This design comes from an exercise in tuning for small area and a short achievable clock period on the open sky130 flow, not from production work. RTL that was checked went through simulation tests only; none was proved equivalent to the original. Some runs may be left out. An edit can pass the tests and still lose a function that they never use. For runs 2 to 7, only the layout was checked, not whether the RTL still works.

`flow/design.v`:
```
`timescale 1ns/1ps
module SIMD(clk,rst,opcode,funct3,funct7,rd_data1,rd_data2,rd_data3,w_add,immed,instrc_add,wr_add,wr_data );
input clk;   
input rst;   
input [6:0] opcode;  
input [2:0] funct3;  
input [6:0] funct7;  
input [15:0] rd_data1;   
input [15:0] rd_data2;   
input [15:0] rd_data3;   
input [4:0] w_add;   
input [11:0] immed;  
output [6:0]instrc_add;
output [4:0] wr_add;     
output [15:0] wr_data;   
wire [1:0]mode;
reg [12:0]op;
wire [3:0]scr_r;
wire scr;
wire [2:0]op_r;
wire [1:0]mac_hl;
wire [15:0]sig_ex;
wire [6:0]n_instrc_add;
wire [1:0]alu_mode;
wire [12:0]alu_op;
wire alu_scr;
wire signed[15:0]source1;
wire [15:0]data2;
wire signed[15:0]source3;
wire [15:0]exsig_data;
wire signed[15:0]source2;
wire signed[7:0]source1_8_1;
wire signed[7:0]source1_8_2;
wire signed[7:0]source2_8_1;
wire signed[7:0]source2_8_2;
wire signed[7:0]source3_8_1;
wire signed[7:0]source3_8_2;
wire signed[3:0]source1_4_1;
wire signed[3:0]source1_4_2;
wire signed[3:0]source1_4_3;
wire signed[3:0]source1_4_4;
wire signed[3:0]source2_4_1;
wire signed[3:0]source2_4_2;
wire signed[3:0]source2_4_3;
wire signed[3:0]source2_4_4;
wire signed[3:0]source3_4_1;
wire signed[3:0]source3_4_2;
wire signed[3:0]source3_4_3;
wire signed[3:0]source3_4_4;
reg [15:0]result_reg;
reg [31:0]mul_reg;
reg[91:0] pip_reg;
reg [6:0] instrc_add;  
assign scr_r=opcode[3:0];
assign op_r=opcode[6:4];
assign mac_hl=funct7[1:0];
always @(posedge clk)
    begin
        if(!rst)
            instrc_add<=0;
        else
            instrc_add<=n_instrc_add;
    end
assign mode=(funct3==3'b001)? 2'b01:
            (funct3==3'b010)? 2'b10:
            (funct3==3'b100)? 2'b11:2'b00;
assign scr=(scr_r==4'b0011)? 1:0;
always @ (opcode or funct7 or mac_hl)
    begin
        case (opcode)
            7'b0111011:begin
                            case(funct7)
                                7'b0000000: op=13'b0000_0000_0000_1;  
                                7'b0100000: op=13'b0000_0000_0001_0;  
                                7'b1000001: op=13'b0000_0000_0010_0;  
                                7'b1000010: op=13'b0000_0000_0100_0;  
                                7'b0001000: op=13'b0000_0000_1000_0;  
                                7'b0010000: op=13'b0000_0001_0000_0;  
                                7'b0011000: op=13'b0000_0010_0000_0;  
                                7'b0110000: op=13'b0000_0100_0000_0;  
                                default:op=13'b0000_0000_0000_0;  
                            endcase
                        end
             7'b1001011:begin
                            case(mac_hl)
                                2'b01:op=13'b0000_1000_0000_0;  
                                2'b10:op=13'b0001_0000_0000_0;  
                                default:op=13'b0000_0000_0000_0;  
                            endcase
                        end
             7'b0100011:op=13'b0010_0000_0000_0;  
             7'b1100011:op=13'b0100_0000_0000_0;  
             7'b1010011:op=13'b1000_0000_0000_0;  
             default:op=13'b0000_0000_0000_0;  
        endcase                                   
    end
assign sig_ex={{4{immed[10]}},immed};
assign n_instrc_add=instrc_add+3'b100;
always @(posedge clk)
    begin
        if(!rst)
            pip_reg <=0;
        else
            begin
                pip_reg[1:0]<=mode;  
                pip_reg[14:2]<=op;  
                pip_reg[15]<=scr;  
                pip_reg[31:16]<= rd_data1;  
                pip_reg[47:32]<= rd_data2;  
                pip_reg[63:48]<= rd_data3;  
                pip_reg[68:64]<= w_add;  
                pip_reg[91:76]<= sig_ex; 
            end 
    end
assign alu_mode=pip_reg[1:0];
assign alu_op=pip_reg[14:2];
assign alu_scr=pip_reg[15];
assign source1=pip_reg[31:16];
assign data2=pip_reg[47:32];
assign source3=pip_reg[63:48];
assign wr_add=pip_reg[68:64];
assign exsig_data=pip_reg[91:76];
assign source2=(alu_scr==1'b0)? data2:exsig_data;
assign source1_8_1=source1[7:0];
assign source1_8_2=source1[15:8];
assign source2_8_1=source2[7:0];
assign source2_8_2=source2[15:8];
assign source3_8_1=source3[7:0];
assign source3_8_2=source3[15:8];
assign source1_4_1=source1[3:0];
assign source1_4_2=source1[7:4];
assign source1_4_3=source1[11:8];
assign source1_4_4=source1[15:12];
assign source2_4_1=source2[3:0];
assign source2_4_2=source2[7:4];
assign source2_4_3=source2[11:8];
assign source2_4_4=source2[15:12];
assign source3_4_1=source3[3:0];
assign source3_4_2=source3[7:4];
assign source3_4_3=source3[11:8];
assign source3_4_4=source3[15:12];
always @(alu_op or alu_mode or source1 or source2 or source3 or source1_8_1 or source1_8_2 or 
         source2_8_1 or source2_8_2 or source3_8_1 or source3_8_2 or source1_4_1 or source1_4_2 or
         source1_4_3 or source1_4_4 or source2_4_1 or source2_4_2 or source2_4_3 or source2_4_4 or
         source3_4_1 or source3_4_2 or source3_4_3 or source3_4_3 or source3_4_4)
    begin
        mul_reg=0;
        result_reg=0;
        case(alu_op)
           13'b0000_0000_0000_1:begin
                                    case(alu_mode)
                                        2'b01:result_reg=source1+source2;  
                                        2'b10:result_reg={source1_8_2+source2_8_2,source1_8_1+source2_8_1};  
                                        2'b11:result_reg={source1_4_4+source2_4_4,source1_4_3+source2_4_3,source1_4_2+source2_4_2,source1_4_1+source2_4_1};  
                                        default:result_reg=0;
                                    endcase
                                end
           13'b0000_0000_0001_0:begin
                                    case(alu_mode)
                                        2'b01:result_reg=source1-source2;  
                                        2'b10:result_reg={source1_8_2-source2_8_2,source1_8_1-source2_8_1};  
                                        2'b11:result_reg={source1_4_4-source2_4_4,source1_4_3-source2_4_3,source1_4_2-source2_4_2,source1_4_1-source2_4_1};  
                                        default:result_reg=0;                       
                                    endcase
                                end
           13'b0000_0000_0010_0:begin
                                    case(alu_mode)
                                        2'b01:begin
                                                mul_reg=source1*source2;  
                                                result_reg=mul_reg[15:0];  
                                              end
                                        2'b10:begin
                                                mul_reg[15:0]=source1_8_1*source2_8_1;  
                                                mul_reg[31:16]=source1_8_2*source2_8_2;
                                                result_reg={mul_reg[23:16],mul_reg[7:0]}; 
                                              end
                                        2'b11:begin
                                                mul_reg[7:0]=source1_4_1*source2_4_1;  
                                                mul_reg[15:8]=source1_4_2*source2_4_2;
                                                mul_reg[23:16]=source1_4_3*source2_4_3;
                                                mul_reg[31:24]=source1_4_4*source2_4_4;
                                                result_reg={mul_reg[27:24],mul_reg[19:16],mul_reg[11:8],mul_reg[3:0]}; 
                                              end
                                        default:begin
                                                    result_reg=0;
                                                    mul_reg=0;
                                                end
                                    endcase
                                end
           13'b0000_0000_0100_0:begin
                                    case(alu_mode)
                                        2'b01:begin 
                                                mul_reg=source1*source2;  
                                                result_reg=mul_reg[31:16];  
                                              end
                                        2'b10:begin
                                                mul_reg[15:0]=source1_8_1*source2_8_1;  
                                                mul_reg[31:16]=source1_8_2*source2_8_2;
                                                result_reg={mul_reg[31:24],mul_reg[15:8]}; 
                                              end
                                        2'b11:begin
                                                mul_reg[7:0]=source1_4_1*source2_4_1;  
                                                mul_reg[15:8]=source1_4_2*source2_4_2;
                                                mul_reg[23:16]=source1_4_3*source2_4_3;
                                                mul_reg[31:24]=source1_4_4*source2_4_4;
                                                result_reg={mul_reg[31:28],mul_reg[23:20],mul_reg[15:12],mul_reg[7:4]}; 
                                              end
                                        default:begin
                                                    result_reg=0;
                                                    mul_reg=0;
                                                end
                                    endcase
                                end
           13'b0000_0000_1000_0:result_reg=source1&source2;  
           13'b0000_0001_0000_0:result_reg=source1|source2;  
           13'b0000_0010_0000_0:result_reg=source1^source2;  
           13'b0000_0100_0000_0:result_reg=~source1;  
           13'b0000_1000_0000_0:begin
                                    case(alu_mode)
                                        2'b01:begin
                                                mul_reg=source1*source2+{{16{1'b0}},source3};  
                                                result_reg=mul_reg[15:0];  
                                              end
                                        2'b10:begin
                                                mul_reg[15:0]=source1_8_1*source2_8_1+{{8{1'b0}},source3_8_1};  
                                                mul_reg[31:16]=source1_8_2*source2_8_2+{{8{1'b0}},source3_8_2};
                                                result_reg={mul_reg[23:16],mul_reg[7:0]}; 
                                              end
                                        2'b11:begin
                                                mul_reg[7:0]=source1_4_1*source2_4_1+{{4{1'b0}},source3_4_1};  
                                                mul_reg[15:8]=source1_4_2*source2_4_2+{{4{1'b0}},source3_4_2};
                                                mul_reg[23:16]=source1_4_3*source2_4_3+{{4{1'b0}},source3_4_3};
                                                mul_reg[31:24]=source1_4_4*source2_4_4+{{4{1'b0}},source3_4_4};
                                                result_reg={mul_reg[27:24],mul_reg[19:16],mul_reg[11:8],mul_reg[3:0]}; 
                                              end
                                        default:begin
                                                    result_reg=0;
                                                    mul_reg=0;
                                                end
                                    endcase
                                end
           13'b0001_0000_0000_0:begin
                                    case(alu_mode)
                                        2'b01:begin
                                                mul_reg=source1*source2+{{16{1'b0}},source3};  
                                                result_reg=mul_reg[31:16];  
                                              end
                                        2'b10:begin
                                                mul_reg[15:0]=source1_8_1*source2_8_1+{{8{1'b0}},source3_8_1};  
                                                mul_reg[31:16]=source1_8_2*source2_8_2+{{8{1'b0}},source3_8_2};
                                                result_reg={mul_reg[31:24],mul_reg[15:8]}; 
                                              end
                                        2'b11:begin
                                                mul_reg[7:0]=source1_4_1*source2_4_1+{{4{1'b0}},source3_4_1};  
                                                mul_reg[15:8]=source1_4_2*source2_4_2+{{4{1'b0}},source3_4_2};
                                                mul_reg[23:16]=source1_4_3*source2_4_3+{{4{1'b0}},source3_4_3};
                                                mul_reg[31:24]=source1_4_4*source2_4_4+{{4{1'b0}},source3_4_4};
                                                result_reg={mul_reg[31:28],mul_reg[23:20],mul_reg[15:12],mul_reg[7:4]}; 
                                              end
                                        default:begin
                                                    result_reg=0;
                                                    mul_reg=0;
                                                end                                    
                                    endcase
                                end
           13'b0010_0000_0000_0:result_reg=(source1<<source2);  
           13'b0100_0000_0000_0:result_reg=(source1>>source2);  
           13'b1000_0000_0000_0:result_reg=(source1<<<source2);  
           default:result_reg=0;
        endcase
    end
assign wr_data=result_reg;
endmodule
```
`flow/run.sh`:
```
#!/bin/bash
# synth_recipe.tcl (not shown) runs the flow's synth.tcl, then flattens the netlist and writes it again
# the make line also repeats each setting of config.mk as NAME=value (left out here)
make -C /OpenROAD-flow-scripts/flow DESIGN_CONFIG=/design/flow/config.mk WORK_HOME=/design/flow/orfs CLKGATE_MAP_FILE= SYNTH_SCRIPT=/design/flow/synth_recipe.tcl finish
```
`flow/config.mk`:
```
export PLATFORM = sky130hd
export DESIGN_NAME = SIMD
export DESIGN_NICKNAME = SIMD
export VERILOG_FILES = /design/flow/design.v
export SDC_FILE = /design/flow/constraint.sdc
export NUM_CORES = 4
export LEC_CHECK = 0
export CAP_MARGIN = 20
export CORE_MARGIN = 2
export CORE_UTILIZATION = 40
export SLEW_MARGIN = 20
```
`flow/constraint.sdc`:
```
create_clock -name core_clock -period 10.6 [get_ports {clk}]
set_input_delay 2.1200 -clock core_clock [delete_from_list [all_inputs] [get_ports {clk}]]
set_output_delay 2.1200 -clock core_clock [all_outputs]
set_load 0.01 [all_outputs]
```
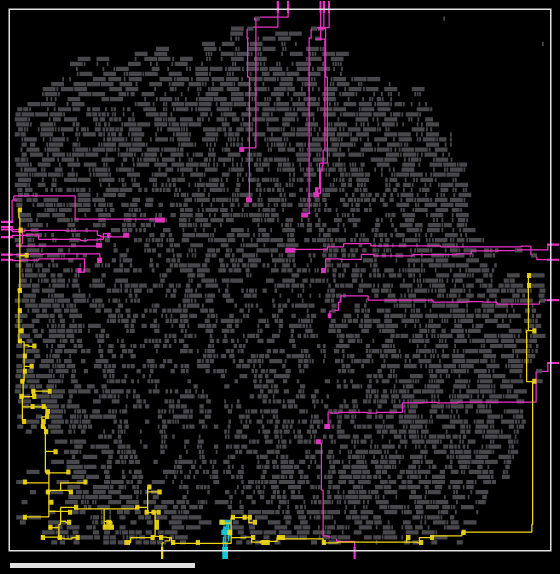
(run_1/port_trees.png)
Scale bar: 100 µm.
magenta -> `wr_data`  # bits 16, direction output, edge 6 west, 5 north, 4 east, 1 south, end cells 16, buffers 18, wire 1580 µm
yellow -> `rst`  # bits 1, direction input, edge south, end cells 76, buffers 2, wire 903 µm
cyan -> `funct3`  # bits 3, direction input, edge south, end cells 4, buffers 3, wire 53.3 µm

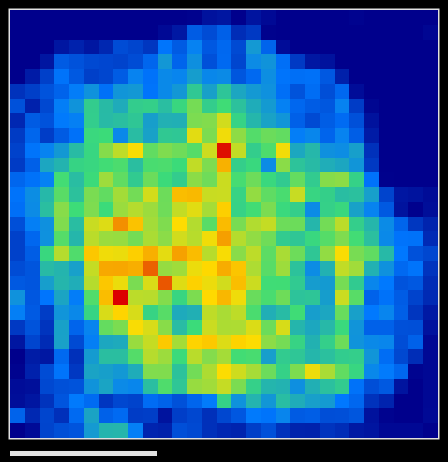
(run_1/route_heat.png)
Scale bar: 100 µm. 29 x 29 tiles, from dark blue (low) to red (high), scaled to the fullest tile. Values are wire area over tile area, all layers added.
tiles over half the peak = 28%
mean over tiles = 0.26
emptiest ninth of the die = north-east
densest ninth of the die = centre
nearly empty tiles = 15%
total track usage: 31.22%
routed vias: 28581
Detailed Route WL: 131.2 mm
drt wl/cell: 25.58 µm

==> flow_summary.ini, run 1 <==
[logic_synthesis]
syn_area_per_cell_um2 = 8.481
ys_types = 81
netlist.area_leader.share_pct = 35.88
synth-compound-area-share_pct = 12.63
ys_ff_latch = 86
yosysMostFrequentCell = inv_1
synthMuxAreaShare_pct = 1.653
syn_inst = 3901
synth_edf_count = 0
post-synth-top-area-cell = fa_1
yosysWarnings = 1
synth_area_um2 = 33080
synthTopCellsByCount = 925 x inv_1, 593 x fa_1, 401 x ha_1
synth-simple-area-share_pct = 12.68
synth-async-reset-ratio_pct = 0
seq_area_frac_synth_pct = 5.204
yosys-top-cells-area = fa_1 36%, ha_1 15%, inv_1 10%, dfxtp_1 5.2%, nand2_1 3.3%
synth_flop_cell = dfxtp_1
yosys.area_share.adder_pct = 51.05
synth_top_family_by_area = adder cells
synth_xor_area_share_pct = 4.447

[route]
dr_wl_met3_mm = 11.38
remaining_drc_errors = 0
top_layer_used = met5
ant_nets = 0
initialDrtViolationCount = 2811
viasPerCell = 5.571
drt-met1-wl_mm = 53.40
first_pass_iters = 8
met2_length_mm = 58.55

[finish]
largest_class = multi-input combinational cells
seq_area_um2 = 1727
final_common_cell = inv_1
sh_seq_area_pct = 4.683
layout-drive-gt1-share_pct = 6.726
clock_area_share_pct = 0.8381
area_growth_pct = 11.46
multi_input_area_share_pct = 74.58
buf_share_pct = 6.671
nClkBuffers = 9
post-route-util_pct = 44.98
diodes = 1
multi_input_cells = 2739
layoutNonFillerInstCount = 5130
fin_nets = 5132
inv_count = 942
final_cell_mix = 923 x inv_1, 589 x fa_1, 398 x ha_1
n_fill_cell = 8211
multi_input_area_um2 = 27500
design_area_um2 = 36870
num-nonclk-buffers = 276
flops_and_latches = 86
largest_reg_flops = 81

[floorplanning]
initial_utilization_pct = 40.36
rows = 105
fp.dieH_um = 291.6
die_area_um2 = 85030
num_tap_cells = 1070
die_x_um = 291.6
design.core.area_um2 = 81980
ioPinCount = 112

[cts]
numCtsBuffers = 9
htree_levels = 3
cts-root-buf = clkbuf_16
cts_hold_buf = 0
cts_tree = yes
clock_sinks = 86
path_clk_slew_ns = 0.07
cts.path.max_buffers = 2
clock_latency_ns = 0.38

[grt]
gr-total-overflow = 0
grt_start_max_net_pins = 77
antenna_found_initial = 4
grt_pass1_wl_mm = 195.1
grt_pass1_vias = 29680

[worst_setup_path]
worstSetupPathType = flop to output pin
path_max_fanout = 12
r2r_cells = 4
start_kind = flop
crit_required_ns = 8.48
rr_startpoint = instrc_add[2]$_SDFF_PN0_
r2r-end = instrc_add[6]$_SDFF_PN0_
crit_slowest_cell = clkdlybuf4s50_1
endpoint = wr_data[14]
r2r_slack_ns = 9.53
crit_start = pip_reg[15]$_SDFF_PN0_
cpPeakStageDelay_ns = 0.55
cp_common_cell = buf_4
cp_data_arrival_time_ns = 8.31
critPathCaptureType = output pin

[sta]
drv_slew = 0
skew_ns = 0.004808
post-route-period-util_pct = 98.42
period_needed_ns = 10.43
tightest_slew_ns = 1.139
rsz0062_at_grt = yes
max_freq_ghz = 0.09585
setup_violations = 0
hold_viol = 0
slew_headroom_pct = 22.10
final.setup.tns_ns = 0
whs_ns = 0.4862
finalWorstSetupSlack_ns = 0.1671

[hold_path]
min-delay-start = instrc_add[2]$_SDFF_PN0_
hold_class = flop to flop
hold_end = instrc_add[2]$_SDFF_PN0_
holdPathStages = 1

[job]
maxCapViolations = 0

[placement]
io_buffers = 109
gp_congestion = 1.048
dp.cells = 5112
place_hpwl_mm = 111.5
post-place-ws_ns = 0.1752
placed_cell_area_um2 = 36390

[outcome]
status = complete, no violations
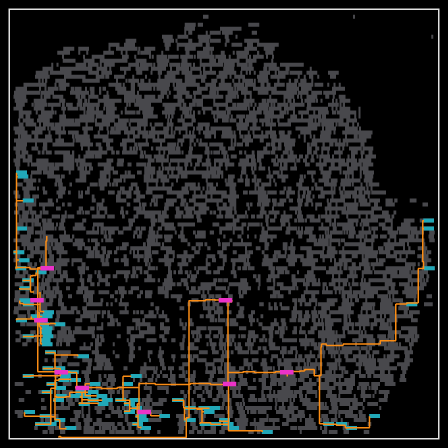
(run_1/clock_wires.png)
magenta -> clock-net drivers  # count 9
cyan -> flip-flops  # count 86
orange -> clock wires  # length 1630 µm
routed clock nets = 10

==> run 1: timing repair <==
action / in CTS / in global routing
endpoints found under the setup margin: 8 / 10
setup buffers: 0 / 1
hold endpoints to repair: 0 / 0
pin swaps: 1 / 7
cloned: 0 / 0
resized for setup: 19 / 38
==> run 1: cells by family after synthesis <==
group           after synthesis
fa+ha+maj                   994
buf+inv                    1077
xor+xnor                    168
compound gates              629
mux                          49
flops                        86
other cells                   1
simple gates                897
==> run 1: metal layers <==
| metal | global-route usage [%] | up-vias |
|---|---|---|
| li1 | - | 12704 |
| met1 | 41.33 | 14209 |
| met2 | 49.38 | 1331 |
| met3 | 5.298 | 333 |
| met4 | 15.65 | 4 |
| met5 | 0 | - |
==> run 1: worst max-delay path, delay by kind of cell (launching register included) <==
kind	cells	cell delay [ns]
compound gates	7	1.46
simple gates	4	0.70
mux	1	0.25
fa+ha+maj	7	3.00
flops	1	0.38
buf+inv	12	2.14
==> run 2: a larger rewrite; changed files in full <==
==> flow/design.v <==
module SIMD(clk,rst,opcode,funct3,funct7,rd_data1,rd_data2,rd_data3,w_add,immed,instrc_add,wr_add,wr_data);
input clk;
input rst;
input [6:0] opcode;
input [2:0] funct3;
input [6:0] funct7;
input [15:0] rd_data1;
input [15:0] rd_data2;
input [15:0] rd_data3;
input [4:0] w_add;
input [11:0] immed;
output [6:0] instrc_add;
output [4:0] wr_add;
output [15:0] wr_data;
wire alu = (opcode == 7'b0111011);
wire mac = (opcode == 7'b1001011);
wire shl = (opcode == 7'b0100011) | (opcode == 7'b1010011);
wire shr = (opcode == 7'b1100011);
wire m16 = (funct3 == 3'b001);
wire m8  = (funct3 == 3'b010);
wire m4  = (funct3 == 3'b100);
wire mv  = m16 | m8 | m4;
wire op_add  = alu & (funct7 == 7'b0000000) & mv;
wire op_sub  = alu & (funct7 == 7'b0100000) & mv;
wire op_mul  = alu & (funct7 == 7'b1000001) & mv;
wire op_mulh = alu & (funct7 == 7'b1000010) & mv;
wire op_madd  = mac & (funct7[1:0] == 2'b01) & mv;
wire op_maddh = mac & (funct7[1:0] == 2'b10) & mv;
wire op_and = alu & (funct7 == 7'b0001000);
wire op_or  = alu & (funct7 == 7'b0010000);
wire op_xor = alu & (funct7 == 7'b0011000);
wire op_not = alu & (funct7 == 7'b0110000);
wire bmul = op_mul | op_mulh | op_madd | op_maddh;
wire hi = op_mulh | op_maddh;
wire lg = op_and | op_or | op_xor | op_not | shl | shr;
wire sgn = op_mulh;
wire s4 = sgn & m4;
wire s8 = sgn & m8;
wire s16 = sgn & m16;
wire i_16 = s16;
wire i_4 = s4;
wire i_4_8 = s4 | s8;
wire i_4_8_16 = s4 | s8 | s16;
wire i_8 = s8;
wire i_8_16 = s8 | s16;
wire [15:0] a = rd_data2;
wire [15:0] lane1 = m16 ? 16'h0001 : m8 ? 16'h0101 : 16'h1111;
wire [15:0] b = bmul ? rd_data1 : op_add ? lane1 : {16{op_sub}};
wire [15:0] b8 = b & {16{m8 | m16}};
wire [15:0] b16 = b & {16{m16}};
wire [15:0] csrc = (op_madd | op_maddh) ? rd_data3 : (op_add | op_sub) ? rd_data1 : 16'h0000;
wire [31:0] cc = m16 ? {16'h0000, csrc} :
                 m8  ? {8'h00, csrc[15:8], 8'h00, csrc[7:0]} :
                 m4  ? {4'h0, csrc[15:12], 4'h0, csrc[11:8], 4'h0, csrc[7:4], 4'h0, csrc[3:0]} : 32'h0;
wire p8 = ~m4;         
wire p16 = m16;        
wire [15:0] imm = {{4{immed[10]}}, immed};
wire shz = |imm[15:4];
wire [15:0] shlv = rd_data1 << imm[3:0];
wire [15:0] shrv = rd_data1 >> imm[3:0];
wire [15:0] lres = ({16{op_and}} & (rd_data1 & rd_data2)) |
                   ({16{op_or}}  & (rd_data1 | rd_data2)) |
                   ({16{op_xor}} & (rd_data1 ^ rd_data2)) |
                   ({16{op_not}} & ~rd_data1) |
                   ({16{shl & ~shz}} & shlv) |
                   ({16{shr & ~shz}} & shrv);
wire pp1, pp2, pp3, pp4, pp5, pp6, pp7, pp8, pp9, pp10, pp11, pp12, pp13, pp14, pp15, pp16, pp17, pp18, pp19, pp20, pp21, pp22, pp23, pp24, pp25, pp26, pp27, pp28, pp29, pp30, pp31, pp32, pp33, pp34, pp35, pp36, pp37, pp38, pp39, pp40, pp41, pp42, pp43, pp44, pp45, pp46, pp47, pp48, pp49, pp50, pp51, pp52, pp53, pp54, pp55, pp56, pp57, pp58, pp59, pp60, pp61, pp62, pp63, pp64, pp65, pp66, pp67, pp68, pp69, pp70, pp71, pp72, pp73, pp74, pp75, pp76, pp77, pp78, pp79, pp80, pp81, pp82, pp83, pp84, pp85, pp86, pp87, pp88, pp89, pp90, pp91, pp92, pp93, pp94, pp95, pp96, pp97, pp98, pp99, pp100, pp101, pp102, pp103, pp104, pp105, pp106, pp107, pp108, pp109, pp110, pp111, pp112, pp113, pp114, pp115, pp116, pp117, pp118, pp119, pp120, pp121, pp122, pp123, pp124, pp125, pp126, pp127, pp128, pp129, pp130, pp131, pp132, pp133, pp134, pp135, pp136, pp137, pp138, pp139, pp140, pp141, pp142, pp143, pp144, pp145, pp146, pp147, pp148, pp149, pp150, pp151, pp152, pp153, pp154, pp155, pp156, pp157, pp158, pp159, pp160, pp161, pp162, pp163, pp164, pp165, pp166, pp167, pp168, pp169, pp170, pp171, pp172, pp173, pp174, pp175, pp176, pp177, pp178, pp179, pp180, pp181, pp182, pp183, pp184, pp185, pp186, pp187, pp188, pp189, pp190, pp191, pp192, pp193, pp194, pp195, pp196, pp197, pp198, pp199, pp200, pp201, pp202, pp203, pp204, pp205, pp206, pp207, pp208, pp209, pp210, pp211, pp212, pp213, pp214, pp215, pp216, pp217, pp218, pp219, pp220, pp221, pp222, pp223, pp224, pp225, pp226, pp227, pp228, pp229, pp230, pp231, pp232, pp233, pp234, pp235, pp236, pp237, pp238, pp239, pp240, pp241, pp242, pp243, pp244, pp245, pp246, pp247, pp248, pp249, pp250, pp251, pp252, pp253, pp254, pp255, pp256, s257, c258, s259, c260, s261, c262, s263, c264, s265, c266, s267, c268, s269, c270, s271, c272, s273, c274, s275, c276, s277, c278, s279, c280, s281, c282, s283, c284, s285, c286, s287, c288, s289, c290, s291, c292, s293, c294, s295, c296, s297, c298, s299, c300, k301, s302, c303, k304, s305, c306, k307, s308, c309, k310, s311, c312, k313, s314, c315, k316, s317, c318, k319, s320, c321, s322, c323, s324, c325, s326, c327, s328, c329, s330, c331, s332, c333, s334, c335, s336, c337, s338, c339, s340, c341, s342, c343, s344, c345, s346, c347, s348, c349, s350, c351, s352, c353, s354, c355, s356, c357, s358, c359, s360, c361, s362, c363, s364, c365, s366, c367, s368, c369, s370, c371, s372, c373, s374, c375, s376, c377, s378, c379, s380, c381, s382, c383, s384, c385, s386, c387, s388, c389, s390, c391, s392, c393, s394, c395, s396, c397, s398, c399, s400, c401, s402, c403, s404, c405, s406, c407, s408, c409, s410, c411, s412, c413, s414, c415, s416, c417, s418, c419, s420, c421, s422, c423, s424, c425, s426, c427, s428, c429, s430, c431, s432, c433, s434, c435, s436, c437, s438, c439, s440, c441, s442, c443, s444, c445, s446, c447, s448, c449, s450, c451, s452, c453, s454, c455, s456, c457, s458, c459, s460, c461, s462, c463, s464, c465, s466, c467, s468, c469, s470, c471, s472, c473, s474, c475, k476, s477, c478, k479, s480, c481, k482, s483, c484, k485, s486, c487, k488, s489, c490, k491, s492, c493, k494, s495, c496, k497, s498, c499, k500, s501, c502, k503, s504, c505, k506, s507, c508, k509, s510, c511, k512, s513, c514, k515, s516, c517, k518, s519, c520, s521, c522, s523, c524, s525, c526, s527, c528, s529, c530, s531, c532, s533, c534, s535, c536, s537, c538, s539, c540, s541, c542, s543, c544, s545, c546, s547, c548, s549, c550, s551, c552, s553, c554, s555, c556, s557, c558, s559, c560, s561, c562, s563, c564, s565, c566, s567, c568, s569, c570, s571, c572, s573, c574, s575, c576, s577, c578, s579, c580, s581, c582, s583, c584, s585, c586, s587, c588, s589, c590, s591, c592, s593, c594, s595, c596, s597, c598, s599, c600, s601, c602, s603, c604, s605, c606, s607, c608, s609, c610, s611, c612, s613, c614, s615, c616, s617, c618, s619, c620, s621, c622, s623, c624, s625, c626, s627, c628, s629, c630, s631, c632, s633, c634, s635, c636, s637, c638, s639, c640, s641, c642, s643, c644, s645, c646, s647, c648, s649, c650, s651, c652, s653, c654, s655, c656, s657, c658, s659, c660, s661, c662, s663, c664, s665, c666, s667, c668, s669, c670, s671, c672, s673, c674, s675, c676, s677, c678, s679, c680, s681, c682, s683, c684, s685, c686, s687, c688, s689, c690, s691, c692, s693, c694, k695, s696, c697, k698, s699, c700, k701, s702, c703, k704, s705, c706, k707, s708, c709, k710, s711, c712, k713, s714, c715, k716, s717, c718, k719, s720, c721, s722, c723, s724, c725, s726, c727, s728, c729, s730, c731, s732, c733, s734, c735, s736, c737, s738, c739, s740, c741, s742, c743, s744, c745, s746, c747, s748, c749, s750, c751, s752, c753, s754, c755, s756, c757, s758, c759, s760, c761, s762, c763, s764, c765, s766, c767, s768, c769, s770, c771, s772, c773, s774, c775, s776, c777, s778, c779, s780, c781, s782, c783, s784, c785, s786, c787, s788, c789, s790, c791;
assign pp1 = a[0] & b[0];
assign pp2 = a[0] & b[1];
assign pp3 = a[0] & b[2];
assign pp4 = (a[0] & b[3]) ^ i_4;
assign pp5 = a[0] & b8[4];
assign pp6 = a[0] & b8[5];
assign pp7 = a[0] & b8[6];
assign pp8 = (a[0] & b8[7]) ^ i_8;
assign pp9 = a[0] & b16[8];
assign pp10 = a[0] & b16[9];
assign pp11 = a[0] & b16[10];
assign pp12 = a[0] & b16[11];
assign pp13 = a[0] & b16[12];
assign pp14 = a[0] & b16[13];
assign pp15 = a[0] & b16[14];
assign pp16 = (a[0] & b16[15]) ^ i_16;
assign pp17 = a[1] & b[0];
assign pp18 = a[1] & b[1];
assign pp19 = a[1] & b[2];
assign pp20 = (a[1] & b[3]) ^ i_4;
assign pp21 = a[1] & b8[4];
assign pp22 = a[1] & b8[5];
assign pp23 = a[1] & b8[6];
assign pp24 = (a[1] & b8[7]) ^ i_8;
assign pp25 = a[1] & b16[8];
assign pp26 = a[1] & b16[9];
assign pp27 = a[1] & b16[10];
assign pp28 = a[1] & b16[11];
assign pp29 = a[1] & b16[12];
assign pp30 = a[1] & b16[13];
assign pp31 = a[1] & b16[14];
assign pp32 = (a[1] & b16[15]) ^ i_16;
assign pp33 = a[2] & b[0];
assign pp34 = a[2] & b[1];
assign pp35 = a[2] & b[2];
assign pp36 = (a[2] & b[3]) ^ i_4;
assign pp37 = a[2] & b8[4];
assign pp38 = a[2] & b8[5];
assign pp39 = a[2] & b8[6];
assign pp40 = (a[2] & b8[7]) ^ i_8;
assign pp41 = a[2] & b16[8];
assign pp42 = a[2] & b16[9];
assign pp43 = a[2] & b16[10];
assign pp44 = a[2] & b16[11];
assign pp45 = a[2] & b16[12];
assign pp46 = a[2] & b16[13];
assign pp47 = a[2] & b16[14];
assign pp48 = (a[2] & b16[15]) ^ i_16;
assign pp49 = (a[3] & b[0]) ^ i_4;
assign pp50 = (a[3] & b[1]) ^ i_4;
assign pp51 = (a[3] & b[2]) ^ i_4;
assign pp52 = a[3] & b[3];
assign pp53 = a[3] & b8[4];
assign pp54 = a[3] & b8[5];
assign pp55 = a[3] & b8[6];
assign pp56 = (a[3] & b8[7]) ^ i_8;
assign pp57 = a[3] & b16[8];
assign pp58 = a[3] & b16[9];
assign pp59 = a[3] & b16[10];
assign pp60 = a[3] & b16[11];
assign pp61 = a[3] & b16[12];
assign pp62 = a[3] & b16[13];
assign pp63 = a[3] & b16[14];
assign pp64 = (a[3] & b16[15]) ^ i_16;
assign pp65 = a[4] & b8[0];
assign pp66 = a[4] & b8[1];
assign pp67 = a[4] & b8[2];
assign pp68 = a[4] & b8[3];
assign pp69 = a[4] & b[4];
assign pp70 = a[4] & b[5];
assign pp71 = a[4] & b[6];
assign pp72 = (a[4] & b[7]) ^ i_4_8;
assign pp73 = a[4] & b16[8];
assign pp74 = a[4] & b16[9];
assign pp75 = a[4] & b16[10];
assign pp76 = a[4] & b16[11];
assign pp77 = a[4] & b16[12];
assign pp78 = a[4] & b16[13];
assign pp79 = a[4] & b16[14];
assign pp80 = (a[4] & b16[15]) ^ i_16;
assign pp81 = a[5] & b8[0];
assign pp82 = a[5] & b8[1];
assign pp83 = a[5] & b8[2];
assign pp84 = a[5] & b8[3];
assign pp85 = a[5] & b[4];
assign pp86 = a[5] & b[5];
assign pp87 = a[5] & b[6];
assign pp88 = (a[5] & b[7]) ^ i_4_8;
assign pp89 = a[5] & b16[8];
assign pp90 = a[5] & b16[9];
assign pp91 = a[5] & b16[10];
assign pp92 = a[5] & b16[11];
assign pp93 = a[5] & b16[12];
assign pp94 = a[5] & b16[13];
assign pp95 = a[5] & b16[14];
assign pp96 = (a[5] & b16[15]) ^ i_16;
assign pp97 = a[6] & b8[0];
assign pp98 = a[6] & b8[1];
assign pp99 = a[6] & b8[2];
assign pp100 = a[6] & b8[3];
assign pp101 = a[6] & b[4];
assign pp102 = a[6] & b[5];
assign pp103 = a[6] & b[6];
assign pp104 = (a[6] & b[7]) ^ i_4_8;
assign pp105 = a[6] & b16[8];
assign pp106 = a[6] & b16[9];
assign pp107 = a[6] & b16[10];
assign pp108 = a[6] & b16[11];
assign pp109 = a[6] & b16[12];
assign pp110 = a[6] & b16[13];
assign pp111 = a[6] & b16[14];
assign pp112 = (a[6] & b16[15]) ^ i_16;
assign pp113 = (a[7] & b8[0]) ^ i_8;
assign pp114 = (a[7] & b8[1]) ^ i_8;
assign pp115 = (a[7] & b8[2]) ^ i_8;
assign pp116 = (a[7] & b8[3]) ^ i_8;
assign pp117 = (a[7] & b[4]) ^ i_4_8;
assign pp118 = (a[7] & b[5]) ^ i_4_8;
assign pp119 = (a[7] & b[6]) ^ i_4_8;
assign pp120 = a[7] & b[7];
assign pp121 = a[7] & b16[8];
assign pp122 = a[7] & b16[9];
assign pp123 = a[7] & b16[10];
assign pp124 = a[7] & b16[11];
assign pp125 = a[7] & b16[12];
assign pp126 = a[7] & b16[13];
assign pp127 = a[7] & b16[14];
assign pp128 = (a[7] & b16[15]) ^ i_16;
assign pp129 = a[8] & b16[0];
assign pp130 = a[8] & b16[1];
assign pp131 = a[8] & b16[2];
assign pp132 = a[8] & b16[3];
assign pp133 = a[8] & b16[4];
assign pp134 = a[8] & b16[5];
assign pp135 = a[8] & b16[6];
assign pp136 = a[8] & b16[7];
assign pp137 = a[8] & b[8];
assign pp138 = a[8] & b[9];
assign pp139 = a[8] & b[10];
assign pp140 = (a[8] & b[11]) ^ i_4;
assign pp141 = a[8] & b8[12];
assign pp142 = a[8] & b8[13];
assign pp143 = a[8] & b8[14];
assign pp144 = (a[8] & b8[15]) ^ i_8_16;
assign pp145 = a[9] & b16[0];
assign pp146 = a[9] & b16[1];
assign pp147 = a[9] & b16[2];
assign pp148 = a[9] & b16[3];
assign pp149 = a[9] & b16[4];
assign pp150 = a[9] & b16[5];
assign pp151 = a[9] & b16[6];
assign pp152 = a[9] & b16[7];
assign pp153 = a[9] & b[8];
assign pp154 = a[9] & b[9];
assign pp155 = a[9] & b[10];
assign pp156 = (a[9] & b[11]) ^ i_4;
assign pp157 = a[9] & b8[12];
assign pp158 = a[9] & b8[13];
assign pp159 = a[9] & b8[14];
assign pp160 = (a[9] & b8[15]) ^ i_8_16;
assign pp161 = a[10] & b16[0];
assign pp162 = a[10] & b16[1];
assign pp163 = a[10] & b16[2];
assign pp164 = a[10] & b16[3];
assign pp165 = a[10] & b16[4];
assign pp166 = a[10] & b16[5];
assign pp167 = a[10] & b16[6];
assign pp168 = a[10] & b16[7];
assign pp169 = a[10] & b[8];
assign pp170 = a[10] & b[9];
assign pp171 = a[10] & b[10];
assign pp172 = (a[10] & b[11]) ^ i_4;
assign pp173 = a[10] & b8[12];
assign pp174 = a[10] & b8[13];
assign pp175 = a[10] & b8[14];
assign pp176 = (a[10] & b8[15]) ^ i_8_16;
assign pp177 = a[11] & b16[0];
assign pp178 = a[11] & b16[1];
assign pp179 = a[11] & b16[2];
assign pp180 = a[11] & b16[3];
assign pp181 = a[11] & b16[4];
assign pp182 = a[11] & b16[5];
assign pp183 = a[11] & b16[6];
assign pp184 = a[11] & b16[7];
assign pp185 = (a[11] & b[8]) ^ i_4;
assign pp186 = (a[11] & b[9]) ^ i_4;
assign pp187 = (a[11] & b[10]) ^ i_4;
assign pp188 = a[11] & b[11];
assign pp189 = a[11] & b8[12];
assign pp190 = a[11] & b8[13];
assign pp191 = a[11] & b8[14];
assign pp192 = (a[11] & b8[15]) ^ i_8_16;
assign pp193 = a[12] & b16[0];
assign pp194 = a[12] & b16[1];
assign pp195 = a[12] & b16[2];
assign pp196 = a[12] & b16[3];
assign pp197 = a[12] & b16[4];
assign pp198 = a[12] & b16[5];
assign pp199 = a[12] & b16[6];
assign pp200 = a[12] & b16[7];
assign pp201 = a[12] & b8[8];
assign pp202 = a[12] & b8[9];
assign pp203 = a[12] & b8[10];
assign pp204 = a[12] & b8[11];
assign pp205 = a[12] & b[12];
assign pp206 = a[12] & b[13];
assign pp207 = a[12] & b[14];
assign pp208 = (a[12] & b[15]) ^ i_4_8_16;
assign pp209 = a[13] & b16[0];
assign pp210 = a[13] & b16[1];
assign pp211 = a[13] & b16[2];
assign pp212 = a[13] & b16[3];
assign pp213 = a[13] & b16[4];
assign pp214 = a[13] & b16[5];
assign pp215 = a[13] & b16[6];
assign pp216 = a[13] & b16[7];
assign pp217 = a[13] & b8[8];
assign pp218 = a[13] & b8[9];
assign pp219 = a[13] & b8[10];
assign pp220 = a[13] & b8[11];
assign pp221 = a[13] & b[12];
assign pp222 = a[13] & b[13];
assign pp223 = a[13] & b[14];
assign pp224 = (a[13] & b[15]) ^ i_4_8_16;
assign pp225 = a[14] & b16[0];
assign pp226 = a[14] & b16[1];
assign pp227 = a[14] & b16[2];
assign pp228 = a[14] & b16[3];
assign pp229 = a[14] & b16[4];
assign pp230 = a[14] & b16[5];
assign pp231 = a[14] & b16[6];
assign pp232 = a[14] & b16[7];
assign pp233 = a[14] & b8[8];
assign pp234 = a[14] & b8[9];
assign pp235 = a[14] & b8[10];
assign pp236 = a[14] & b8[11];
assign pp237 = a[14] & b[12];
assign pp238 = a[14] & b[13];
assign pp239 = a[14] & b[14];
assign pp240 = (a[14] & b[15]) ^ i_4_8_16;
assign pp241 = (a[15] & b16[0]) ^ i_16;
assign pp242 = (a[15] & b16[1]) ^ i_16;
assign pp243 = (a[15] & b16[2]) ^ i_16;
assign pp244 = (a[15] & b16[3]) ^ i_16;
assign pp245 = (a[15] & b16[4]) ^ i_16;
assign pp246 = (a[15] & b16[5]) ^ i_16;
assign pp247 = (a[15] & b16[6]) ^ i_16;
assign pp248 = (a[15] & b16[7]) ^ i_16;
assign pp249 = (a[15] & b8[8]) ^ i_8_16;
assign pp250 = (a[15] & b8[9]) ^ i_8_16;
assign pp251 = (a[15] & b8[10]) ^ i_8_16;
assign pp252 = (a[15] & b8[11]) ^ i_8_16;
assign pp253 = (a[15] & b[12]) ^ i_4_8_16;
assign pp254 = (a[15] & b[13]) ^ i_4_8_16;
assign pp255 = (a[15] & b[14]) ^ i_4_8_16;
assign pp256 = a[15] & b[15];
assign s257 = cc[1] ^ pp17;
assign c258 = cc[1] & pp17;
assign s259 = cc[2] ^ pp18 ^ pp3;
assign c260 = (cc[2] & pp18) | (pp3 & (cc[2] ^ pp18));
assign s261 = pp33 ^ c258;
assign c262 = pp33 & c258;
assign s263 = cc[3] ^ pp19 ^ pp34;
assign c264 = (cc[3] & pp19) | (pp34 & (cc[3] ^ pp19));
assign s265 = pp4 ^ pp49 ^ c260;
assign c266 = (pp4 & pp49) | (c260 & (pp4 ^ pp49));
assign s267 = c262 ^ s263;
assign c268 = c262 & s263;
assign s269 = (s4) ^ cc[4] ^ pp35;
assign c270 = ((s4) & cc[4]) | (pp35 & ((s4) ^ cc[4]));
assign s271 = pp5 ^ pp65 ^ pp20;
assign c272 = (pp5 & pp65) | (pp20 & (pp5 ^ pp65));
assign s273 = pp50 ^ c264 ^ s269;
assign c274 = (pp50 & c264) | (s269 & (pp50 ^ c264));
assign s275 = s271 ^ c268 ^ c266;
assign c276 = (s271 & c268) | (c266 & (s271 ^ c268));
assign s277 = cc[5] ^ pp21 ^ pp6;
assign c278 = (cc[5] & pp21) | (pp6 & (cc[5] ^ pp21));
assign s279 = pp66 ^ pp81 ^ pp36;
assign c280 = (pp66 & pp81) | (pp36 & (pp66 ^ pp81));
assign s281 = pp51 ^ c270 ^ s277;
assign c282 = (pp51 & c270) | (s277 & (pp51 ^ c270));
assign s283 = c272 ^ s279 ^ c274;
assign c284 = (c272 & s279) | (c274 & (c272 ^ s279));
assign s285 = s281 ^ c276;
assign c286 = s281 & c276;
assign s287 = cc[6] ^ pp22 ^ pp37;
assign c288 = (cc[6] & pp22) | (pp37 & (cc[6] ^ pp22));
assign s289 = pp52 ^ pp67 ^ pp7;
assign c290 = (pp52 & pp67) | (pp7 & (pp52 ^ pp67));
assign s291 = pp82 ^ pp97 ^ c278;
assign c292 = (pp82 & pp97) | (c278 & (pp82 ^ pp97));
assign s293 = s287 ^ s289 ^ c280;
assign c294 = (s287 & s289) | (c280 & (s287 ^ s289));
assign s295 = c282 ^ s291 ^ s293;
assign c296 = (c282 & s291) | (s293 & (c282 ^ s291));
assign s297 = c284 ^ c286;
assign c298 = c284 & c286;
assign s299 = (s4) ^ cc[7] ^ pp23;
assign c300 = ((s4) & cc[7]) | (pp23 & ((s4) ^ cc[7]));
assign k301 = c300 & p8;
assign s302 = pp38 ^ pp53 ^ pp68;
assign c303 = (pp38 & pp53) | (pp68 & (pp38 ^ pp53));
assign k304 = c303 & p8;
assign s305 = pp83 ^ pp98 ^ pp113;
assign c306 = (pp83 & pp98) | (pp113 & (pp83 ^ pp98));
assign k307 = c306 & p8;
assign s308 = pp8 ^ c288 ^ c290;
assign c309 = (pp8 & c288) | (c290 & (pp8 ^ c288));
assign k310 = c309 & p8;
assign s311 = s299 ^ s302 ^ s305;
assign c312 = (s299 & s302) | (s305 & (s299 ^ s302));
assign k313 = c312 & p8;
assign s314 = c292 ^ s308 ^ c294;
assign c315 = (c292 & s308) | (c294 & (c292 ^ s308));
assign k316 = c315 & p8;
assign s317 = s311 ^ c296 ^ s314;
assign c318 = (s311 & c296) | (s314 & (s311 ^ c296));
assign k319 = c318 & p8;
assign s320 = (s8) ^ cc[8] ^ pp129;
assign c321 = ((s8) & cc[8]) | (pp129 & ((s8) ^ cc[8]));
assign s322 = pp39 ^ pp54 ^ pp69;
assign c323 = (pp39 & pp54) | (pp69 & (pp39 ^ pp54));
assign s324 = pp84 ^ pp9 ^ pp99;
assign c325 = (pp84 & pp9) | (pp99 & (pp84 ^ pp9));
assign s326 = pp114 ^ pp24 ^ s320;
assign c327 = (pp114 & pp24) | (s320 & (pp114 ^ pp24));
assign s328 = s322 ^ s324 ^ k301;
assign c329 = (s322 & s324) | (k301 & (s322 ^ s324));
assign s330 = k304 ^ k307 ^ k310;
assign c331 = (k304 & k307) | (k310 & (k304 ^ k307));
assign s332 = s326 ^ s328 ^ k313;
assign c333 = (s326 & s328) | (k313 & (s326 ^ s328));
assign s334 = s330 ^ k316 ^ s332;
assign c335 = (s330 & k316) | (s332 & (s330 ^ k316));
assign s336 = cc[9] ^ pp10 ^ pp100;
assign c337 = (cc[9] & pp10) | (pp100 & (cc[9] ^ pp10));
assign s338 = pp130 ^ pp145 ^ pp25;
assign c339 = (pp130 & pp145) | (pp25 & (pp130 ^ pp145));
assign s340 = pp55 ^ pp70 ^ pp85;
assign c341 = (pp55 & pp70) | (pp85 & (pp55 ^ pp70));
assign s342 = pp115 ^ pp40 ^ c321;
assign c343 = (pp115 & pp40) | (c321 & (pp115 ^ pp40));
assign s344 = c323 ^ c325 ^ s336;
assign c345 = (c323 & c325) | (s336 & (c323 ^ c325));
assign s346 = s338 ^ s340 ^ c327;
assign c347 = (s338 & s340) | (c327 & (s338 ^ s340));
assign s348 = s342 ^ c329 ^ s344;
assign c349 = (s342 & c329) | (s344 & (s342 ^ c329));
assign s350 = c331 ^ s346 ^ s348;
assign c351 = (c331 & s346) | (s348 & (c331 ^ s346));
assign s352 = c333 ^ s350;
assign c353 = c333 & s350;
assign s354 = cc[10] ^ pp101 ^ pp11;
assign c355 = (cc[10] & pp101) | (pp11 & (cc[10] ^ pp101));
assign s356 = pp131 ^ pp146 ^ pp161;
assign c357 = (pp131 & pp146) | (pp161 & (pp131 ^ pp146));
assign s358 = pp26 ^ pp41 ^ pp71;
assign c359 = (pp26 & pp41) | (pp71 & (pp26 ^ pp41));
assign s360 = pp86 ^ pp116 ^ pp56;
assign c361 = (pp86 & pp116) | (pp56 & (pp86 ^ pp116));
assign s362 = c337 ^ c339 ^ c341;
assign c363 = (c337 & c339) | (c341 & (c337 ^ c339));
assign s364 = s354 ^ s356 ^ s358;
assign c365 = (s354 & s356) | (s358 & (s354 ^ s356));
assign s366 = s360 ^ c343 ^ c345;
assign c367 = (s360 & c343) | (c345 & (s360 ^ c343));
assign s368 = s362 ^ s364 ^ c347;
assign c369 = (s362 & s364) | (c347 & (s362 ^ s364));
assign s370 = c349 ^ s366 ^ s368;
assign c371 = (c349 & s366) | (s368 & (c349 ^ s366));
assign s372 = c351 ^ c353;
assign c373 = c351 & c353;
assign s374 = cc[11] ^ pp102 ^ pp12;
assign c375 = (cc[11] & pp102) | (pp12 & (cc[11] ^ pp102));
assign s376 = pp132 ^ pp147 ^ pp162;
assign c377 = (pp132 & pp147) | (pp162 & (pp132 ^ pp147));
assign s378 = pp177 ^ pp27 ^ pp42;
assign c379 = (pp177 & pp27) | (pp42 & (pp177 ^ pp27));
assign s380 = pp57 ^ pp87 ^ pp117;
assign c381 = (pp57 & pp87) | (pp117 & (pp57 ^ pp87));
assign s382 = pp72 ^ c355 ^ c357;
assign c383 = (pp72 & c355) | (c357 & (pp72 ^ c355));
assign s384 = c359 ^ s374 ^ s376;
assign c385 = (c359 & s374) | (s376 & (c359 ^ s374));
assign s386 = s378 ^ c361 ^ s380;
assign c387 = (s378 & c361) | (s380 & (s378 ^ c361));
assign s388 = c363 ^ c365 ^ s382;
assign c389 = (c363 & c365) | (s382 & (c363 ^ c365));
assign s390 = s384 ^ s386 ^ c367;
assign c391 = (s384 & s386) | (c367 & (s384 ^ s386));
assign s392 = s388 ^ c369 ^ s390;
assign c393 = (s388 & c369) | (s390 & (s388 ^ c369));
assign s394 = c371 ^ s392;
assign c395 = c371 & s392;
assign s396 = (s4) ^ cc[12] ^ pp103;
assign c397 = ((s4) & cc[12]) | (pp103 & ((s4) ^ cc[12]));
assign s398 = pp13 ^ pp133 ^ pp148;
assign c399 = (pp13 & pp133) | (pp148 & (pp13 ^ pp133));
assign s400 = pp163 ^ pp178 ^ pp193;
assign c401 = (pp163 & pp178) | (pp193 & (pp163 ^ pp178));
assign s402 = pp28 ^ pp43 ^ pp58;
assign c403 = (pp28 & pp43) | (pp58 & (pp28 ^ pp43));
assign s404 = pp73 ^ pp118 ^ pp88;
assign c405 = (pp73 & pp118) | (pp88 & (pp73 ^ pp118));
assign s406 = c375 ^ c377 ^ c379;
assign c407 = (c375 & c377) | (c379 & (c375 ^ c377));
assign s408 = s396 ^ s398 ^ s400;
assign c409 = (s396 & s398) | (s400 & (s396 ^ s398));
assign s410 = s402 ^ c381 ^ s404;
assign c411 = (s402 & c381) | (s404 & (s402 ^ c381));
assign s412 = c383 ^ c385 ^ s406;
assign c413 = (c383 & c385) | (s406 & (c383 ^ c385));
assign s414 = s408 ^ c387 ^ s410;
assign c415 = (s408 & c387) | (s410 & (s408 ^ c387));
assign s416 = c389 ^ s412 ^ c391;
assign c417 = (c389 & s412) | (c391 & (c389 ^ s412));
assign s418 = s414 ^ c393 ^ s416;
assign c419 = (s414 & c393) | (s416 & (s414 ^ c393));
assign s420 = cc[13] ^ pp134 ^ pp14;
assign c421 = (cc[13] & pp134) | (pp14 & (cc[13] ^ pp134));
assign s422 = pp149 ^ pp164 ^ pp179;
assign c423 = (pp149 & pp164) | (pp179 & (pp149 ^ pp164));
assign s424 = pp194 ^ pp209 ^ pp29;
assign c425 = (pp194 & pp209) | (pp29 & (pp194 ^ pp209));
assign s426 = pp44 ^ pp59 ^ pp74;
assign c427 = (pp44 & pp59) | (pp74 & (pp44 ^ pp59));
assign s428 = pp89 ^ pp104 ^ pp119;
assign c429 = (pp89 & pp104) | (pp119 & (pp89 ^ pp104));
assign s430 = c397 ^ c399 ^ c401;
assign c431 = (c397 & c399) | (c401 & (c397 ^ c399));
assign s432 = c403 ^ s420 ^ s422;
assign c433 = (c403 & s420) | (s422 & (c403 ^ s420));
assign s434 = s424 ^ s426 ^ c405;
assign c435 = (s424 & s426) | (c405 & (s424 ^ s426));
assign s436 = s428 ^ c407 ^ c409;
assign c437 = (s428 & c407) | (c409 & (s428 ^ c407));
assign s438 = s430 ^ s432 ^ c411;
assign c439 = (s430 & s432) | (c411 & (s430 ^ s432));
assign s440 = s434 ^ c413 ^ s436;
assign c441 = (s434 & c413) | (s436 & (s434 ^ c413));
assign s442 = c415 ^ s438 ^ s440;
assign c443 = (c415 & s438) | (s440 & (c415 ^ s438));
assign s444 = c417 ^ s442;
assign c445 = c417 & s442;
assign s446 = cc[14] ^ pp105 ^ pp120;
assign c447 = (cc[14] & pp105) | (pp120 & (cc[14] ^ pp105));
assign s448 = pp135 ^ pp15 ^ pp150;
assign c449 = (pp135 & pp15) | (pp150 & (pp135 ^ pp15));
assign s450 = pp165 ^ pp180 ^ pp195;
assign c451 = (pp165 & pp180) | (pp195 & (pp165 ^ pp180));
assign s452 = pp210 ^ pp225 ^ pp30;
assign c453 = (pp210 & pp225) | (pp30 & (pp210 ^ pp225));
assign s454 = pp45 ^ pp60 ^ pp75;
assign c455 = (pp45 & pp60) | (pp75 & (pp45 ^ pp60));
assign s456 = pp90 ^ c421 ^ c423;
assign c457 = (pp90 & c421) | (c423 & (pp90 ^ c421));
assign s458 = c425 ^ c427 ^ s446;
assign c459 = (c425 & c427) | (s446 & (c425 ^ c427));
assign s460 = s448 ^ s450 ^ s452;
assign c461 = (s448 & s450) | (s452 & (s448 ^ s450));
assign s462 = s454 ^ c429 ^ c431;
assign c463 = (s454 & c429) | (c431 & (s454 ^ c429));
assign s464 = c433 ^ s456 ^ c435;
assign c465 = (c433 & s456) | (c435 & (c433 ^ s456));
assign s466 = s458 ^ s460 ^ c437;
assign c467 = (s458 & s460) | (c437 & (s458 ^ s460));
assign s468 = s462 ^ c439 ^ s464;
assign c469 = (s462 & c439) | (s464 & (s462 ^ c439));
assign s470 = c441 ^ s466 ^ s468;
assign c471 = (c441 & s466) | (s468 & (c441 ^ s466));
assign s472 = c443 ^ s470;
assign c473 = c443 & s470;
assign s474 = (s4 | s8) ^ cc[15] ^ pp106;
assign c475 = ((s4 | s8) & cc[15]) | (pp106 & ((s4 | s8) ^ cc[15]));
assign k476 = c475 & p16;
assign s477 = pp121 ^ pp136 ^ pp151;
assign c478 = (pp121 & pp136) | (pp151 & (pp121 ^ pp136));
assign k479 = c478 & p16;
assign s480 = pp166 ^ pp181 ^ pp196;
assign c481 = (pp166 & pp181) | (pp196 & (pp166 ^ pp181));
assign k482 = c481 & p16;
assign s483 = pp211 ^ pp226 ^ pp31;
assign c484 = (pp211 & pp226) | (pp31 & (pp211 ^ pp226));
assign k485 = c484 & p16;
assign s486 = pp46 ^ pp61 ^ pp76;
assign c487 = (pp46 & pp61) | (pp76 & (pp46 ^ pp61));
assign k488 = c487 & p16;
assign s489 = pp91 ^ pp16 ^ pp241;
assign c490 = (pp91 & pp16) | (pp241 & (pp91 ^ pp16));
assign k491 = c490 & p16;
assign s492 = c447 ^ c449 ^ c451;
assign c493 = (c447 & c449) | (c451 & (c447 ^ c449));
assign k494 = c493 & p16;
assign s495 = c453 ^ c455 ^ s474;
assign c496 = (c453 & c455) | (s474 & (c453 ^ c455));
assign k497 = c496 & p16;
assign s498 = s477 ^ s480 ^ s483;
assign c499 = (s477 & s480) | (s483 & (s477 ^ s480));
assign k500 = c499 & p16;
assign s501 = s486 ^ s489 ^ c457;
assign c502 = (s486 & s489) | (c457 & (s486 ^ s489));
assign k503 = c502 & p16;
assign s504 = c459 ^ c461 ^ s492;
assign c505 = (c459 & c461) | (s492 & (c459 ^ c461));
assign k506 = c505 & p16;
assign s507 = s495 ^ s498 ^ c463;
assign c508 = (s495 & s498) | (c463 & (s495 ^ s498));
assign k509 = c508 & p16;
assign s510 = s501 ^ c465 ^ s504;
assign c511 = (s501 & c465) | (s504 & (s501 ^ c465));
assign k512 = c511 & p16;
assign s513 = c467 ^ s507 ^ c469;
assign c514 = (c467 & s507) | (c469 & (c467 ^ s507));
assign k515 = c514 & p16;
assign s516 = s510 ^ c471 ^ s513;
assign c517 = (s510 & c471) | (s513 & (s510 ^ c471));
assign k518 = c517 & p16;
assign s519 = (s16) ^ cc[16] ^ pp107;
assign c520 = ((s16) & cc[16]) | (pp107 & ((s16) ^ cc[16]));
assign s521 = pp122 ^ pp137 ^ pp152;
assign c522 = (pp122 & pp137) | (pp152 & (pp122 ^ pp137));
assign s523 = pp167 ^ pp182 ^ pp197;
assign c524 = (pp167 & pp182) | (pp197 & (pp167 ^ pp182));
assign s525 = pp212 ^ pp227 ^ pp47;
assign c526 = (pp212 & pp227) | (pp47 & (pp212 ^ pp227));
assign s527 = pp62 ^ pp77 ^ pp92;
assign c528 = (pp62 & pp77) | (pp92 & (pp62 ^ pp77));
assign s529 = pp242 ^ pp32 ^ s519;
assign c530 = (pp242 & pp32) | (s519 & (pp242 ^ pp32));
assign s531 = s521 ^ s523 ^ s525;
assign c532 = (s521 & s523) | (s525 & (s521 ^ s523));
assign s533 = s527 ^ k476 ^ k479;
assign c534 = (s527 & k476) | (k479 & (s527 ^ k476));
assign s535 = k482 ^ k485 ^ k488;
assign c536 = (k482 & k485) | (k488 & (k482 ^ k485));
assign s537 = k491 ^ k494 ^ s529;
assign c538 = (k491 & k494) | (s529 & (k491 ^ k494));
assign s539 = s531 ^ k497 ^ k500;
assign c540 = (s531 & k497) | (k500 & (s531 ^ k497));
assign s541 = s533 ^ s535 ^ k503;
assign c542 = (s533 & s535) | (k503 & (s533 ^ s535));
assign s543 = k506 ^ s537 ^ s539;
assign c544 = (k506 & s537) | (s539 & (k506 ^ s537));
assign s545 = k509 ^ s541 ^ k512;
assign c546 = (k509 & s541) | (k512 & (k509 ^ s541));
assign s547 = s543 ^ k515 ^ s545;
assign c548 = (s543 & k515) | (s545 & (s543 ^ k515));
assign s549 = cc[17] ^ pp108 ^ pp123;
assign c550 = (cc[17] & pp108) | (pp123 & (cc[17] ^ pp108));
assign s551 = pp138 ^ pp153 ^ pp168;
assign c552 = (pp138 & pp153) | (pp168 & (pp138 ^ pp153));
assign s553 = pp183 ^ pp198 ^ pp213;
assign c554 = (pp183 & pp198) | (pp213 & (pp183 ^ pp198));
assign s555 = pp228 ^ pp63 ^ pp78;
assign c556 = (pp228 & pp63) | (pp78 & (pp228 ^ pp63));
assign s557 = pp93 ^ pp243 ^ pp48;
assign c558 = (pp93 & pp243) | (pp48 & (pp93 ^ pp243));
assign s559 = c520 ^ c522 ^ c524;
assign c560 = (c520 & c522) | (c524 & (c520 ^ c522));
assign s561 = c526 ^ c528 ^ s549;
assign c562 = (c526 & c528) | (s549 & (c526 ^ c528));
assign s563 = s551 ^ s553 ^ s555;
assign c564 = (s551 & s553) | (s555 & (s551 ^ s553));
assign s565 = s557 ^ c530 ^ c532;
assign c566 = (s557 & c530) | (c532 & (s557 ^ c530));
assign s567 = s559 ^ c534 ^ c536;
assign c568 = (s559 & c534) | (c536 & (s559 ^ c534));
assign s569 = s561 ^ s563 ^ c538;
assign c570 = (s561 & s563) | (c538 & (s561 ^ s563));
assign s571 = s565 ^ c540 ^ s567;
assign c572 = (s565 & c540) | (s567 & (s565 ^ c540));
assign s573 = c542 ^ s569 ^ c544;
assign c574 = (c542 & s569) | (c544 & (c542 ^ s569));
assign s575 = s571 ^ c546 ^ s573;
assign c576 = (s571 & c546) | (s573 & (s571 ^ c546));
assign s577 = cc[18] ^ pp109 ^ pp124;
assign c578 = (cc[18] & pp109) | (pp124 & (cc[18] ^ pp109));
assign s579 = pp139 ^ pp154 ^ pp169;
assign c580 = (pp139 & pp154) | (pp169 & (pp139 ^ pp154));
assign s581 = pp184 ^ pp199 ^ pp214;
assign c582 = (pp184 & pp199) | (pp214 & (pp184 ^ pp199));
assign s583 = pp229 ^ pp79 ^ pp94;
assign c584 = (pp229 & pp79) | (pp94 & (pp229 ^ pp79));
assign s585 = pp244 ^ pp64 ^ c550;
assign c586 = (pp244 & pp64) | (c550 & (pp244 ^ pp64));
assign s587 = c552 ^ c554 ^ c556;
assign c588 = (c552 & c554) | (c556 & (c552 ^ c554));
assign s589 = s577 ^ s579 ^ s581;
assign c590 = (s577 & s579) | (s581 & (s577 ^ s579));
assign s591 = s583 ^ c558 ^ c560;
assign c592 = (s583 & c558) | (c560 & (s583 ^ c558));
assign s593 = c562 ^ c564 ^ s585;
assign c594 = (c562 & c564) | (s585 & (c562 ^ c564));
assign s595 = s587 ^ s589 ^ c566;
assign c596 = (s587 & s589) | (c566 & (s587 ^ s589));
assign s597 = s591 ^ c568 ^ s593;
assign c598 = (s591 & c568) | (s593 & (s591 ^ c568));
assign s599 = c570 ^ s595 ^ c572;
assign c600 = (c570 & s595) | (c572 & (c570 ^ s595));
assign s601 = s597 ^ c574 ^ s599;
assign c602 = (s597 & c574) | (s599 & (s597 ^ c574));
assign s603 = cc[19] ^ pp110 ^ pp125;
assign c604 = (cc[19] & pp110) | (pp125 & (cc[19] ^ pp110));
assign s605 = pp155 ^ pp170 ^ pp200;
assign c606 = (pp155 & pp170) | (pp200 & (pp155 ^ pp170));
assign s607 = pp215 ^ pp230 ^ pp95;
assign c608 = (pp215 & pp230) | (pp95 & (pp215 ^ pp230));
assign s609 = pp140 ^ pp185 ^ pp245;
assign c610 = (pp140 & pp185) | (pp245 & (pp140 ^ pp185));
assign s611 = pp80 ^ c578 ^ c580;
assign c612 = (pp80 & c578) | (c580 & (pp80 ^ c578));
assign s613 = c582 ^ c584 ^ s603;
assign c614 = (c582 & c584) | (s603 & (c582 ^ c584));
assign s615 = s605 ^ s607 ^ s609;
assign c616 = (s605 & s607) | (s609 & (s605 ^ s607));
assign s617 = c586 ^ c588 ^ c590;
assign c618 = (c586 & c588) | (c590 & (c586 ^ c588));
assign s619 = s611 ^ s613 ^ c592;
assign c620 = (s611 & s613) | (c592 & (s611 ^ s613));
assign s621 = s615 ^ c594 ^ s617;
assign c622 = (s615 & c594) | (s617 & (s615 ^ c594));
assign s623 = c596 ^ s619 ^ c598;
assign c624 = (c596 & s619) | (c598 & (c596 ^ s619));
assign s625 = s621 ^ c600 ^ s623;
assign c626 = (s621 & c600) | (s623 & (s621 ^ c600));
assign s627 = (s4) ^ cc[20] ^ pp111;
assign c628 = ((s4) & cc[20]) | (pp111 & ((s4) ^ cc[20]));
assign s629 = pp126 ^ pp141 ^ pp171;
assign c630 = (pp126 & pp141) | (pp171 & (pp126 ^ pp141));
assign s631 = pp201 ^ pp216 ^ pp231;
assign c632 = (pp201 & pp216) | (pp231 & (pp201 ^ pp216));
assign s633 = pp156 ^ pp186 ^ pp246;
assign c634 = (pp156 & pp186) | (pp246 & (pp156 ^ pp186));
assign s635 = pp96 ^ c604 ^ c606;
assign c636 = (pp96 & c604) | (c606 & (pp96 ^ c604));
assign s637 = c608 ^ s627 ^ s629;
assign c638 = (c608 & s627) | (s629 & (c608 ^ s627));
assign s639 = s631 ^ c610 ^ s633;
assign c640 = (s631 & c610) | (s633 & (s631 ^ c610));
assign s641 = c612 ^ c614 ^ s635;
assign c642 = (c612 & c614) | (s635 & (c612 ^ c614));
assign s643 = s637 ^ c616 ^ s639;
assign c644 = (s637 & c616) | (s639 & (s637 ^ c616));
assign s645 = c618 ^ s641 ^ c620;
assign c646 = (c618 & s641) | (c620 & (c618 ^ s641));
assign s647 = s643 ^ c622 ^ s645;
assign c648 = (s643 & c622) | (s645 & (s643 ^ c622));
assign s649 = c624 ^ s647;
assign c650 = c624 & s647;
assign s651 = cc[21] ^ pp127 ^ pp142;
assign c652 = (cc[21] & pp127) | (pp142 & (cc[21] ^ pp127));
assign s653 = pp157 ^ pp202 ^ pp217;
assign c654 = (pp157 & pp202) | (pp217 & (pp157 ^ pp202));
assign s655 = pp232 ^ pp112 ^ pp172;
assign c656 = (pp232 & pp112) | (pp172 & (pp232 ^ pp112));
assign s657 = pp187 ^ pp247 ^ c628;
assign c658 = (pp187 & pp247) | (c628 & (pp187 ^ pp247));
assign s659 = c630 ^ c632 ^ s651;
assign c660 = (c630 & c632) | (s651 & (c630 ^ c632));
assign s661 = s653 ^ c634 ^ s655;
assign c662 = (s653 & c634) | (s655 & (s653 ^ c634));
assign s663 = c636 ^ c638 ^ s657;
assign c664 = (c636 & c638) | (s657 & (c636 ^ c638));
assign s665 = s659 ^ c640 ^ s661;
assign c666 = (s659 & c640) | (s661 & (s659 ^ c640));
assign s667 = c642 ^ s663 ^ c644;
assign c668 = (c642 & s663) | (c644 & (c642 ^ s663));
assign s669 = s665 ^ c646 ^ s667;
assign c670 = (s665 & c646) | (s667 & (s665 ^ c646));
assign s671 = c648 ^ s669;
assign c672 = c648 & s669;
assign s673 = cc[22] ^ pp143 ^ pp158;
assign c674 = (cc[22] & pp143) | (pp158 & (cc[22] ^ pp143));
assign s675 = pp173 ^ pp188 ^ pp203;
assign c676 = (pp173 & pp188) | (pp203 & (pp173 ^ pp188));
assign s677 = pp218 ^ pp233 ^ pp128;
assign c678 = (pp218 & pp233) | (pp128 & (pp218 ^ pp233));
assign s679 = pp248 ^ c652 ^ c654;
assign c680 = (pp248 & c652) | (c654 & (pp248 ^ c652));
assign s681 = s673 ^ s675 ^ c656;
assign c682 = (s673 & s675) | (c656 & (s673 ^ s675));
assign s683 = s677 ^ c658 ^ c660;
assign c684 = (s677 & c658) | (c660 & (s677 ^ c658));
assign s685 = s679 ^ c662 ^ s681;
assign c686 = (s679 & c662) | (s681 & (s679 ^ c662));
assign s687 = c664 ^ s683 ^ c666;
assign c688 = (c664 & s683) | (c666 & (c664 ^ s683));
assign s689 = s685 ^ c668 ^ s687;
assign c690 = (s685 & c668) | (s687 & (s685 ^ c668));
assign s691 = c670 ^ s689;
assign c692 = c670 & s689;
assign s693 = (s4) ^ cc[23] ^ pp159;
assign c694 = ((s4) & cc[23]) | (pp159 & ((s4) ^ cc[23]));
assign k695 = c694 & p8;
assign s696 = pp174 ^ pp189 ^ pp204;
assign c697 = (pp174 & pp189) | (pp204 & (pp174 ^ pp189));
assign k698 = c697 & p8;
assign s699 = pp219 ^ pp234 ^ pp144;
assign c700 = (pp219 & pp234) | (pp144 & (pp219 ^ pp234));
assign k701 = c700 & p8;
assign s702 = pp249 ^ c674 ^ c676;
assign c703 = (pp249 & c674) | (c676 & (pp249 ^ c674));
assign k704 = c703 & p8;
assign s705 = s693 ^ s696 ^ c678;
assign c706 = (s693 & s696) | (c678 & (s693 ^ s696));
assign k707 = c706 & p8;
assign s708 = s699 ^ c680 ^ s702;
assign c709 = (s699 & c680) | (s702 & (s699 ^ c680));
assign k710 = c709 & p8;
assign s711 = c682 ^ s705 ^ c684;
assign c712 = (c682 & s705) | (c684 & (c682 ^ s705));
assign k713 = c712 & p8;
assign s714 = s708 ^ c686 ^ s711;
assign c715 = (s708 & c686) | (s711 & (s708 ^ c686));
assign k716 = c715 & p8;
assign s717 = c688 ^ s714 ^ c690;
assign c718 = (c688 & s714) | (c690 & (c688 ^ s714));
assign k719 = c718 & p8;
assign s720 = (s8) ^ cc[24] ^ pp175;
assign c721 = ((s8) & cc[24]) | (pp175 & ((s8) ^ cc[24]));
assign s722 = pp190 ^ pp205 ^ pp220;
assign c723 = (pp190 & pp205) | (pp220 & (pp190 ^ pp205));
assign s724 = pp235 ^ pp160 ^ pp250;
assign c725 = (pp235 & pp160) | (pp250 & (pp235 ^ pp160));
assign s726 = s720 ^ s722 ^ k695;
assign c727 = (s720 & s722) | (k695 & (s720 ^ s722));
assign s728 = k698 ^ s724 ^ k701;
assign c729 = (k698 & s724) | (k701 & (k698 ^ s724));
assign s730 = k704 ^ s726 ^ k707;
assign c731 = (k704 & s726) | (k707 & (k704 ^ s726));
assign s732 = s728 ^ k710 ^ s730;
assign c733 = (s728 & k710) | (s730 & (s728 ^ k710));
assign s734 = k713 ^ s732 ^ k716;
assign c735 = (k713 & s732) | (k716 & (k713 ^ s732));
assign s736 = cc[25] ^ pp191 ^ pp206;
assign c737 = (cc[25] & pp191) | (pp206 & (cc[25] ^ pp191));
assign s738 = pp221 ^ pp236 ^ pp176;
assign c739 = (pp221 & pp236) | (pp176 & (pp221 ^ pp236));
assign s740 = pp251 ^ c721 ^ c723;
assign c741 = (pp251 & c721) | (c723 & (pp251 ^ c721));
assign s742 = s736 ^ c725 ^ s738;
assign c743 = (s736 & c725) | (s738 & (s736 ^ c725));
assign s744 = s740 ^ c727 ^ c729;
assign c745 = (s740 & c727) | (c729 & (s740 ^ c727));
assign s746 = s742 ^ c731 ^ s744;
assign c747 = (s742 & c731) | (s744 & (s742 ^ c731));
assign s748 = c733 ^ s746;
assign c749 = c733 & s746;
assign s750 = cc[26] ^ pp207 ^ pp222;
assign c751 = (cc[26] & pp207) | (pp222 & (cc[26] ^ pp207));
assign s752 = pp237 ^ pp192 ^ pp252;
assign c753 = (pp237 & pp192) | (pp252 & (pp237 ^ pp192));
assign s754 = c737 ^ s750 ^ c739;
assign c755 = (c737 & s750) | (c739 & (c737 ^ s750));
assign s756 = s752 ^ c741 ^ c743;
assign c757 = (s752 & c741) | (c743 & (s752 ^ c741));
assign s758 = s754 ^ c745 ^ s756;
assign c759 = (s754 & c745) | (s756 & (s754 ^ c745));
assign s760 = c747 ^ s758;
assign c761 = c747 & s758;
assign s762 = cc[27] ^ pp223 ^ pp238;
assign c763 = (cc[27] & pp223) | (pp238 & (cc[27] ^ pp223));
assign s764 = pp208 ^ pp253 ^ c751;
assign c765 = (pp208 & pp253) | (c751 & (pp208 ^ pp253));
assign s766 = s762 ^ c753 ^ s764;
assign c767 = (s762 & c753) | (s764 & (s762 ^ c753));
assign s768 = c755 ^ s766 ^ c757;
assign c769 = (c755 & s766) | (c757 & (c755 ^ s766));
assign s770 = c759 ^ s768;
assign c771 = c759 & s768;
assign s772 = (s4) ^ cc[28] ^ pp239;
assign c773 = ((s4) & cc[28]) | (pp239 & ((s4) ^ cc[28]));
assign s774 = pp224 ^ pp254 ^ c763;
assign c775 = (pp224 & pp254) | (c763 & (pp224 ^ pp254));
assign s776 = s772 ^ c765 ^ s774;
assign c777 = (s772 & c765) | (s774 & (s772 ^ c765));
assign s778 = c767 ^ s776 ^ c769;
assign c779 = (c767 & s776) | (c769 & (c767 ^ s776));
assign s780 = cc[29] ^ pp240 ^ pp255;
assign c781 = (cc[29] & pp240) | (pp255 & (cc[29] ^ pp240));
assign s782 = c773 ^ s780 ^ c775;
assign c783 = (c773 & s780) | (c775 & (c773 ^ s780));
assign s784 = c777 ^ s782;
assign c785 = c777 & s782;
assign s786 = cc[30] ^ pp256 ^ c781;
assign c787 = (cc[30] & pp256) | (c781 & (cc[30] ^ pp256));
assign s788 = s786 ^ c783;
assign c789 = s786 & c783;
assign s790 = (s4 | s8 | s16) ^ cc[31] ^ c787;
assign c791 = ((s4 | s8 | s16) & cc[31]) | (c787 & ((s4 | s8 | s16) ^ cc[31]));
wire [31:0] tx = {c789, c785, c779, c771, c761, c749, c735, k719, c692, c672, c650, c626, c602, c576, c548, k518, c473, c445, c419, c395, c373, s370, c335, k319, c298, s295, s283, s273, s265, s259, pp2, pp1};
wire [31:0] ty = {s790, s788, s784, s778, s770, s760, s748, s734, s717, s691, s671, s649, s625, s601, s575, s547, s516, s472, s444, s418, s394, s372, s352, s334, s317, s297, s285, s275, s267, s261, s257, cc[0]};
reg [4:0] pc;
reg [4:0] wr_add_r;
always @(posedge clk) begin
    if (!rst) begin
        pc <= 5'd0;
        wr_add_r <= 5'd0;
    end else begin
        pc <= pc + 5'd1;
        wr_add_r <= w_add;
    end
end
assign instrc_add = {pc, 2'b00};
assign wr_add = wr_add_r;
wire [31:0] nx = tx | {16'h0000, lres};
reg [31:0] rx, ry;
reg r_k8, r_k16;
reg [5:0] rsel;
always @(posedge clk) begin
    rx <= nx;
    ry <= ty;
    r_k8 <= p8;
    r_k16 <= p16;
    if (!rst) rsel <= 6'd0;
    else rsel <= {m4 & hi, m4 & ~hi & ~lg, m8 & hi, m8 & ~hi & ~lg, m16 & hi, lg | (m16 & ~hi)};
end
wire [34:0] gx = {rx[31:24], r_k8, rx[23:16], r_k16, rx[15:8], r_k8, rx[7:0]};
wire [34:0] gy = {ry[31:24], 1'b0, ry[23:16], 1'b0, ry[15:8], 1'b0, ry[7:0]};
wire [34:0] gs = gx + gy;
wire [31:0] P = {gs[34:27], gs[25:18], gs[16:9], gs[7:0]};
wire [15:0] res = ({16{rsel[0]}} & P[15:0]) | ({16{rsel[1]}} & P[31:16]) |
                  ({16{rsel[2]}} & {P[23:16], P[7:0]}) | ({16{rsel[3]}} & {P[31:24], P[15:8]}) |
                  ({16{rsel[4]}} & {P[27:24], P[19:16], P[11:8], P[3:0]}) |
                  ({16{rsel[5]}} & {P[31:28], P[23:20], P[15:12], P[7:4]});
assign wr_data = res;
endmodule
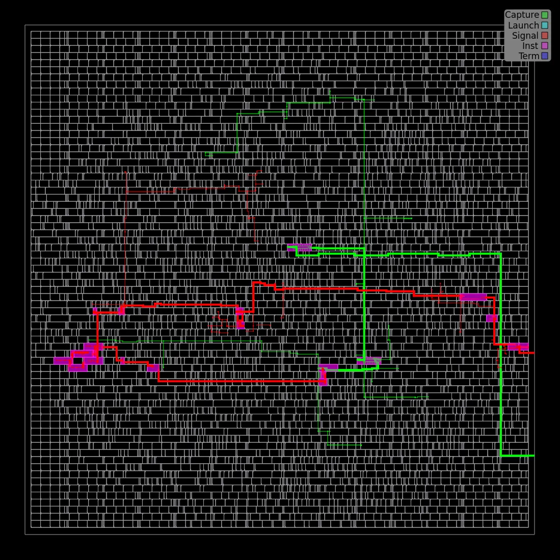
(run_2/critical_path.png)
final worst path period need: 8.519 ns
setup total negative slack: 0 ns

==> run 2 against run 1 <==
Still clean. Non-clock buffer count fell by 142. First-iteration DRC count fell by 50%. Register-to-register slack about the same. Global-route usage decreased by 2.0 points. Final area decreased by 55%. Clock skew fell by 0.0043 ns. Synthesized cell count is 55% lower. Flip-flop and latch count fell by 4.
==> flow_summary.ini, run 2 <==
[floorplanning]
die_area_um2 = 38230
initial_utilization_pct = 40.37
ioPinCount = 112
design.core.area_um2 = 36350
fp.dieH_um = 195.5
die_x_um = 195.5
rows = 70
num_tap_cells = 468

[finish]
multi_input_area_um2 = 11770
n_fill_cell = 3597
final_cell_mix = 231 x fa_1, 220 x nand2_1, 219 x inv_1
buf_share_pct = 7.790
design_area_um2 = 16420
clock_area_share_pct = 1.799
area_growth_pct = 11.87
largest_class = multi-input combinational cells
post-route-util_pct = 45.16
final_common_cell = fa_1
num-nonclk-buffers = 134
fin_nets = 2219
inv_count = 224
layout-drive-gt1-share_pct = 4.441
flops_and_latches = 82
multi_input_area_share_pct = 71.72
nClkBuffers = 9
diodes = 0
layoutNonFillerInstCount = 2292

[worst_setup_path]
crit_slowest_cell = a2111oi_4
cp_data_arrival_time_ns = 8.78
crit_buf_inv = 5
cp_common_cell = fa_1
crit_required_ns = 10.86
critPathCaptureType = flop
start_kind = input pin
cpPeakStageDelay_ns = 1.07
path_max_fanout = 14

[grt]
grt_start_max_net_pins = 70
grt_pass1_vias = 13520
antenna_found_initial = 1
gr-usage-met2_pct = 46.76
grtUsageMet1_pct = 37.93
grt.busiest_layer = met2
grt.total_usage_pct = 29.24
grt_pass1_wl_mm = 83.23
gr-total-overflow = 0

[cts]
cts_hold_buf = 0
path_clk_slew_ns = 0.09
numCtsBuffers = 9
cts_tree = yes
clock_sinks = 82
cts.path.max_buffers = 2
clock_latency_ns = 0.36
postCtsSetupRepairBufs = 0
htree_levels = 3

[sta]
whs_ns = 0.4810
setup_violations = 0
max_freq_ghz = 0.1174
skew_ns = 0.0004767
rsz0062_at_grt = no
drv_slew = 0
hold_viol = 0
post-route-period-util_pct = 80.36
finalWorstSetupSlack_ns = 2.081
slew_headroom_pct = 23.87

[logic_synthesis]
yosys-top-cells-area = fa_1 32%, dfxtp_1 11%, ha_1 7.2%, inv_1 5.6%, nand2_1 5.6%
synth_flop_cell = dfxtp_1
synth-async-reset-ratio_pct = 0
seq_area_frac_synth_pct = 11.19
yosysMostFrequentCell = fa_1
syn_area_per_cell_um2 = 8.281
synthTopCellsByCount = 231 x fa_1, 220 x inv_1, 220 x nand2_1
yosysWarnings = 1
netlist.area_leader.share_pct = 31.51
synth_edf_count = 0
ys_ff_latch = 82
post-synth-top-area-cell = fa_1
syn_inst = 1772
ys_types = 81

[hold_path]
hold_class = flop to flop

[placement]
place_hpwl_mm = 43.30
gp_congestion = 1.016
dp.cells = 2276
io_buffers = 109
placed_cell_area_um2 = 16120

[route]
dr_wl_met3_mm = 5.352
met2_length_mm = 24.45
dr_total_vias = 13238
initialDrtViolationCount = 1415
wl_mm = 54.39
top_layer_used = met4
post_drt_wl_per_cell_um = 23.73
remaining_drc_errors = 0
ant_nets = 0
first_pass_iters = 6

[job]
maxCapViolations = 0

[outcome]
status = complete, no violations
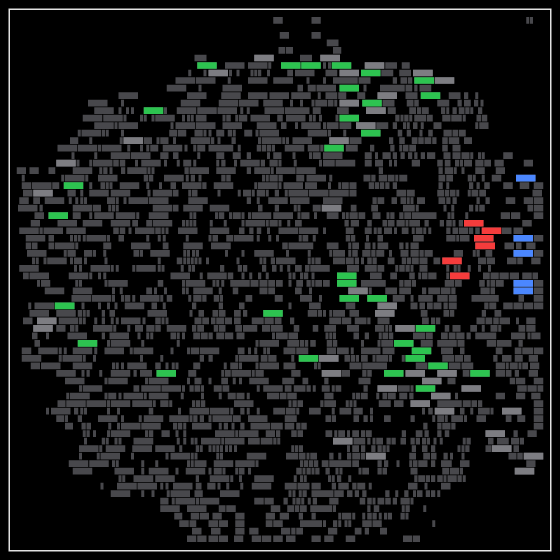
(run_2/ff_map.png)
Other sequential cells in the stronger grey, the rest of the logic in the fainter grey.
blue -> `wr_add_r`  # placed flops 5, where east
green -> `ry`  # placed flops 32
red -> `rsel`  # placed flops 6, where east
not coloured = 39
Reg area: 1642 µm²
sequential share of cell area: 10.00%

[run 2: cell count changes in the layout (fill, tap and decap cells not counted), sizes merged, moves of 17 or more]
cell,change
fa,-362
nor2,-93
and2,-48
inv,-709
xnor2,-51
nor3,-20
o211ai,-20
buf,-143
a21oi,-83
nor2b,-17
o21ai,-45
ha,-316
xor2,-29
nand2,-66
[run 2: worst paths after layout]
kind	start	end	slack (ns)	cells past startpoint
hold reg to reg	pc[0]$_SDFF_PN0_	pc[0]$_SDFF_PN0_	0.48	1
hold / removal	pc[0]$_SDFF_PN0_	pc[0]$_SDFF_PN0_	0.48	1
setup reg to reg	pc[0]$_SDFF_PN0_	pc[4]$_SDFF_PN0_	9.54	4
setup / recovery	opcode[6]	rx[15]$_DFF_P_	2.08	19
[run 2: kinds of logic after synthesis]
logic type	Yosys count	synth area share (%)
and+or+nand+nor	607	18.87
buffers and inverters	323	8.714
AOI/OAI and AO/OA	319	14.38
adders and majority gates	316	38.76
xor gates and xnor gates	88	5.252
DFF	82	11.19
muxes	36	2.814
other	1	0.02556
==> run_2/port_trees.png <==
Scale bar: 50 µm.
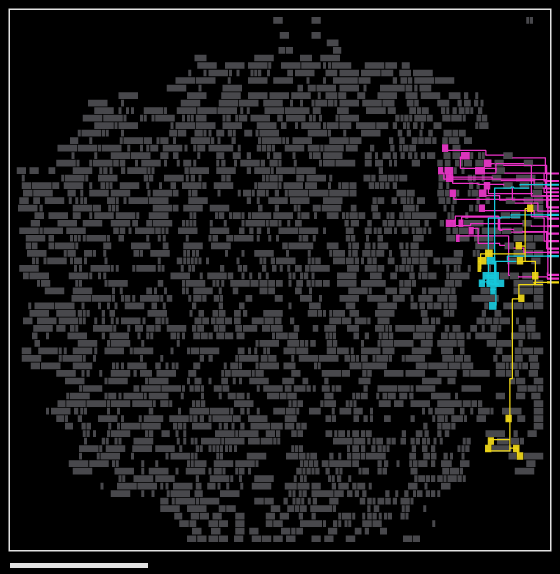

--- run 3 (diff from run 2) ---
--- a/flow/design.v
+++ b/flow/design.v
@@ -873,23 +873,16 @@
 assign wr_add = wr_add_r;
-wire [31:0] nx = tx | {16'h0000, lres};
-reg [31:0] rx, ry;
-reg r_k8, r_k16;
-reg [5:0] rsel;
-always @(posedge clk) begin
-    rx <= nx;
-    ry <= ty;
-    r_k8 <= p8;
-    r_k16 <= p16;
-    if (!rst) rsel <= 6'd0;
-    else rsel <= {m4 & hi, m4 & ~hi & ~lg, m8 & hi, m8 & ~hi & ~lg, m16 & hi, lg | (m16 & ~hi)};
-end
-wire [34:0] gx = {rx[31:24], r_k8, rx[23:16], r_k16, rx[15:8], r_k8, rx[7:0]};
-wire [34:0] gy = {ry[31:24], 1'b0, ry[23:16], 1'b0, ry[15:8], 1'b0, ry[7:0]};
+wire [34:0] gx = {tx[31:24], p8, tx[23:16], p16, tx[15:8], p8, tx[7:0]};
+wire [34:0] gy = {ty[31:24], 1'b0, ty[23:16], 1'b0, ty[15:8], 1'b0, ty[7:0]};
 wire [34:0] gs = gx + gy;
 wire [31:0] P = {gs[34:27], gs[25:18], gs[16:9], gs[7:0]};
-wire [15:0] res = ({16{rsel[0]}} & P[15:0]) | ({16{rsel[1]}} & P[31:16]) |
-                  ({16{rsel[2]}} & {P[23:16], P[7:0]}) | ({16{rsel[3]}} & {P[31:24], P[15:8]}) |
-                  ({16{rsel[4]}} & {P[27:24], P[19:16], P[11:8], P[3:0]}) |
-                  ({16{rsel[5]}} & {P[31:28], P[23:20], P[15:12], P[7:4]});
-assign wr_data = res;
+wire [15:0] res = ({16{m16 & ~hi}} & P[15:0]) | ({16{m16 & hi}} & P[31:16]) |
+                  ({16{m8 & ~hi}} & {P[23:16], P[7:0]}) | ({16{m8 & hi}} & {P[31:24], P[15:8]}) |
+                  ({16{m4 & ~hi}} & {P[27:24], P[19:16], P[11:8], P[3:0]}) |
+                  ({16{m4 & hi}} & {P[31:28], P[23:20], P[15:12], P[7:4]});
+reg [15:0] wr_data_r;
+always @(posedge clk) begin
+    if (!rst) wr_data_r <= 16'h0000;
+    else wr_data_r <= res | lres;
+end
+assign wr_data = wr_data_r;
 endmodule
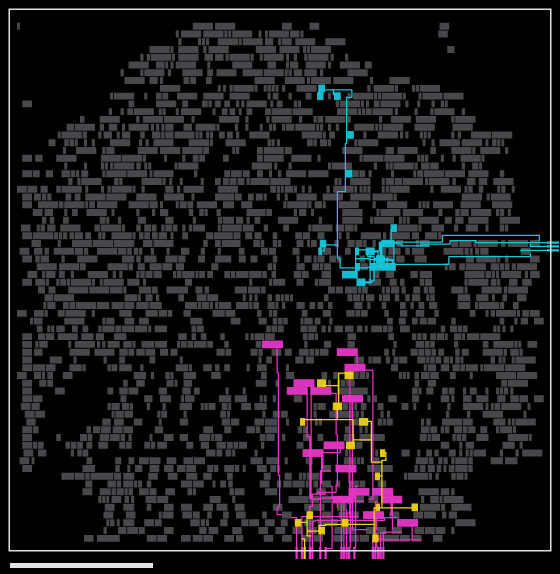
(run_3/port_trees.png)
Scale bar: 50 µm.
cyan -> `funct3`  # bits 3, direction input, edge east, end cells 17, buffers 5, wire 424 µm
yellow -> `rst`  # bits 1, direction input, edge south, end cells 15, buffers 1, wire 172 µm
magenta -> `wr_data`  # bits 16, direction output, edge south, end cells 16, buffers 16, wire 773 µm
port buffer count: 109
I/O pins: 112

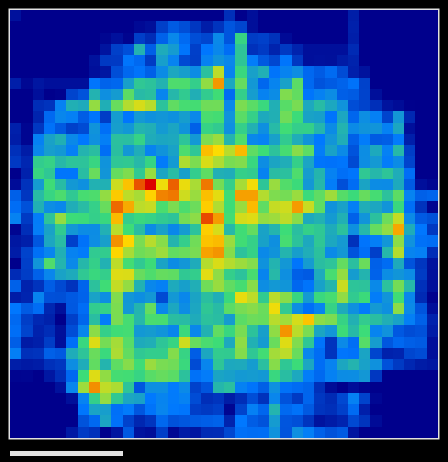
(run_3/route_heat.png)
Scale bar: 50 µm. 38 x 38 tiles, from dark blue (low) to red (high), scaled to the fullest tile. Values are wire area over tile area, all layers added.
fullest tile = 0.88
densest ninth of the die = centre
mean over tiles = 0.26
nearly empty tiles = 17%
drt wl/cell: 24.90 µm
Detailed Route WL: 55.13 mm
total track usage: 30.92%
routed vias: 13092

==> run 3 against run 2 <==
Critical endpoint is now wr_data_r[4]$_SDFF_PN0_. Hold slack worse by 0.019 ns. Highest routed layer unchanged. Fmax down 16%. Register-to-register slack better by 0.07 ns. Still clean on timing, DRC and antenna. Synthesized cell count fell by 5.4%.
==> flow_summary.ini, run 3 <==
[sta]
tightest_slew_ns = 1.110
final.setup.tns_ns = 0
drv_slew = 0
hold_viol = 0
period_needed_ns = 10.13
finalWorstSetupSlack_ns = 0.4700
post-route-period-util_pct = 95.57
slew_headroom_pct = 25.77
rsz0062_at_grt = no
skew_ns = 0.0006035
whs_ns = 0.4615
max_freq_ghz = 0.09872
setup_violations = 0

[route]
top_layer_used = met4
viasPerCell = 5.913
dr_wl_met3_mm = 5.321
ant_nets = 0
drt-met1-wl_mm = 22.98
initialDrtViolationCount = 1420
met2_length_mm = 24.32
remaining_drc_errors = 0
first_pass_iters = 5

[grt]
grtUsageMet3_pct = 5.616
grt_start_max_net_pins = 41
gr-total-overflow = 0
grt.busiest_layer = met2
antenna_found_initial = 0
grt_pass1_wl_mm = 82.92
grtUsageMet1_pct = 42.94
gr-usage-met2_pct = 48.11
grt_pass1_vias = 13304

[finish]
clock_area_share_pct = 0.6715
area_growth_pct = 13.96
inv_count = 238
multi_input_cells = 1320
n_fill_cell = 3385
layoutNonFillerInstCount = 2214
multi_input_area_share_pct = 76.39
largest_class = multi-input combinational cells
seq_area_um2 = 520.5
multi_input_area_um2 = 11960
final_common_cell = inv_1
final_cell_mix = 236 x inv_1, 230 x fa_1, 206 x nand2_1
num-nonclk-buffers = 178
layout-drive-gt1-share_pct = 7.418
post-route-util_pct = 46.45
buf_share_pct = 10.33
flops_and_latches = 26
design_area_um2 = 15650
nClkBuffers = 3
largest_reg_flops = 16
sh_seq_area_pct = 3.325
fin_nets = 2167
diodes = 0

[logic_synthesis]
ys_ff_latch = 26
synth_flop_cell = dfxtp_1
synthTopCellsByCount = 236 x inv_1, 230 x fa_1, 207 x nand2_1
synth-async-reset-ratio_pct = 0
syn_inst = 1677
netlist.area_leader.share_pct = 33.52
syn_area_per_cell_um2 = 8.191
synth_edf_count = 0
synth_area_um2 = 13740
yosys-top-cells-area = fa_1 34%, ha_1 7.8%, inv_1 6.4%, nand2_1 5.7%, xnor2_1 3.9%
yosysMostFrequentCell = inv_1
seq_area_frac_synth_pct = 3.789
yosysWarnings = 1
post-synth-top-area-cell = fa_1
ys_types = 84

[worst_setup_path]
start_kind = input pin
cpPeakStageDelay_ns = 0.66
crit_required_ns = 10.76
path_depth = 27
endpoint = wr_data_r[4]$_SDFF_PN0_
crit_start = funct3[0]
worstSetupPathType = input pin to flop
cp_data_arrival_time_ns = 10.29
critPathTopFamily = adder cells
r2r-end = pc[4]$_SDFF_PN0_
path_max_fanout = 20
critPathCaptureType = flop
r2r_slack_ns = 9.61
cp_common_cell = fa_1
crit_slowest_cell = fa_1
rr_startpoint = pc[0]$_SDFF_PN0_
r2r_cells = 4
crit_buf_inv = 6

[cts]
cts_hold_buf = 0
path_clk_slew_ns = 0.07
htree_levels = 1
cts-root-buf = clkbuf_16
numCtsBuffers = 3
clock_latency_ns = 0.26
cts.path.max_buffers = 2
cts_tree = yes
clock_sinks = 26

[floorplanning]
rows = 67
design.core.area_um2 = 33700
die_area_um2 = 35840
num_tap_cells = 448
die_x_um = 189.3
fp.dieH_um = 189.3
initial_utilization_pct = 40.76

[job]
maxCapViolations = 0

[placement]
post-place-ws_ns = 0.1930
placed_cell_area_um2 = 15540
dp.cells = 2210
gp_congestion = 0.9842
place_hpwl_mm = 45.21

[hold_path]
hold_class = flop to flop

[outcome]
status = complete, no violations
[run 3: what timing repair did]
action                     CTS  global route
setup endpoints to repair    0             5
hold endpoints to repair     0             0
setup buffers                0             0
resized for setup            0             2
[run 3: cell families after synthesis]
family	count (synthesis)	synth area share (%)
compound gates	272	14.16
xor+xnor	88	5.611
fa+ha+maj	316	41.36
buf+inv	332	9.319
flops	26	3.789
mux	70	5.456
other cells	1	0.02730
simple gates	572	20.28
[run 3: how the worst min path moves through the flow]
stage,from,to,slack (ns),depth (start not counted)
finish,pc[0]$_SDFF_PN0_,pc[0]$_SDFF_PN0_,0.46,1
global route,pc[0]$_SDFF_PN0_,pc[0]$_SDFF_PN0_,0.50,1
CTS,pc[0]$_SDFF_PN0_,pc[0]$_SDFF_PN0_,0.47,1
detailed placement,pc[0]$_SDFF_PN0_,pc[0]$_SDFF_PN0_,0.45,1
global placement,pc[0]$_SDFF_PN0_,pc[0]$_SDFF_PN0_,0.45,1
floorplan,pc[0]$_SDFF_PN0_,pc[0]$_SDFF_PN0_,0.47,1
==> run 4: too many edits to list; what changed since run 3 <==
flow/design.v: 888 -> 661 lines; modules unchanged: 0
  SIMD: edited, 888 -> 653 lines
  SIMD_fa: new, 4 lines
  SIMD_ha: new, 4 lines
==> module SIMD_ha as of run 4 <==
module SIMD_ha(input a, input b, output s, output co);
assign s = a ^ b;
assign co = a & b;
endmodule
==> module SIMD_fa as of run 4 <==
module SIMD_fa(input a, input b, input c, output s, output co);
assign s = a ^ b ^ c;
assign co = (a & b) | (c & (a ^ b));
endmodule
--- a/flow/config.mk
+++ b/flow/config.mk
@@ -10,2 +10,4 @@
 export CORE_UTILIZATION = 40
 export SLEW_MARGIN = 20
+export SYNTH_HIERARCHICAL = 1
+export SYNTH_MINIMUM_KEEP_SIZE = 0
==> run 4 against run 3 <==
Global-route usage decreased by 1.2 points. First-iteration DRC count decreased by 0.85%. Utilization is 0.48 points lower. Setup slack better by 1.6 ns. Final area rose by 1.9%. Hold slack better by 0.021 ns. Synthesized area grew 3.3%. Still clean.
==> flow_summary.ini, run 4 <==
[finish]
layoutNonFillerInstCount = 2081
fin_nets = 2020
area_growth_pct = 12.47
design_area_um2 = 15960
layout-drive-gt1-share_pct = 4.126

[route]
top_layer_used = met4
met2_length_mm = 22.80
first_pass_iters = 6
remaining_drc_errors = 0
initialDrtViolationCount = 1408
drt-met1-wl_mm = 23.19
post_drt_wl_per_cell_um = 25.71

[logic_synthesis]
synth-compound-area-share_pct = 13.00
synthTopCellsByCount = 235 x fa_1, 168 x nor2_1, 141 x nand2_1
ys_ff_latch = 82
seq_area_frac_synth_pct = 11.57
synth_xor_area_share_pct = 5.433
synth-async-reset-ratio_pct = 0
yosys-top-cells-area = fa_1 33%, dfxtp_1 12%, ha_1 7.2%, and3_1 5.3%, xnor2_1 4.7%
syn_area_per_cell_um2 = 9.060
netlist.area_leader.share_pct = 33.16
post-synth-top-area-cell = fa_1

[grt]
gr-total-overflow = 0
gr-usage-met2_pct = 44.41
grt_pass1_vias = 12970
grt.busiest_layer = met2
antenna_found_initial = 1
grt_start_max_net_pins = 156
grt.total_usage_pct = 29.74

[floorplanning]
initial_utilization_pct = 40.87
die_x_um = 192.3
design.core.area_um2 = 34710
ioPinCount = 112

[cts]
postCtsSetupRepairBufs = 0
path_clk_slew_ns = 0.06
clock_sinks = 82
numCtsBuffers = 9
cts-resized-gates = 0

[worst_setup_path]
rr_startpoint = pc[0]$_SDFF_PN0_
crit_required_ns = 10.84
critPathCaptureType = flop
worstSetupPathType = input pin to flop
r2r_slack_ns = 9.55
r2r_cells = 4

[sta]
post-route-period-util_pct = 80.20
hold_viol = 0
drv_slew = 0
whs_ns = 0.4827
final.setup.tns_ns = 0
period_needed_ns = 8.501

[hold_path]
holdPathStages = 1
min-delay-start = pc[0]$_SDFF_PN0_

[outcome]
status = complete, no violations

[job]
maxCapViolations = 0
==> run 4: cell type report <==
class | instances | area (µm²) | share of cell area, %
Multi-Input combinational cell | 1349 | 12020 | 75.34
Sequential cell | 82 | 1642 | 10.29
Timing Repair Buffer | 133 | 1272 | 7.975
Tap cell | 455 | 569.3 | 3.568
Clock buffer | 11 | 242.7 | 1.521
Inverter | 44 | 165.2 | 1.035
Clock inverter | 5 | 38.79 | 0.2431
Antenna cell | 2 | 5.005 | 0.03137
==> run 4: cells by family after synthesis <==
| group | after synthesis |
|---|---|
| DFF | 82 |
| xor gates and xnor gates | 88 |
| muxes | 60 |
| adders and majority gates | 317 |
| AOI/OAI and AO/OA | 274 |
| buffers and inverters | 140 |
| other | 1 |
| and+or+nand+nor | 604 |
==> run 4: worst max-delay path, cell delays in order <==
cell,delay [ns]
clkdlybuf4s50_1,0.46
buf_4,0.38
or2_1,0.63
o21a_1,0.35
o21a_1,0.66
a21boi_1,0.99
and3_1,0.29
fa_1,0.44
fa_1,0.43
fa_1,0.58
fa_1,0.44
fa_1,0.42
fa_1,0.39
and2_1,0.15
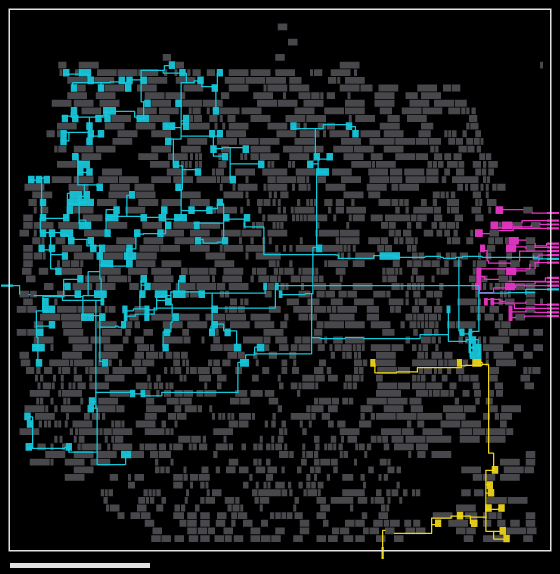
(run_4/port_trees.png)
Scale bar: 50 µm.
magenta -> `wr_data`  # bits 16, direction output, edge east, end cells 16, buffers 16, wire 266 µm
cyan -> `funct3`  # bits 3, direction input, edge 2 east, 1 west, end cells 183, buffers 4, wire 1750 µm
yellow -> `rst`  # bits 1, direction input, edge south, end cells 13, buffers 1, wire 184 µm

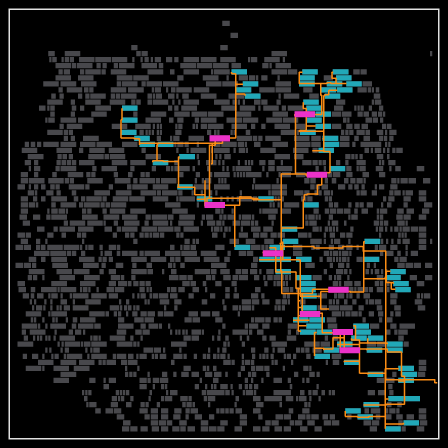
(run_4/clock_wires.png)
magenta -> clock-net drivers  # count 9
orange -> clock wires  # length 1240 µm
cyan -> flip-flops  # count 82
routed clock nets = 10
clock skew: 0.002580 ns
Clock Latency Late Sink: 0.35 ns

--- run 5 (diff from run 4) ---
--- a/flow/config.mk
+++ b/flow/config.mk
@@ -10,2 +10,3 @@
 export CORE_UTILIZATION = 40
+export SETUP_SLACK_MARGIN = 5
 export SLEW_MARGIN = 20
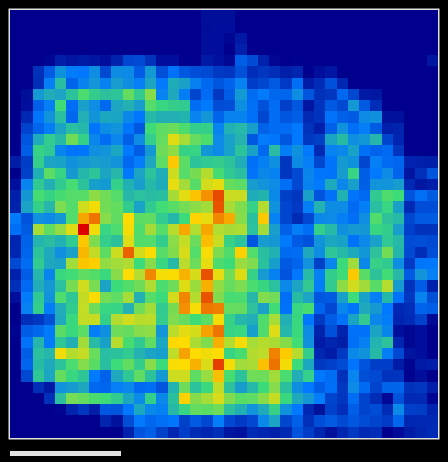
(run_5/route_heat.png)
Scale bar: 50 µm. 38 x 38 tiles, from dark blue (low) to red (high), scaled to the fullest tile. Values are wire area over tile area, all layers added.
tiles over half the peak = 22%
nearly empty tiles = 18%
mean over tiles = 0.26
emptiest ninth of the die = north-east
fullest tile = 0.87
drt wl/cell: 26.02 µm
Detailed Route WL: 56.51 mm

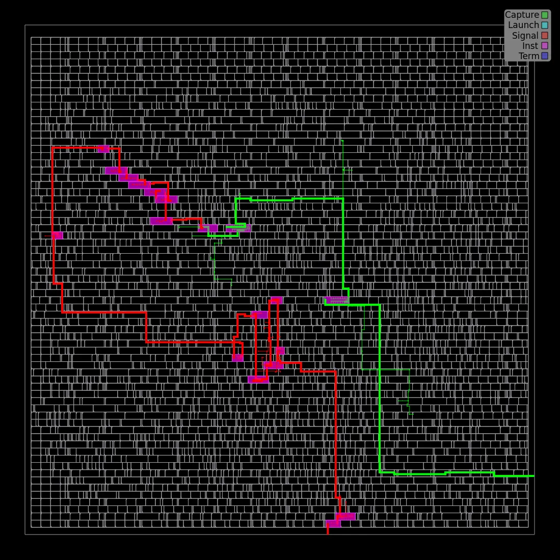
(run_5/critical_path.png)
final worst path period need: 6.297 ns
Post-Layout Cell Count: 2172
post-layout util: 52.13%
fin worst setup slack: 4.303 ns

==> run 5 against run 4 <==
Clock skew fell by 0.0019 ns. Utilization rose by 6.2 points. Die area did not move. Register-to-register slack got worse by 0.04 ns. Critical path type unchanged. Non-clock buffer count rose by 88. Largest cell class unchanged. Via count rose by 5.4%.
==> flow_summary.ini, run 5 <==
[grt]
grt_start_max_net_pins = 149
grt_pass1_wl_mm = 83.33
grt_pass1_vias = 13463
gr-total-overflow = 0
antenna_found_initial = 2
grt.total_usage_pct = 30.58

[worst_setup_path]
r2r-end = pc[4]$_SDFF_PN0_
crit_start = opcode[6]
path_depth = 16
crit_buf_inv = 6
r2r_slack_ns = 9.51
worstPathCellList = buf_8 -> buf_12 -> or2_4 -> buf_6 -> buf_12 -> o31ai_4 -> a21oi_4 -> buf_6 -> buf_6 -> and3_4 -> fa_2 -> fa_1 -> fa_2 -> fa_2 -> fa_2 -> fa_2
path_max_fanout = 4
critPathCaptureType = flop
endpoint = ry[17]$_DFF_P_
cp_common_cell = fa_2
cp_data_arrival_time_ns = 6.51
worstSetupPathType = input pin to flop
rr_startpoint = pc[0]$_SDFF_PN0_
crit_required_ns = 10.81
cpPeakStageDelay_ns = 0.59
r2r_cells = 4
crit_slowest_cell = fa_1
critPathTopFamily = adder cells
start_kind = input pin

[floorplanning]
num_tap_cells = 455
design.core.area_um2 = 34710
ioPinCount = 112
initial_utilization_pct = 40.87
fp.dieH_um = 192.3
die_x_um = 192.3
rows = 68
die_area_um2 = 36990

[logic_synthesis]
yosys-top-cells-area = fa_1 33%, dfxtp_1 12%, ha_1 7.2%, and3_1 5.3%, xnor2_1 4.7%
seq_area_frac_synth_pct = 11.57
synth_area_um2 = 14190
ys_ff_latch = 82
ys_types = 79
synth_flop_cell = dfxtp_1
syn_inst = 1566
netlist.area_leader.share_pct = 33.16
synth_edf_count = 0
synth-async-reset-ratio_pct = 0
yosysMostFrequentCell = fa_1
yosysWarnings = 7
synthTopCellsByCount = 235 x fa_1, 168 x nor2_1, 141 x nand2_1
syn_area_per_cell_um2 = 9.060
post-synth-top-area-cell = fa_1

[job]
maxCapViolations = 0

[sta]
setup_violations = 0
final.setup.tns_ns = 0
drv_slew = 0
hold_viol = 0
post-route-period-util_pct = 59.40
whs_ns = 0.4877
max_freq_ghz = 0.1588
slew_headroom_pct = 31.45
skew_ns = 0.0006488
tightest_slew_ns = 1.028
rsz0062_at_grt = yes

[finish]
final_cell_mix = 164 x nor2_1, 132 x nand2_1, 122 x fa_1
largest_class = multi-input combinational cells
buf_share_pct = 12.42
clock_area_share_pct = 1.832
num-nonclk-buffers = 221
multi_input_area_share_pct = 72.54
inv_count = 44
design_area_um2 = 18100
fin_nets = 2110
diodes = 3
sh_seq_area_pct = 9.071
multi_input_cells = 1351
layout-drive-gt1-share_pct = 23.10
final_common_cell = nor2_1
area_growth_pct = 27.56
multi_input_area_um2 = 13130
seq_area_um2 = 1642
n_fill_cell = 3179
nClkBuffers = 9
flops_and_latches = 82

[route]
dr_total_vias = 13251
viasPerCell = 6.101
ant_nets = 0
remaining_drc_errors = 0
first_pass_iters = 7
initialDrtViolationCount = 1393

[placement]
post-place-ws_ns = 2.276
gp_congestion = 1.007
place_hpwl_mm = 40.92
dp.cells = 2062
io_buffers = 109
placed_cell_area_um2 = 15990

[cts]
numCtsBuffers = 9
clock_latency_ns = 0.34
path_clk_slew_ns = 0.07
cts_hold_buf = 0
clock_sinks = 82
cts.path.max_buffers = 2
cts-root-buf = clkbuf_16
htree_levels = 3
cts_tree = yes

[hold_path]
min-delay-start = pc[0]$_SDFF_PN0_
hold_class = flop to flop

[outcome]
status = complete, no violations
-- run 5: cell counts after synthesis --
Identical to the previous run, type by type.
-- run 5: cells by family after synthesis --
family          after synthesis  share of synthesized area (%)
simple gates                604                          21.15
compound gates              274                          13.00
other cells                   1                        0.02643
buf+inv                     140                          3.907
mux                          60                          4.524
fa+ha+maj                   317                          40.39
flops                        82                          11.57
xor+xnor                     88                          5.433
-- run 5: worst min path at each step --
stage | slack (ns) | endpoint | depth (start not counted)
floorplan | 0.48 | pc[0]$_SDFF_PN0_ | 1
global placement | 0.47 | pc[0]$_SDFF_PN0_ | 1
detailed placement | 0.48 | pc[0]$_SDFF_PN0_ | 1
CTS | 0.49 | pc[0]$_SDFF_PN0_ | 1
global route | 0.55 | pc[0]$_SDFF_PN0_ | 1
finish | 0.49 | pc[0]$_SDFF_PN0_ | 1
-- run 5: per-layer routing --
metal	vias to the layer above	global-route usage [%]	share of wire, %
met3	153	7.019	11
met5	-	0	0
met2	822	47.27	44
met4	0	10.31	3.8
li1	5679	-	-
met1	6597	42.21	42
-- run 5: repair_timing --
action / CTS / global route
cloned: 7 / 1
pin swaps: 51 / 77
endpoints found under the setup margin: 69 / 52
resized for setup: 203 / 89
buffers inserted: 68 / 15
==> run_5/ff_map.png <==
Other sequential cells in the stronger grey, the rest of the logic in the fainter grey.
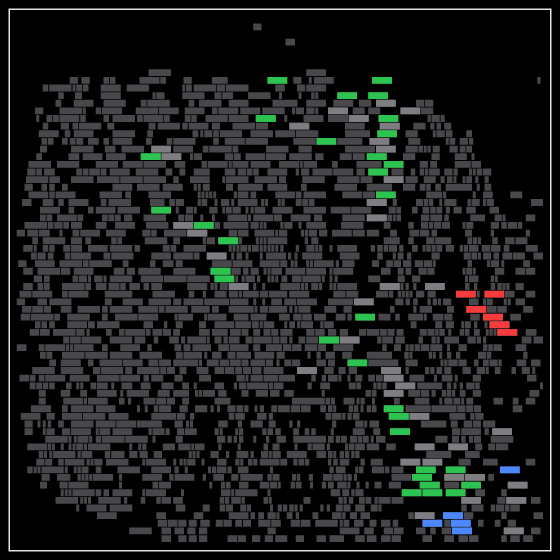

--- run 6 (diff from run 5) ---
--- a/flow/config.mk
+++ b/flow/config.mk
@@ -10,3 +10,3 @@
 export CORE_UTILIZATION = 40
-export SETUP_SLACK_MARGIN = 5
+export SETUP_SLACK_MARGIN = 3
 export SLEW_MARGIN = 20
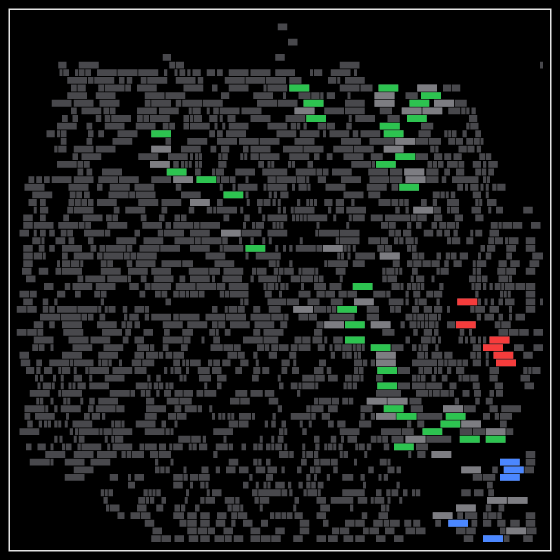
(run_6/ff_map.png)
Other sequential cells in the stronger grey, the rest of the logic in the fainter grey.
red -> `rsel`  # placed flops 6
blue -> `wr_add_r`  # placed flops 5, where south-east
green -> `ry`  # placed flops 32
not coloured = 39

==> run 6 against run 5 <==
First-iteration DRC count shrank 5.8%. Die area is the same. Synthesized cell count is the same. Final cell count shrank 4.0%. Critical path depth shrank 2. Final area shrank 11%. Sequential share of layout area grew 1.2 points.
==> flow_summary.ini, run 6 <==
[outcome]
status = complete, no violations

[finish]
num-nonclk-buffers = 137
nClkBuffers = 11
multi_input_cells = 1349
layoutNonFillerInstCount = 2085
layout-drive-gt1-share_pct = 4.914
clock_area_share_pct = 1.755
post-route-util_pct = 46.22
diodes = 2
largest_class = multi-input combinational cells
final_cell_mix = 235 x fa_1, 167 x nor2_1, 141 x nand2_1
seq_area_um2 = 1642
final_common_cell = fa_1
buf_share_pct = 8.118
n_fill_cell = 3397
design_area_um2 = 16050
sh_seq_area_pct = 10.23
multi_input_area_share_pct = 75.29
fin_nets = 2024
flops_and_latches = 82
inv_count = 44
multi_input_area_um2 = 12080
area_growth_pct = 13.10

[cts]
numCtsBuffers = 9
cts-root-buf = clkbuf_16
cts-resized-gates = 14
cts_tree = yes
cts_hold_buf = 0
clock_sinks = 82
htree_levels = 3
cts.path.max_buffers = 2
postCtsSetupRepairBufs = 0
clock_latency_ns = 0.35
path_clk_slew_ns = 0.07

[sta]
slew_headroom_pct = 26.00
finalWorstSetupSlack_ns = 3.277
rsz0062_at_grt = no
setup_violations = 0
skew_ns = 0.003317
whs_ns = 0.4828
hold_viol = 0
period_needed_ns = 7.323
drv_slew = 0
final.setup.tns_ns = 0
tightest_slew_ns = 1.096
post-route-period-util_pct = 69.09
max_freq_ghz = 0.1366

[floorplanning]
die_area_um2 = 36990
fp.dieH_um = 192.3
num_tap_cells = 455
ioPinCount = 112
die_x_um = 192.3
rows = 68
design.core.area_um2 = 34710
initial_utilization_pct = 40.87

[grt]
grt_pass1_wl_mm = 81.12
grt.busiest_layer = met2
grt.total_usage_pct = 29.76
grtUsageMet3_pct = 7.347
grt_pass1_vias = 12982
gr-total-overflow = 0
grtUsageMet1_pct = 42.26
gr-usage-met2_pct = 44.40
antenna_found_initial = 1
grt_start_max_net_pins = 156

[worst_setup_path]
start_kind = input pin
crit_slowest_cell = nand2_1
worstSetupPathType = input pin to flop
crit_buf_inv = 3
cpPeakStageDelay_ns = 0.50
cp_data_arrival_time_ns = 7.55
critPathTopFamily = adder cells
crit_required_ns = 10.83
path_max_fanout = 26
critPathCaptureType = flop
worstPathCellList = clkdlybuf4s50_1 -> buf_4 -> and4b_1 -> buf_4 -> nand2_1 -> nand2_1 -> xnor2_1 -> fa_1 -> fa_1 -> fa_1 -> fa_1 -> fa_1 -> and2_1 -> fa_1
cp_common_cell = fa_1

[job]
maxCapViolations = 0

[placement]
io_buffers = 109
gp_congestion = 1.009
post-place-ws_ns = 1.783
dp.cells = 2063
place_hpwl_mm = 41.87
placed_cell_area_um2 = 15660

[hold_path]
hold_class = flop to flop

[route]
first_pass_iters = 8
wl_mm = 53.69
initialDrtViolationCount = 1312
dr_wl_met3_mm = 5.792
drt-met1-wl_mm = 23.31
post_drt_wl_per_cell_um = 25.75
viasPerCell = 6.041
met2_length_mm = 22.89
ant_nets = 0
top_layer_used = met4
dr_total_vias = 12596
remaining_drc_errors = 0

[logic_synthesis]
seq_area_frac_synth_pct = 11.57
syn_area_per_cell_um2 = 9.060
ys_types = 79
ys_ff_latch = 82
synth_edf_count = 0
synth_flop_cell = dfxtp_1
synthTopCellsByCount = 235 x fa_1, 168 x nor2_1, 141 x nand2_1
synth_area_um2 = 14190
syn_inst = 1566
yosysWarnings = 7
synth-async-reset-ratio_pct = 0
netlist.area_leader.share_pct = 33.16
yosys-top-cells-area = fa_1 33%, dfxtp_1 12%, ha_1 7.2%, and3_1 5.3%, xnor2_1 4.7%
post-synth-top-area-cell = fa_1
yosysMostFrequentCell = fa_1
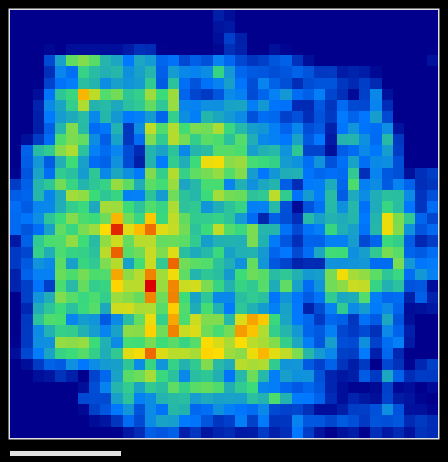
(run_6/route_heat.png)
Scale bar: 50 µm. 38 x 38 tiles, from dark blue (low) to red (high), scaled to the fullest tile. Values are wire area over tile area, all layers added.
nearly empty tiles = 18%
mean over tiles = 0.24
tiles over half the peak = 18%
fullest tile = 0.87
emptiest ninth of the die = north-east

==> run 6: cell count changes in the layout (fill, tap and decap cells not counted), sizes merged, moves of 2 or more <==
cell	before	now
buf	113	29
bufbuf	2	0
bufinv	2	0
clkdlybuf4s15	4	0
clkdlybuf4s50	70	108
clkinvlp	2	4
dlygate4sd2	21	0
dlymetal6s2s	9	0
o21a	11	9
==> run 6: kinds of logic (layout without fill, tap and decap cells) <==
kind of cell	count (synthesis)	after routing	share of synthesized area [%]
AO/OA/AOI/OAI	274	274	13.00
AND/OR/NAND/NOR	604	604	21.15
XOR/XNOR	88	88	5.433
flip-flops	82	82	11.57
other	1	8	0.02643
adder cells (fa/ha/maj)	317	317	40.39
buffers and inverters	140	197	3.907
multiplexers	60	60	4.524
==> run 6: path summary, 6_finish.rpt <==
path	from	endpoint	slack (ns)	cells past startpoint
max	opcode[6]	ry[16]$_DFF_P_	3.28	14
max reg2reg	pc[0]$_SDFF_PN0_	pc[4]$_SDFF_PN0_	9.55	4
min reg2reg	pc[0]$_SDFF_PN0_	pc[0]$_SDFF_PN0_	0.48	1
min	pc[0]$_SDFF_PN0_	pc[0]$_SDFF_PN0_	0.48	1
--- run 7 (diff from run 6) ---
--- a/flow/design.v
+++ b/flow/design.v
@@ -630,24 +630,17 @@
 assign wr_add = wr_add_r;
-wire [31:0] nx = tx | {16'h0000, lres};
-reg [31:0] rx, ry;
-reg r_k8, r_k16;
-reg [5:0] rsel;
 wire lov = op_add | op_sub | op_mul | op_madd;
-always @(posedge clk) begin
-    rx <= nx;
-    ry <= ty;
-    r_k8 <= p8;
-    r_k16 <= p16;
-    if (!rst) rsel <= 6'd0;
-    else rsel <= {m4 & hi, m4 & lov, m8 & hi, m8 & lov, m16 & hi, lg | (m16 & lov)};
-end
-wire [34:0] gx = {rx[31:24], r_k8, rx[23:16], r_k16, rx[15:8], r_k8, rx[7:0]};
-wire [34:0] gy = {ry[31:24], 1'b0, ry[23:16], 1'b0, ry[15:8], 1'b0, ry[7:0]};
+wire [34:0] gx = {tx[31:24], p8, tx[23:16], p16, tx[15:8], p8, tx[7:0]};
+wire [34:0] gy = {ty[31:24], 1'b0, ty[23:16], 1'b0, ty[15:8], 1'b0, ty[7:0]};
 wire [34:0] gs = gx + gy;
 wire [31:0] P = {gs[34:27], gs[25:18], gs[16:9], gs[7:0]};
-wire [15:0] res = ({16{rsel[0]}} & P[15:0]) | ({16{rsel[1]}} & P[31:16]) |
-                  ({16{rsel[2]}} & {P[23:16], P[7:0]}) | ({16{rsel[3]}} & {P[31:24], P[15:8]}) |
-                  ({16{rsel[4]}} & {P[27:24], P[19:16], P[11:8], P[3:0]}) |
-                  ({16{rsel[5]}} & {P[31:28], P[23:20], P[15:12], P[7:4]});
-assign wr_data = res;
+wire [15:0] res = ({16{m16 & lov}} & P[15:0]) | ({16{m16 & hi}} & P[31:16]) |
+                  ({16{m8 & lov}} & {P[23:16], P[7:0]}) | ({16{m8 & hi}} & {P[31:24], P[15:8]}) |
+                  ({16{m4 & lov}} & {P[27:24], P[19:16], P[11:8], P[3:0]}) |
+                  ({16{m4 & hi}} & {P[31:28], P[23:20], P[15:12], P[7:4]});
+reg [15:0] wr_data_r;
+always @(posedge clk) begin
+    if (!rst) wr_data_r <= 16'h0000;
+    else wr_data_r <= res | lres;
+end
+assign wr_data = wr_data_r;
 endmodule
--- a/flow/config.mk
+++ b/flow/config.mk
@@ -10,3 +10,2 @@
 export CORE_UTILIZATION = 40
-export SETUP_SLACK_MARGIN = 3
 export SLEW_MARGIN = 20
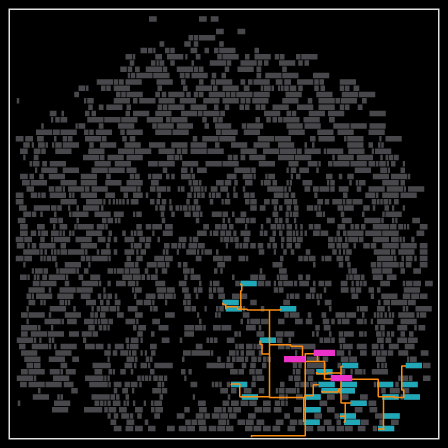
(run_7/clock_wires.png)
orange -> clock wires  # length 391 µm
cyan -> flip-flops  # count 26
magenta -> clock-net drivers  # count 3
routed clock nets = 4

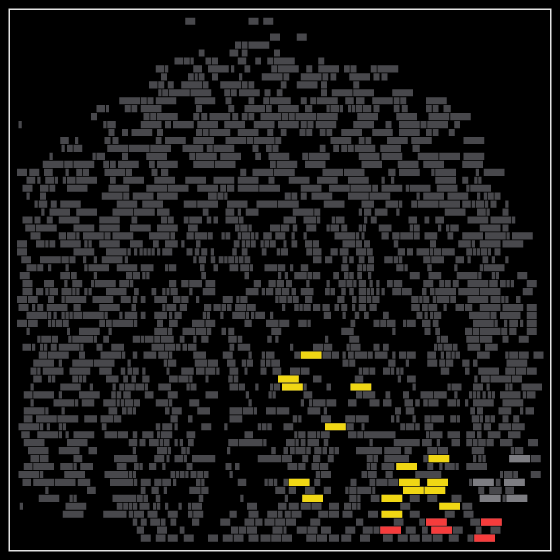
(run_7/ff_map.png)
Other sequential cells in the stronger grey, the rest of the logic in the fainter grey.
yellow -> `wr_data_r`  # placed flops 16
red -> `wr_add_r`  # placed flops 5, where south-east

==> run 7 against run 6 <==
Register-to-register slack better by 0.06 ns. Setup slack worse by 2.4 ns. Synthesized area down 7.9%. Non-clock buffer count up 14. Critical path type unchanged. Global-route usage up 1.3 points. Critical endpoint is now wr_data_r[5]$_SDFF_PN0_. Still clean on timing, DRC and antenna. Utilization down 0.73 points. Critical path depth up 11.
==> flow_summary.ini, run 7 <==
[cts]
cts-resized-gates = 0
path_clk_slew_ns = 0.06
numCtsBuffers = 3
cts_tree = yes
clock_sinks = 26
postCtsSetupRepairBufs = 0

[sta]
post-route-period-util_pct = 91.38
finalWorstSetupSlack_ns = 0.9137
setup_violations = 0
slew_headroom_pct = 25.67
rsz0062_at_grt = no
drv_slew = 0
max_freq_ghz = 0.1032
whs_ns = 0.4672

[worst_setup_path]
crit_buf_inv = 4
start_kind = input pin
critPathTopFamily = adder cells
endpoint = wr_data_r[5]$_SDFF_PN0_
path_max_fanout = 23
crit_slowest_cell = clkdlybuf4s50_1
path_depth = 25
rr_startpoint = pc[0]$_SDFF_PN0_
critPathCaptureType = flop
worstSetupPathType = input pin to flop
crit_start = opcode[6]
cp_data_arrival_time_ns = 9.84
crit_required_ns = 10.76
r2r-end = pc[4]$_SDFF_PN0_

[floorplanning]
fp.dieH_um = 184.7
ioPinCount = 112

[route]
wl_mm = 52.18
top_layer_used = met4
ant_nets = 0
post_drt_wl_per_cell_um = 26.27
remaining_drc_errors = 0
dr_total_vias = 12205

[logic_synthesis]
syn_inst = 1481
synth_flop_cell = dfxtp_1
seq_area_frac_synth_pct = 3.984
syn_area_per_cell_um2 = 8.821
synth-simple-area-share_pct = 23.00
yosysMostFrequentCell = fa_1
synth-compound-area-share_pct = 12.85
ys_ff_latch = 26
yosysWarnings = 7
yosys.area_share.adder_pct = 43.87
netlist.area_leader.share_pct = 36.01
yosys-top-cells-area = fa_1 36%, ha_1 7.9%, and3_1 5.8%, nor2_1 4.5%, xnor2_1 4.5%
synthTopCellsByCount = 235 x fa_1, 157 x nor2_1, 125 x nand2_1
synth_area_um2 = 13060
synth_xor_area_share_pct = 5.833
synth-async-reset-ratio_pct = 0
post-synth-top-area-cell = fa_1

[grt]
grt.total_usage_pct = 31.07
grt_pass1_vias = 12569
antenna_found_initial = 1
grt_start_max_net_pins = 109
gr-total-overflow = 0

[placement]
gp_congestion = 1.007
placed_cell_area_um2 = 14620
post-place-ws_ns = 0.7467

[finish]
final_common_cell = fa_1
fin_nets = 1946
final_cell_mix = 235 x fa_1, 157 x nor2_1, 125 x nand2_1

[outcome]
status = complete, no violations
-- run 7: cell types whose count changed after synthesis, sizes merged, moves of 10 or more --
cell,change
dfxtp,-56
nand2b,+22
o21ai,-18
nand2,-16
a21oi,-11
a31oi,+11
nor2,-11
o211ai,-10
-- run 7: layer usage --
layer,global-route usage (%),up-vias
li1,-,5207
met1,43.98,6211
met2,50.39,691
met3,3.557,96
met4,8.508,0
met5,0,-
-- run 7: area by class of cell --
class / count / area (µm²)
Fill cell: 3279 / 17650
Multi-Input combinational cell: 1309 / 11950
Timing Repair Buffer: 151 / 1394
Tap cell: 442 / 553.0
Sequential cell: 26 / 520.5
Inverter: 54 / 202.7
Clock buffer: 3 / 75.07
Clock inverter: 1 / 30.03
-- run 7: worst min path at each step --
| stage | endpoint |
|---|---|
| after floorplan | pc[0]$_SDFF_PN0_ |
| after global placement | pc[0]$_SDFF_PN0_ |
| after detailed placement | pc[0]$_SDFF_PN0_ |
| after CTS | pc[0]$_SDFF_PN0_ |
| after global routing | pc[0]$_SDFF_PN0_ |
| final | pc[0]$_SDFF_PN0_ |
-- run 7: per-module statistics from Yosys (local to each module, per instance) --
module   cells  copies in the design
SIMD_ha      1                    18
SIMD_fa      1                   234
SIMD      1229                     1
==> run_7/port_trees.png <==
Scale bar: 50 µm.
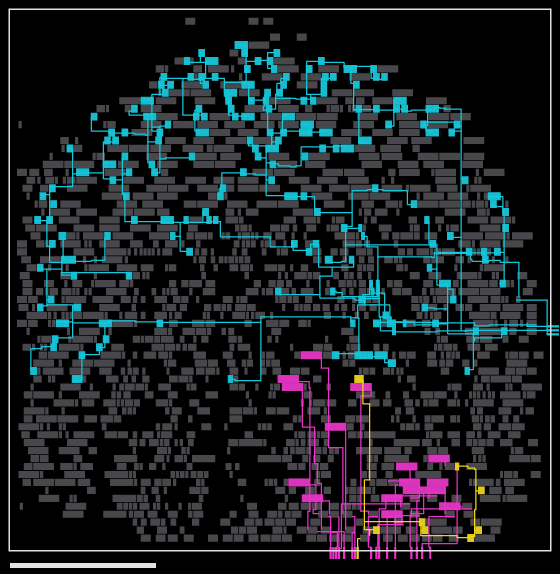

==> run 8: too many edits to list; what changed since run 7 <==
flow/design.v: 654 -> 672 lines; modules unchanged: 2
  SIMD: edited, 646 -> 664 lines
--- a/flow/config.mk
+++ b/flow/config.mk
@@ -9,4 +9,5 @@
 export CORE_MARGIN = 2
 export CORE_UTILIZATION = 40
+export SETUP_SLACK_MARGIN = 5
 export SLEW_MARGIN = 20
 export SYNTH_HIERARCHICAL = 1
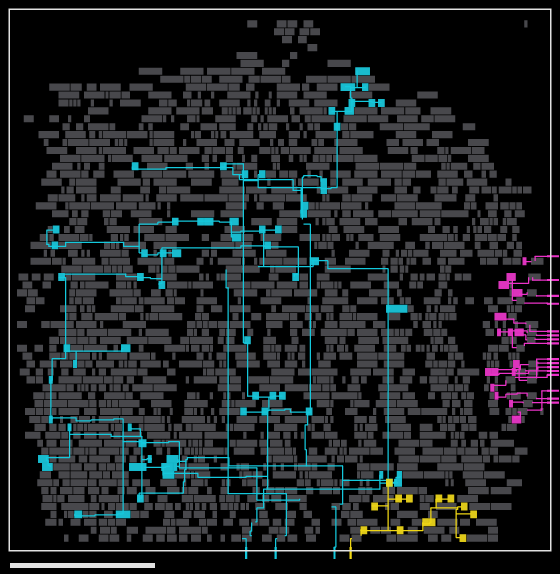
(run_8/port_trees.png)
Scale bar: 50 µm.
yellow -> `rst`  # bits 1, direction input, edge south, end cells 13, buffers 1, wire 103 µm
magenta -> `wr_data`  # bits 16, direction output, edge east, end cells 16, buffers 16, wire 239 µm
cyan -> `funct3`  # bits 3, direction input, edge south, end cells 67, buffers 6, wire 1530 µm

==> run 8 against run 7 <==
Routed wire length increased by 3.0%. Synthesized area increased by 1.0%. Via count decreased by 1.3%. Hold slack improved by 0.017 ns. Critical path depth decreased by 8. First-iteration DRC count decreased by 16%.
==> flow_summary.ini, run 8 <==
[worst_setup_path]
path_max_fanout = 4
worstPathCellList = buf_12 -> and4bb_2 -> o311ai_4 -> xor2_2 -> buf_4 -> nor2_4 -> a222oi_1 -> buf_4 -> buf_6 -> nor3_1 -> fa_1 -> fa_2 -> fa_1 -> fa_2 -> fa_1 -> fa_2 -> fa_1
worstSetupPathType = input pin to flop
r2r_slack_ns = 9.55
crit_slowest_cell = fa_1
start_kind = input pin
crit_required_ns = 10.81
critPathTopFamily = adder cells
cpPeakStageDelay_ns = 0.52
critPathCaptureType = flop
rr_startpoint = pc[0]$_SDFF_PN0_
cp_common_cell = fa_1
crit_buf_inv = 4
cp_data_arrival_time_ns = 6.95
crit_start = opcode[3]

[cts]
htree_levels = 3
cts-root-buf = clkbuf_16
numCtsBuffers = 9
cts_hold_buf = 0
cts.path.max_buffers = 2
clock_sinks = 82
clock_latency_ns = 0.34
path_clk_slew_ns = 0.07
cts_tree = yes

[sta]
max_freq_ghz = 0.1484
setup_violations = 0
slew_headroom_pct = 26.19
finalWorstSetupSlack_ns = 3.863
post-route-period-util_pct = 63.56
hold_viol = 0
period_needed_ns = 6.737
tightest_slew_ns = 1.102
final.setup.tns_ns = 0
rsz0062_at_grt = yes
whs_ns = 0.4840
drv_slew = 0

[logic_synthesis]
synth_xor_area_share_pct = 6.238
synthTopCellsByCount = 239 x fa_1, 184 x nor2_1, 121 x nand2_1
yosys-top-cells-area = fa_1 36%, dfxtp_1 12%, ha_1 8.2%, nor2_1 5.2%, xnor2_1 3.8%
synth-compound-area-share_pct = 12.01
synth_flop_cell = dfxtp_1
synth-async-reset-ratio_pct = 0
syn_inst = 1407
synth_edf_count = 0
yosysMostFrequentCell = fa_1
synth_top_family_by_area = adder cells
ys_ff_latch = 82
ys_types = 76
yosys.area_share.adder_pct = 44.50
seq_area_frac_synth_pct = 12.44
post-synth-top-area-cell = fa_1
synth_area_um2 = 13200
yosysWarnings = 7
netlist.area_leader.share_pct = 36.25
synth-simple-area-share_pct = 19.94
synthMuxAreaShare_pct = 0.9954
syn_area_per_cell_um2 = 9.380

[finish]
num-nonclk-buffers = 257
final_cell_mix = 148 x nor2_1, 124 x fa_1, 115 x fa_2
n_fill_cell = 2945
nClkBuffers = 9
multi_input_cells = 1206
layoutNonFillerInstCount = 2053
diodes = 1
flops_and_latches = 82
largest_class = multi-input combinational cells
clock_area_share_pct = 1.649
buf_share_pct = 14.44
area_growth_pct = 33.99
multi_input_area_share_pct = 70.35
inv_count = 49
sh_seq_area_pct = 9.283
layout-drive-gt1-share_pct = 30.87
fin_nets = 2015
post-route-util_pct = 54.35
final_common_cell = nor2_1
seq_area_um2 = 1642
design_area_um2 = 17680
multi_input_area_um2 = 12440

[floorplanning]
rows = 66
design.core.area_um2 = 32540
die_x_um = 185.6
fp.dieH_um = 185.6
die_area_um2 = 34460
num_tap_cells = 442
initial_utilization_pct = 40.56
ioPinCount = 112

[grt]
antenna_found_initial = 1
gr-total-overflow = 0
grt_pass1_wl_mm = 77.87
grt_pass1_vias = 12109
gr-usage-met2_pct = 47.90
grt_start_max_net_pins = 33
grtUsageMet3_pct = 9.646
grt.total_usage_pct = 31.24
grtUsageMet1_pct = 41.78
grt.busiest_layer = met2

[route]
first_pass_iters = 8
remaining_drc_errors = 0
initialDrtViolationCount = 1231
ant_nets = 0
dr_total_vias = 12046
post_drt_wl_per_cell_um = 26.17
wl_mm = 53.72
viasPerCell = 5.868

[job]
maxCapViolations = 0

[placement]
place_hpwl_mm = 39.20
placed_cell_area_um2 = 14910
gp_congestion = 0.9755
post-place-ws_ns = 2.425
dp.cells = 1904
io_buffers = 109

[outcome]
status = complete, no violations

[hold_path]
hold_class = flop to flop
min-delay-start = pc[0]$_SDFF_PN0_
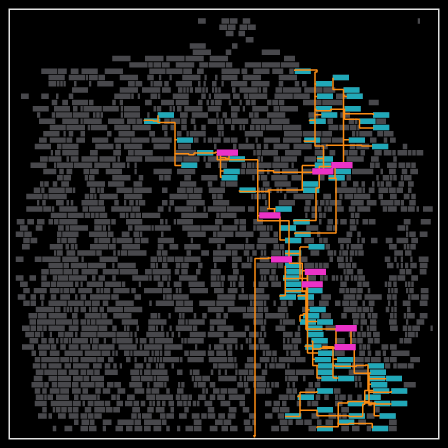
(run_8/clock_wires.png)
cyan -> flip-flops  # count 82
magenta -> clock-net drivers  # count 9
orange -> clock wires  # length 1140 µm
routed clock nets = 10
clock skew: 0.0002301 ns

[run 8: repair_timing]
| item | CTS | global route |
|---|---|---|
| endpoints found under the setup margin | 67 | 58 |
| gates resized for setup | 260 | 118 |
| pin swaps | 95 | 75 |
| cloned | 3 | 2 |
| endpoints found under the hold margin | 0 | 0 |
| setup buffers | 91 | 36 |
[run 8: routing by layer]
metal / vias up / routed length (µm)
li1: 5139 / -
met1: 6017 / 21590
met2: 758 / 23560
met3: 132 / 6258
met4: 0 / 2317
met5: - / 0
[run 8: final timing paths]
path,end,depth (start not counted)
max,ry[20]$_DFF_P_,17
min,pc[0]$_SDFF_PN0_,1
max reg2reg,pc[4]$_SDFF_PN0_,4
min reg2reg,pc[0]$_SDFF_PN0_,1

afterwards: timing with drivers on the ports:
Ports are ideal in the flow. The routed layouts listed here were re-timed in OpenROAD.
Step 1 sets driving cells, clkbuf_16 on the clock port and buf_2 on the other inputs (assumed; they add their load-dependent delay and slew).
Step 2 times the ports against the registers' clock, not the clock port: input delays grow and output delays shrink by t, the midpoint of the rising clock arrivals with the driver on.
a / b / c = ideal / step 1 / step 2; a / b = the first two.
run | t, ns | slack for setup (ns) | hold WS [ns] | worst setup path after step 2 | pins driven straight from the clock port
run 1 | 0.432 | 0.167 / 0.113 / 0.546 | 0.486 / 0.486 / 0.486 | register to output | 1
run 2 | 0.423 | 2.081 / 2.113 / 1.689 | 0.481 / 0.481 / 0.481 | input to register | 1
run 3 | 0.297 | 0.470 / 0.468 / 0.170 | 0.461 / 0.461 / 0.461 | input to register | 1
run 4 | 0.392 | 2.099 / 2.125 / 1.733 | 0.483 / 0.483 / 0.483 | input to register | 1
run 5 | 0.389 | 4.303 / 4.313 / 3.924 | 0.488 / 0.488 / 0.488 | input to register | 1
run 6 | 0.392 | 3.277 / 3.302 / 2.910 | 0.483 / 0.483 / 0.483 | input to register | 1
run 7 | 0.296 | 0.914 / 0.907 / 0.611 | 0.467 / 0.467 / 0.467 | input to register | 1
run 8 | 0.372 | 3.863 / 3.840 / 3.468 | 0.484 / 0.484 / 0.484 | input to register | 1
After both steps setup and hold are still met in every run listed. The setup slack of run 8, which loses most, moves by -0.023 ns with the drivers and by -0.395 ns with both steps.
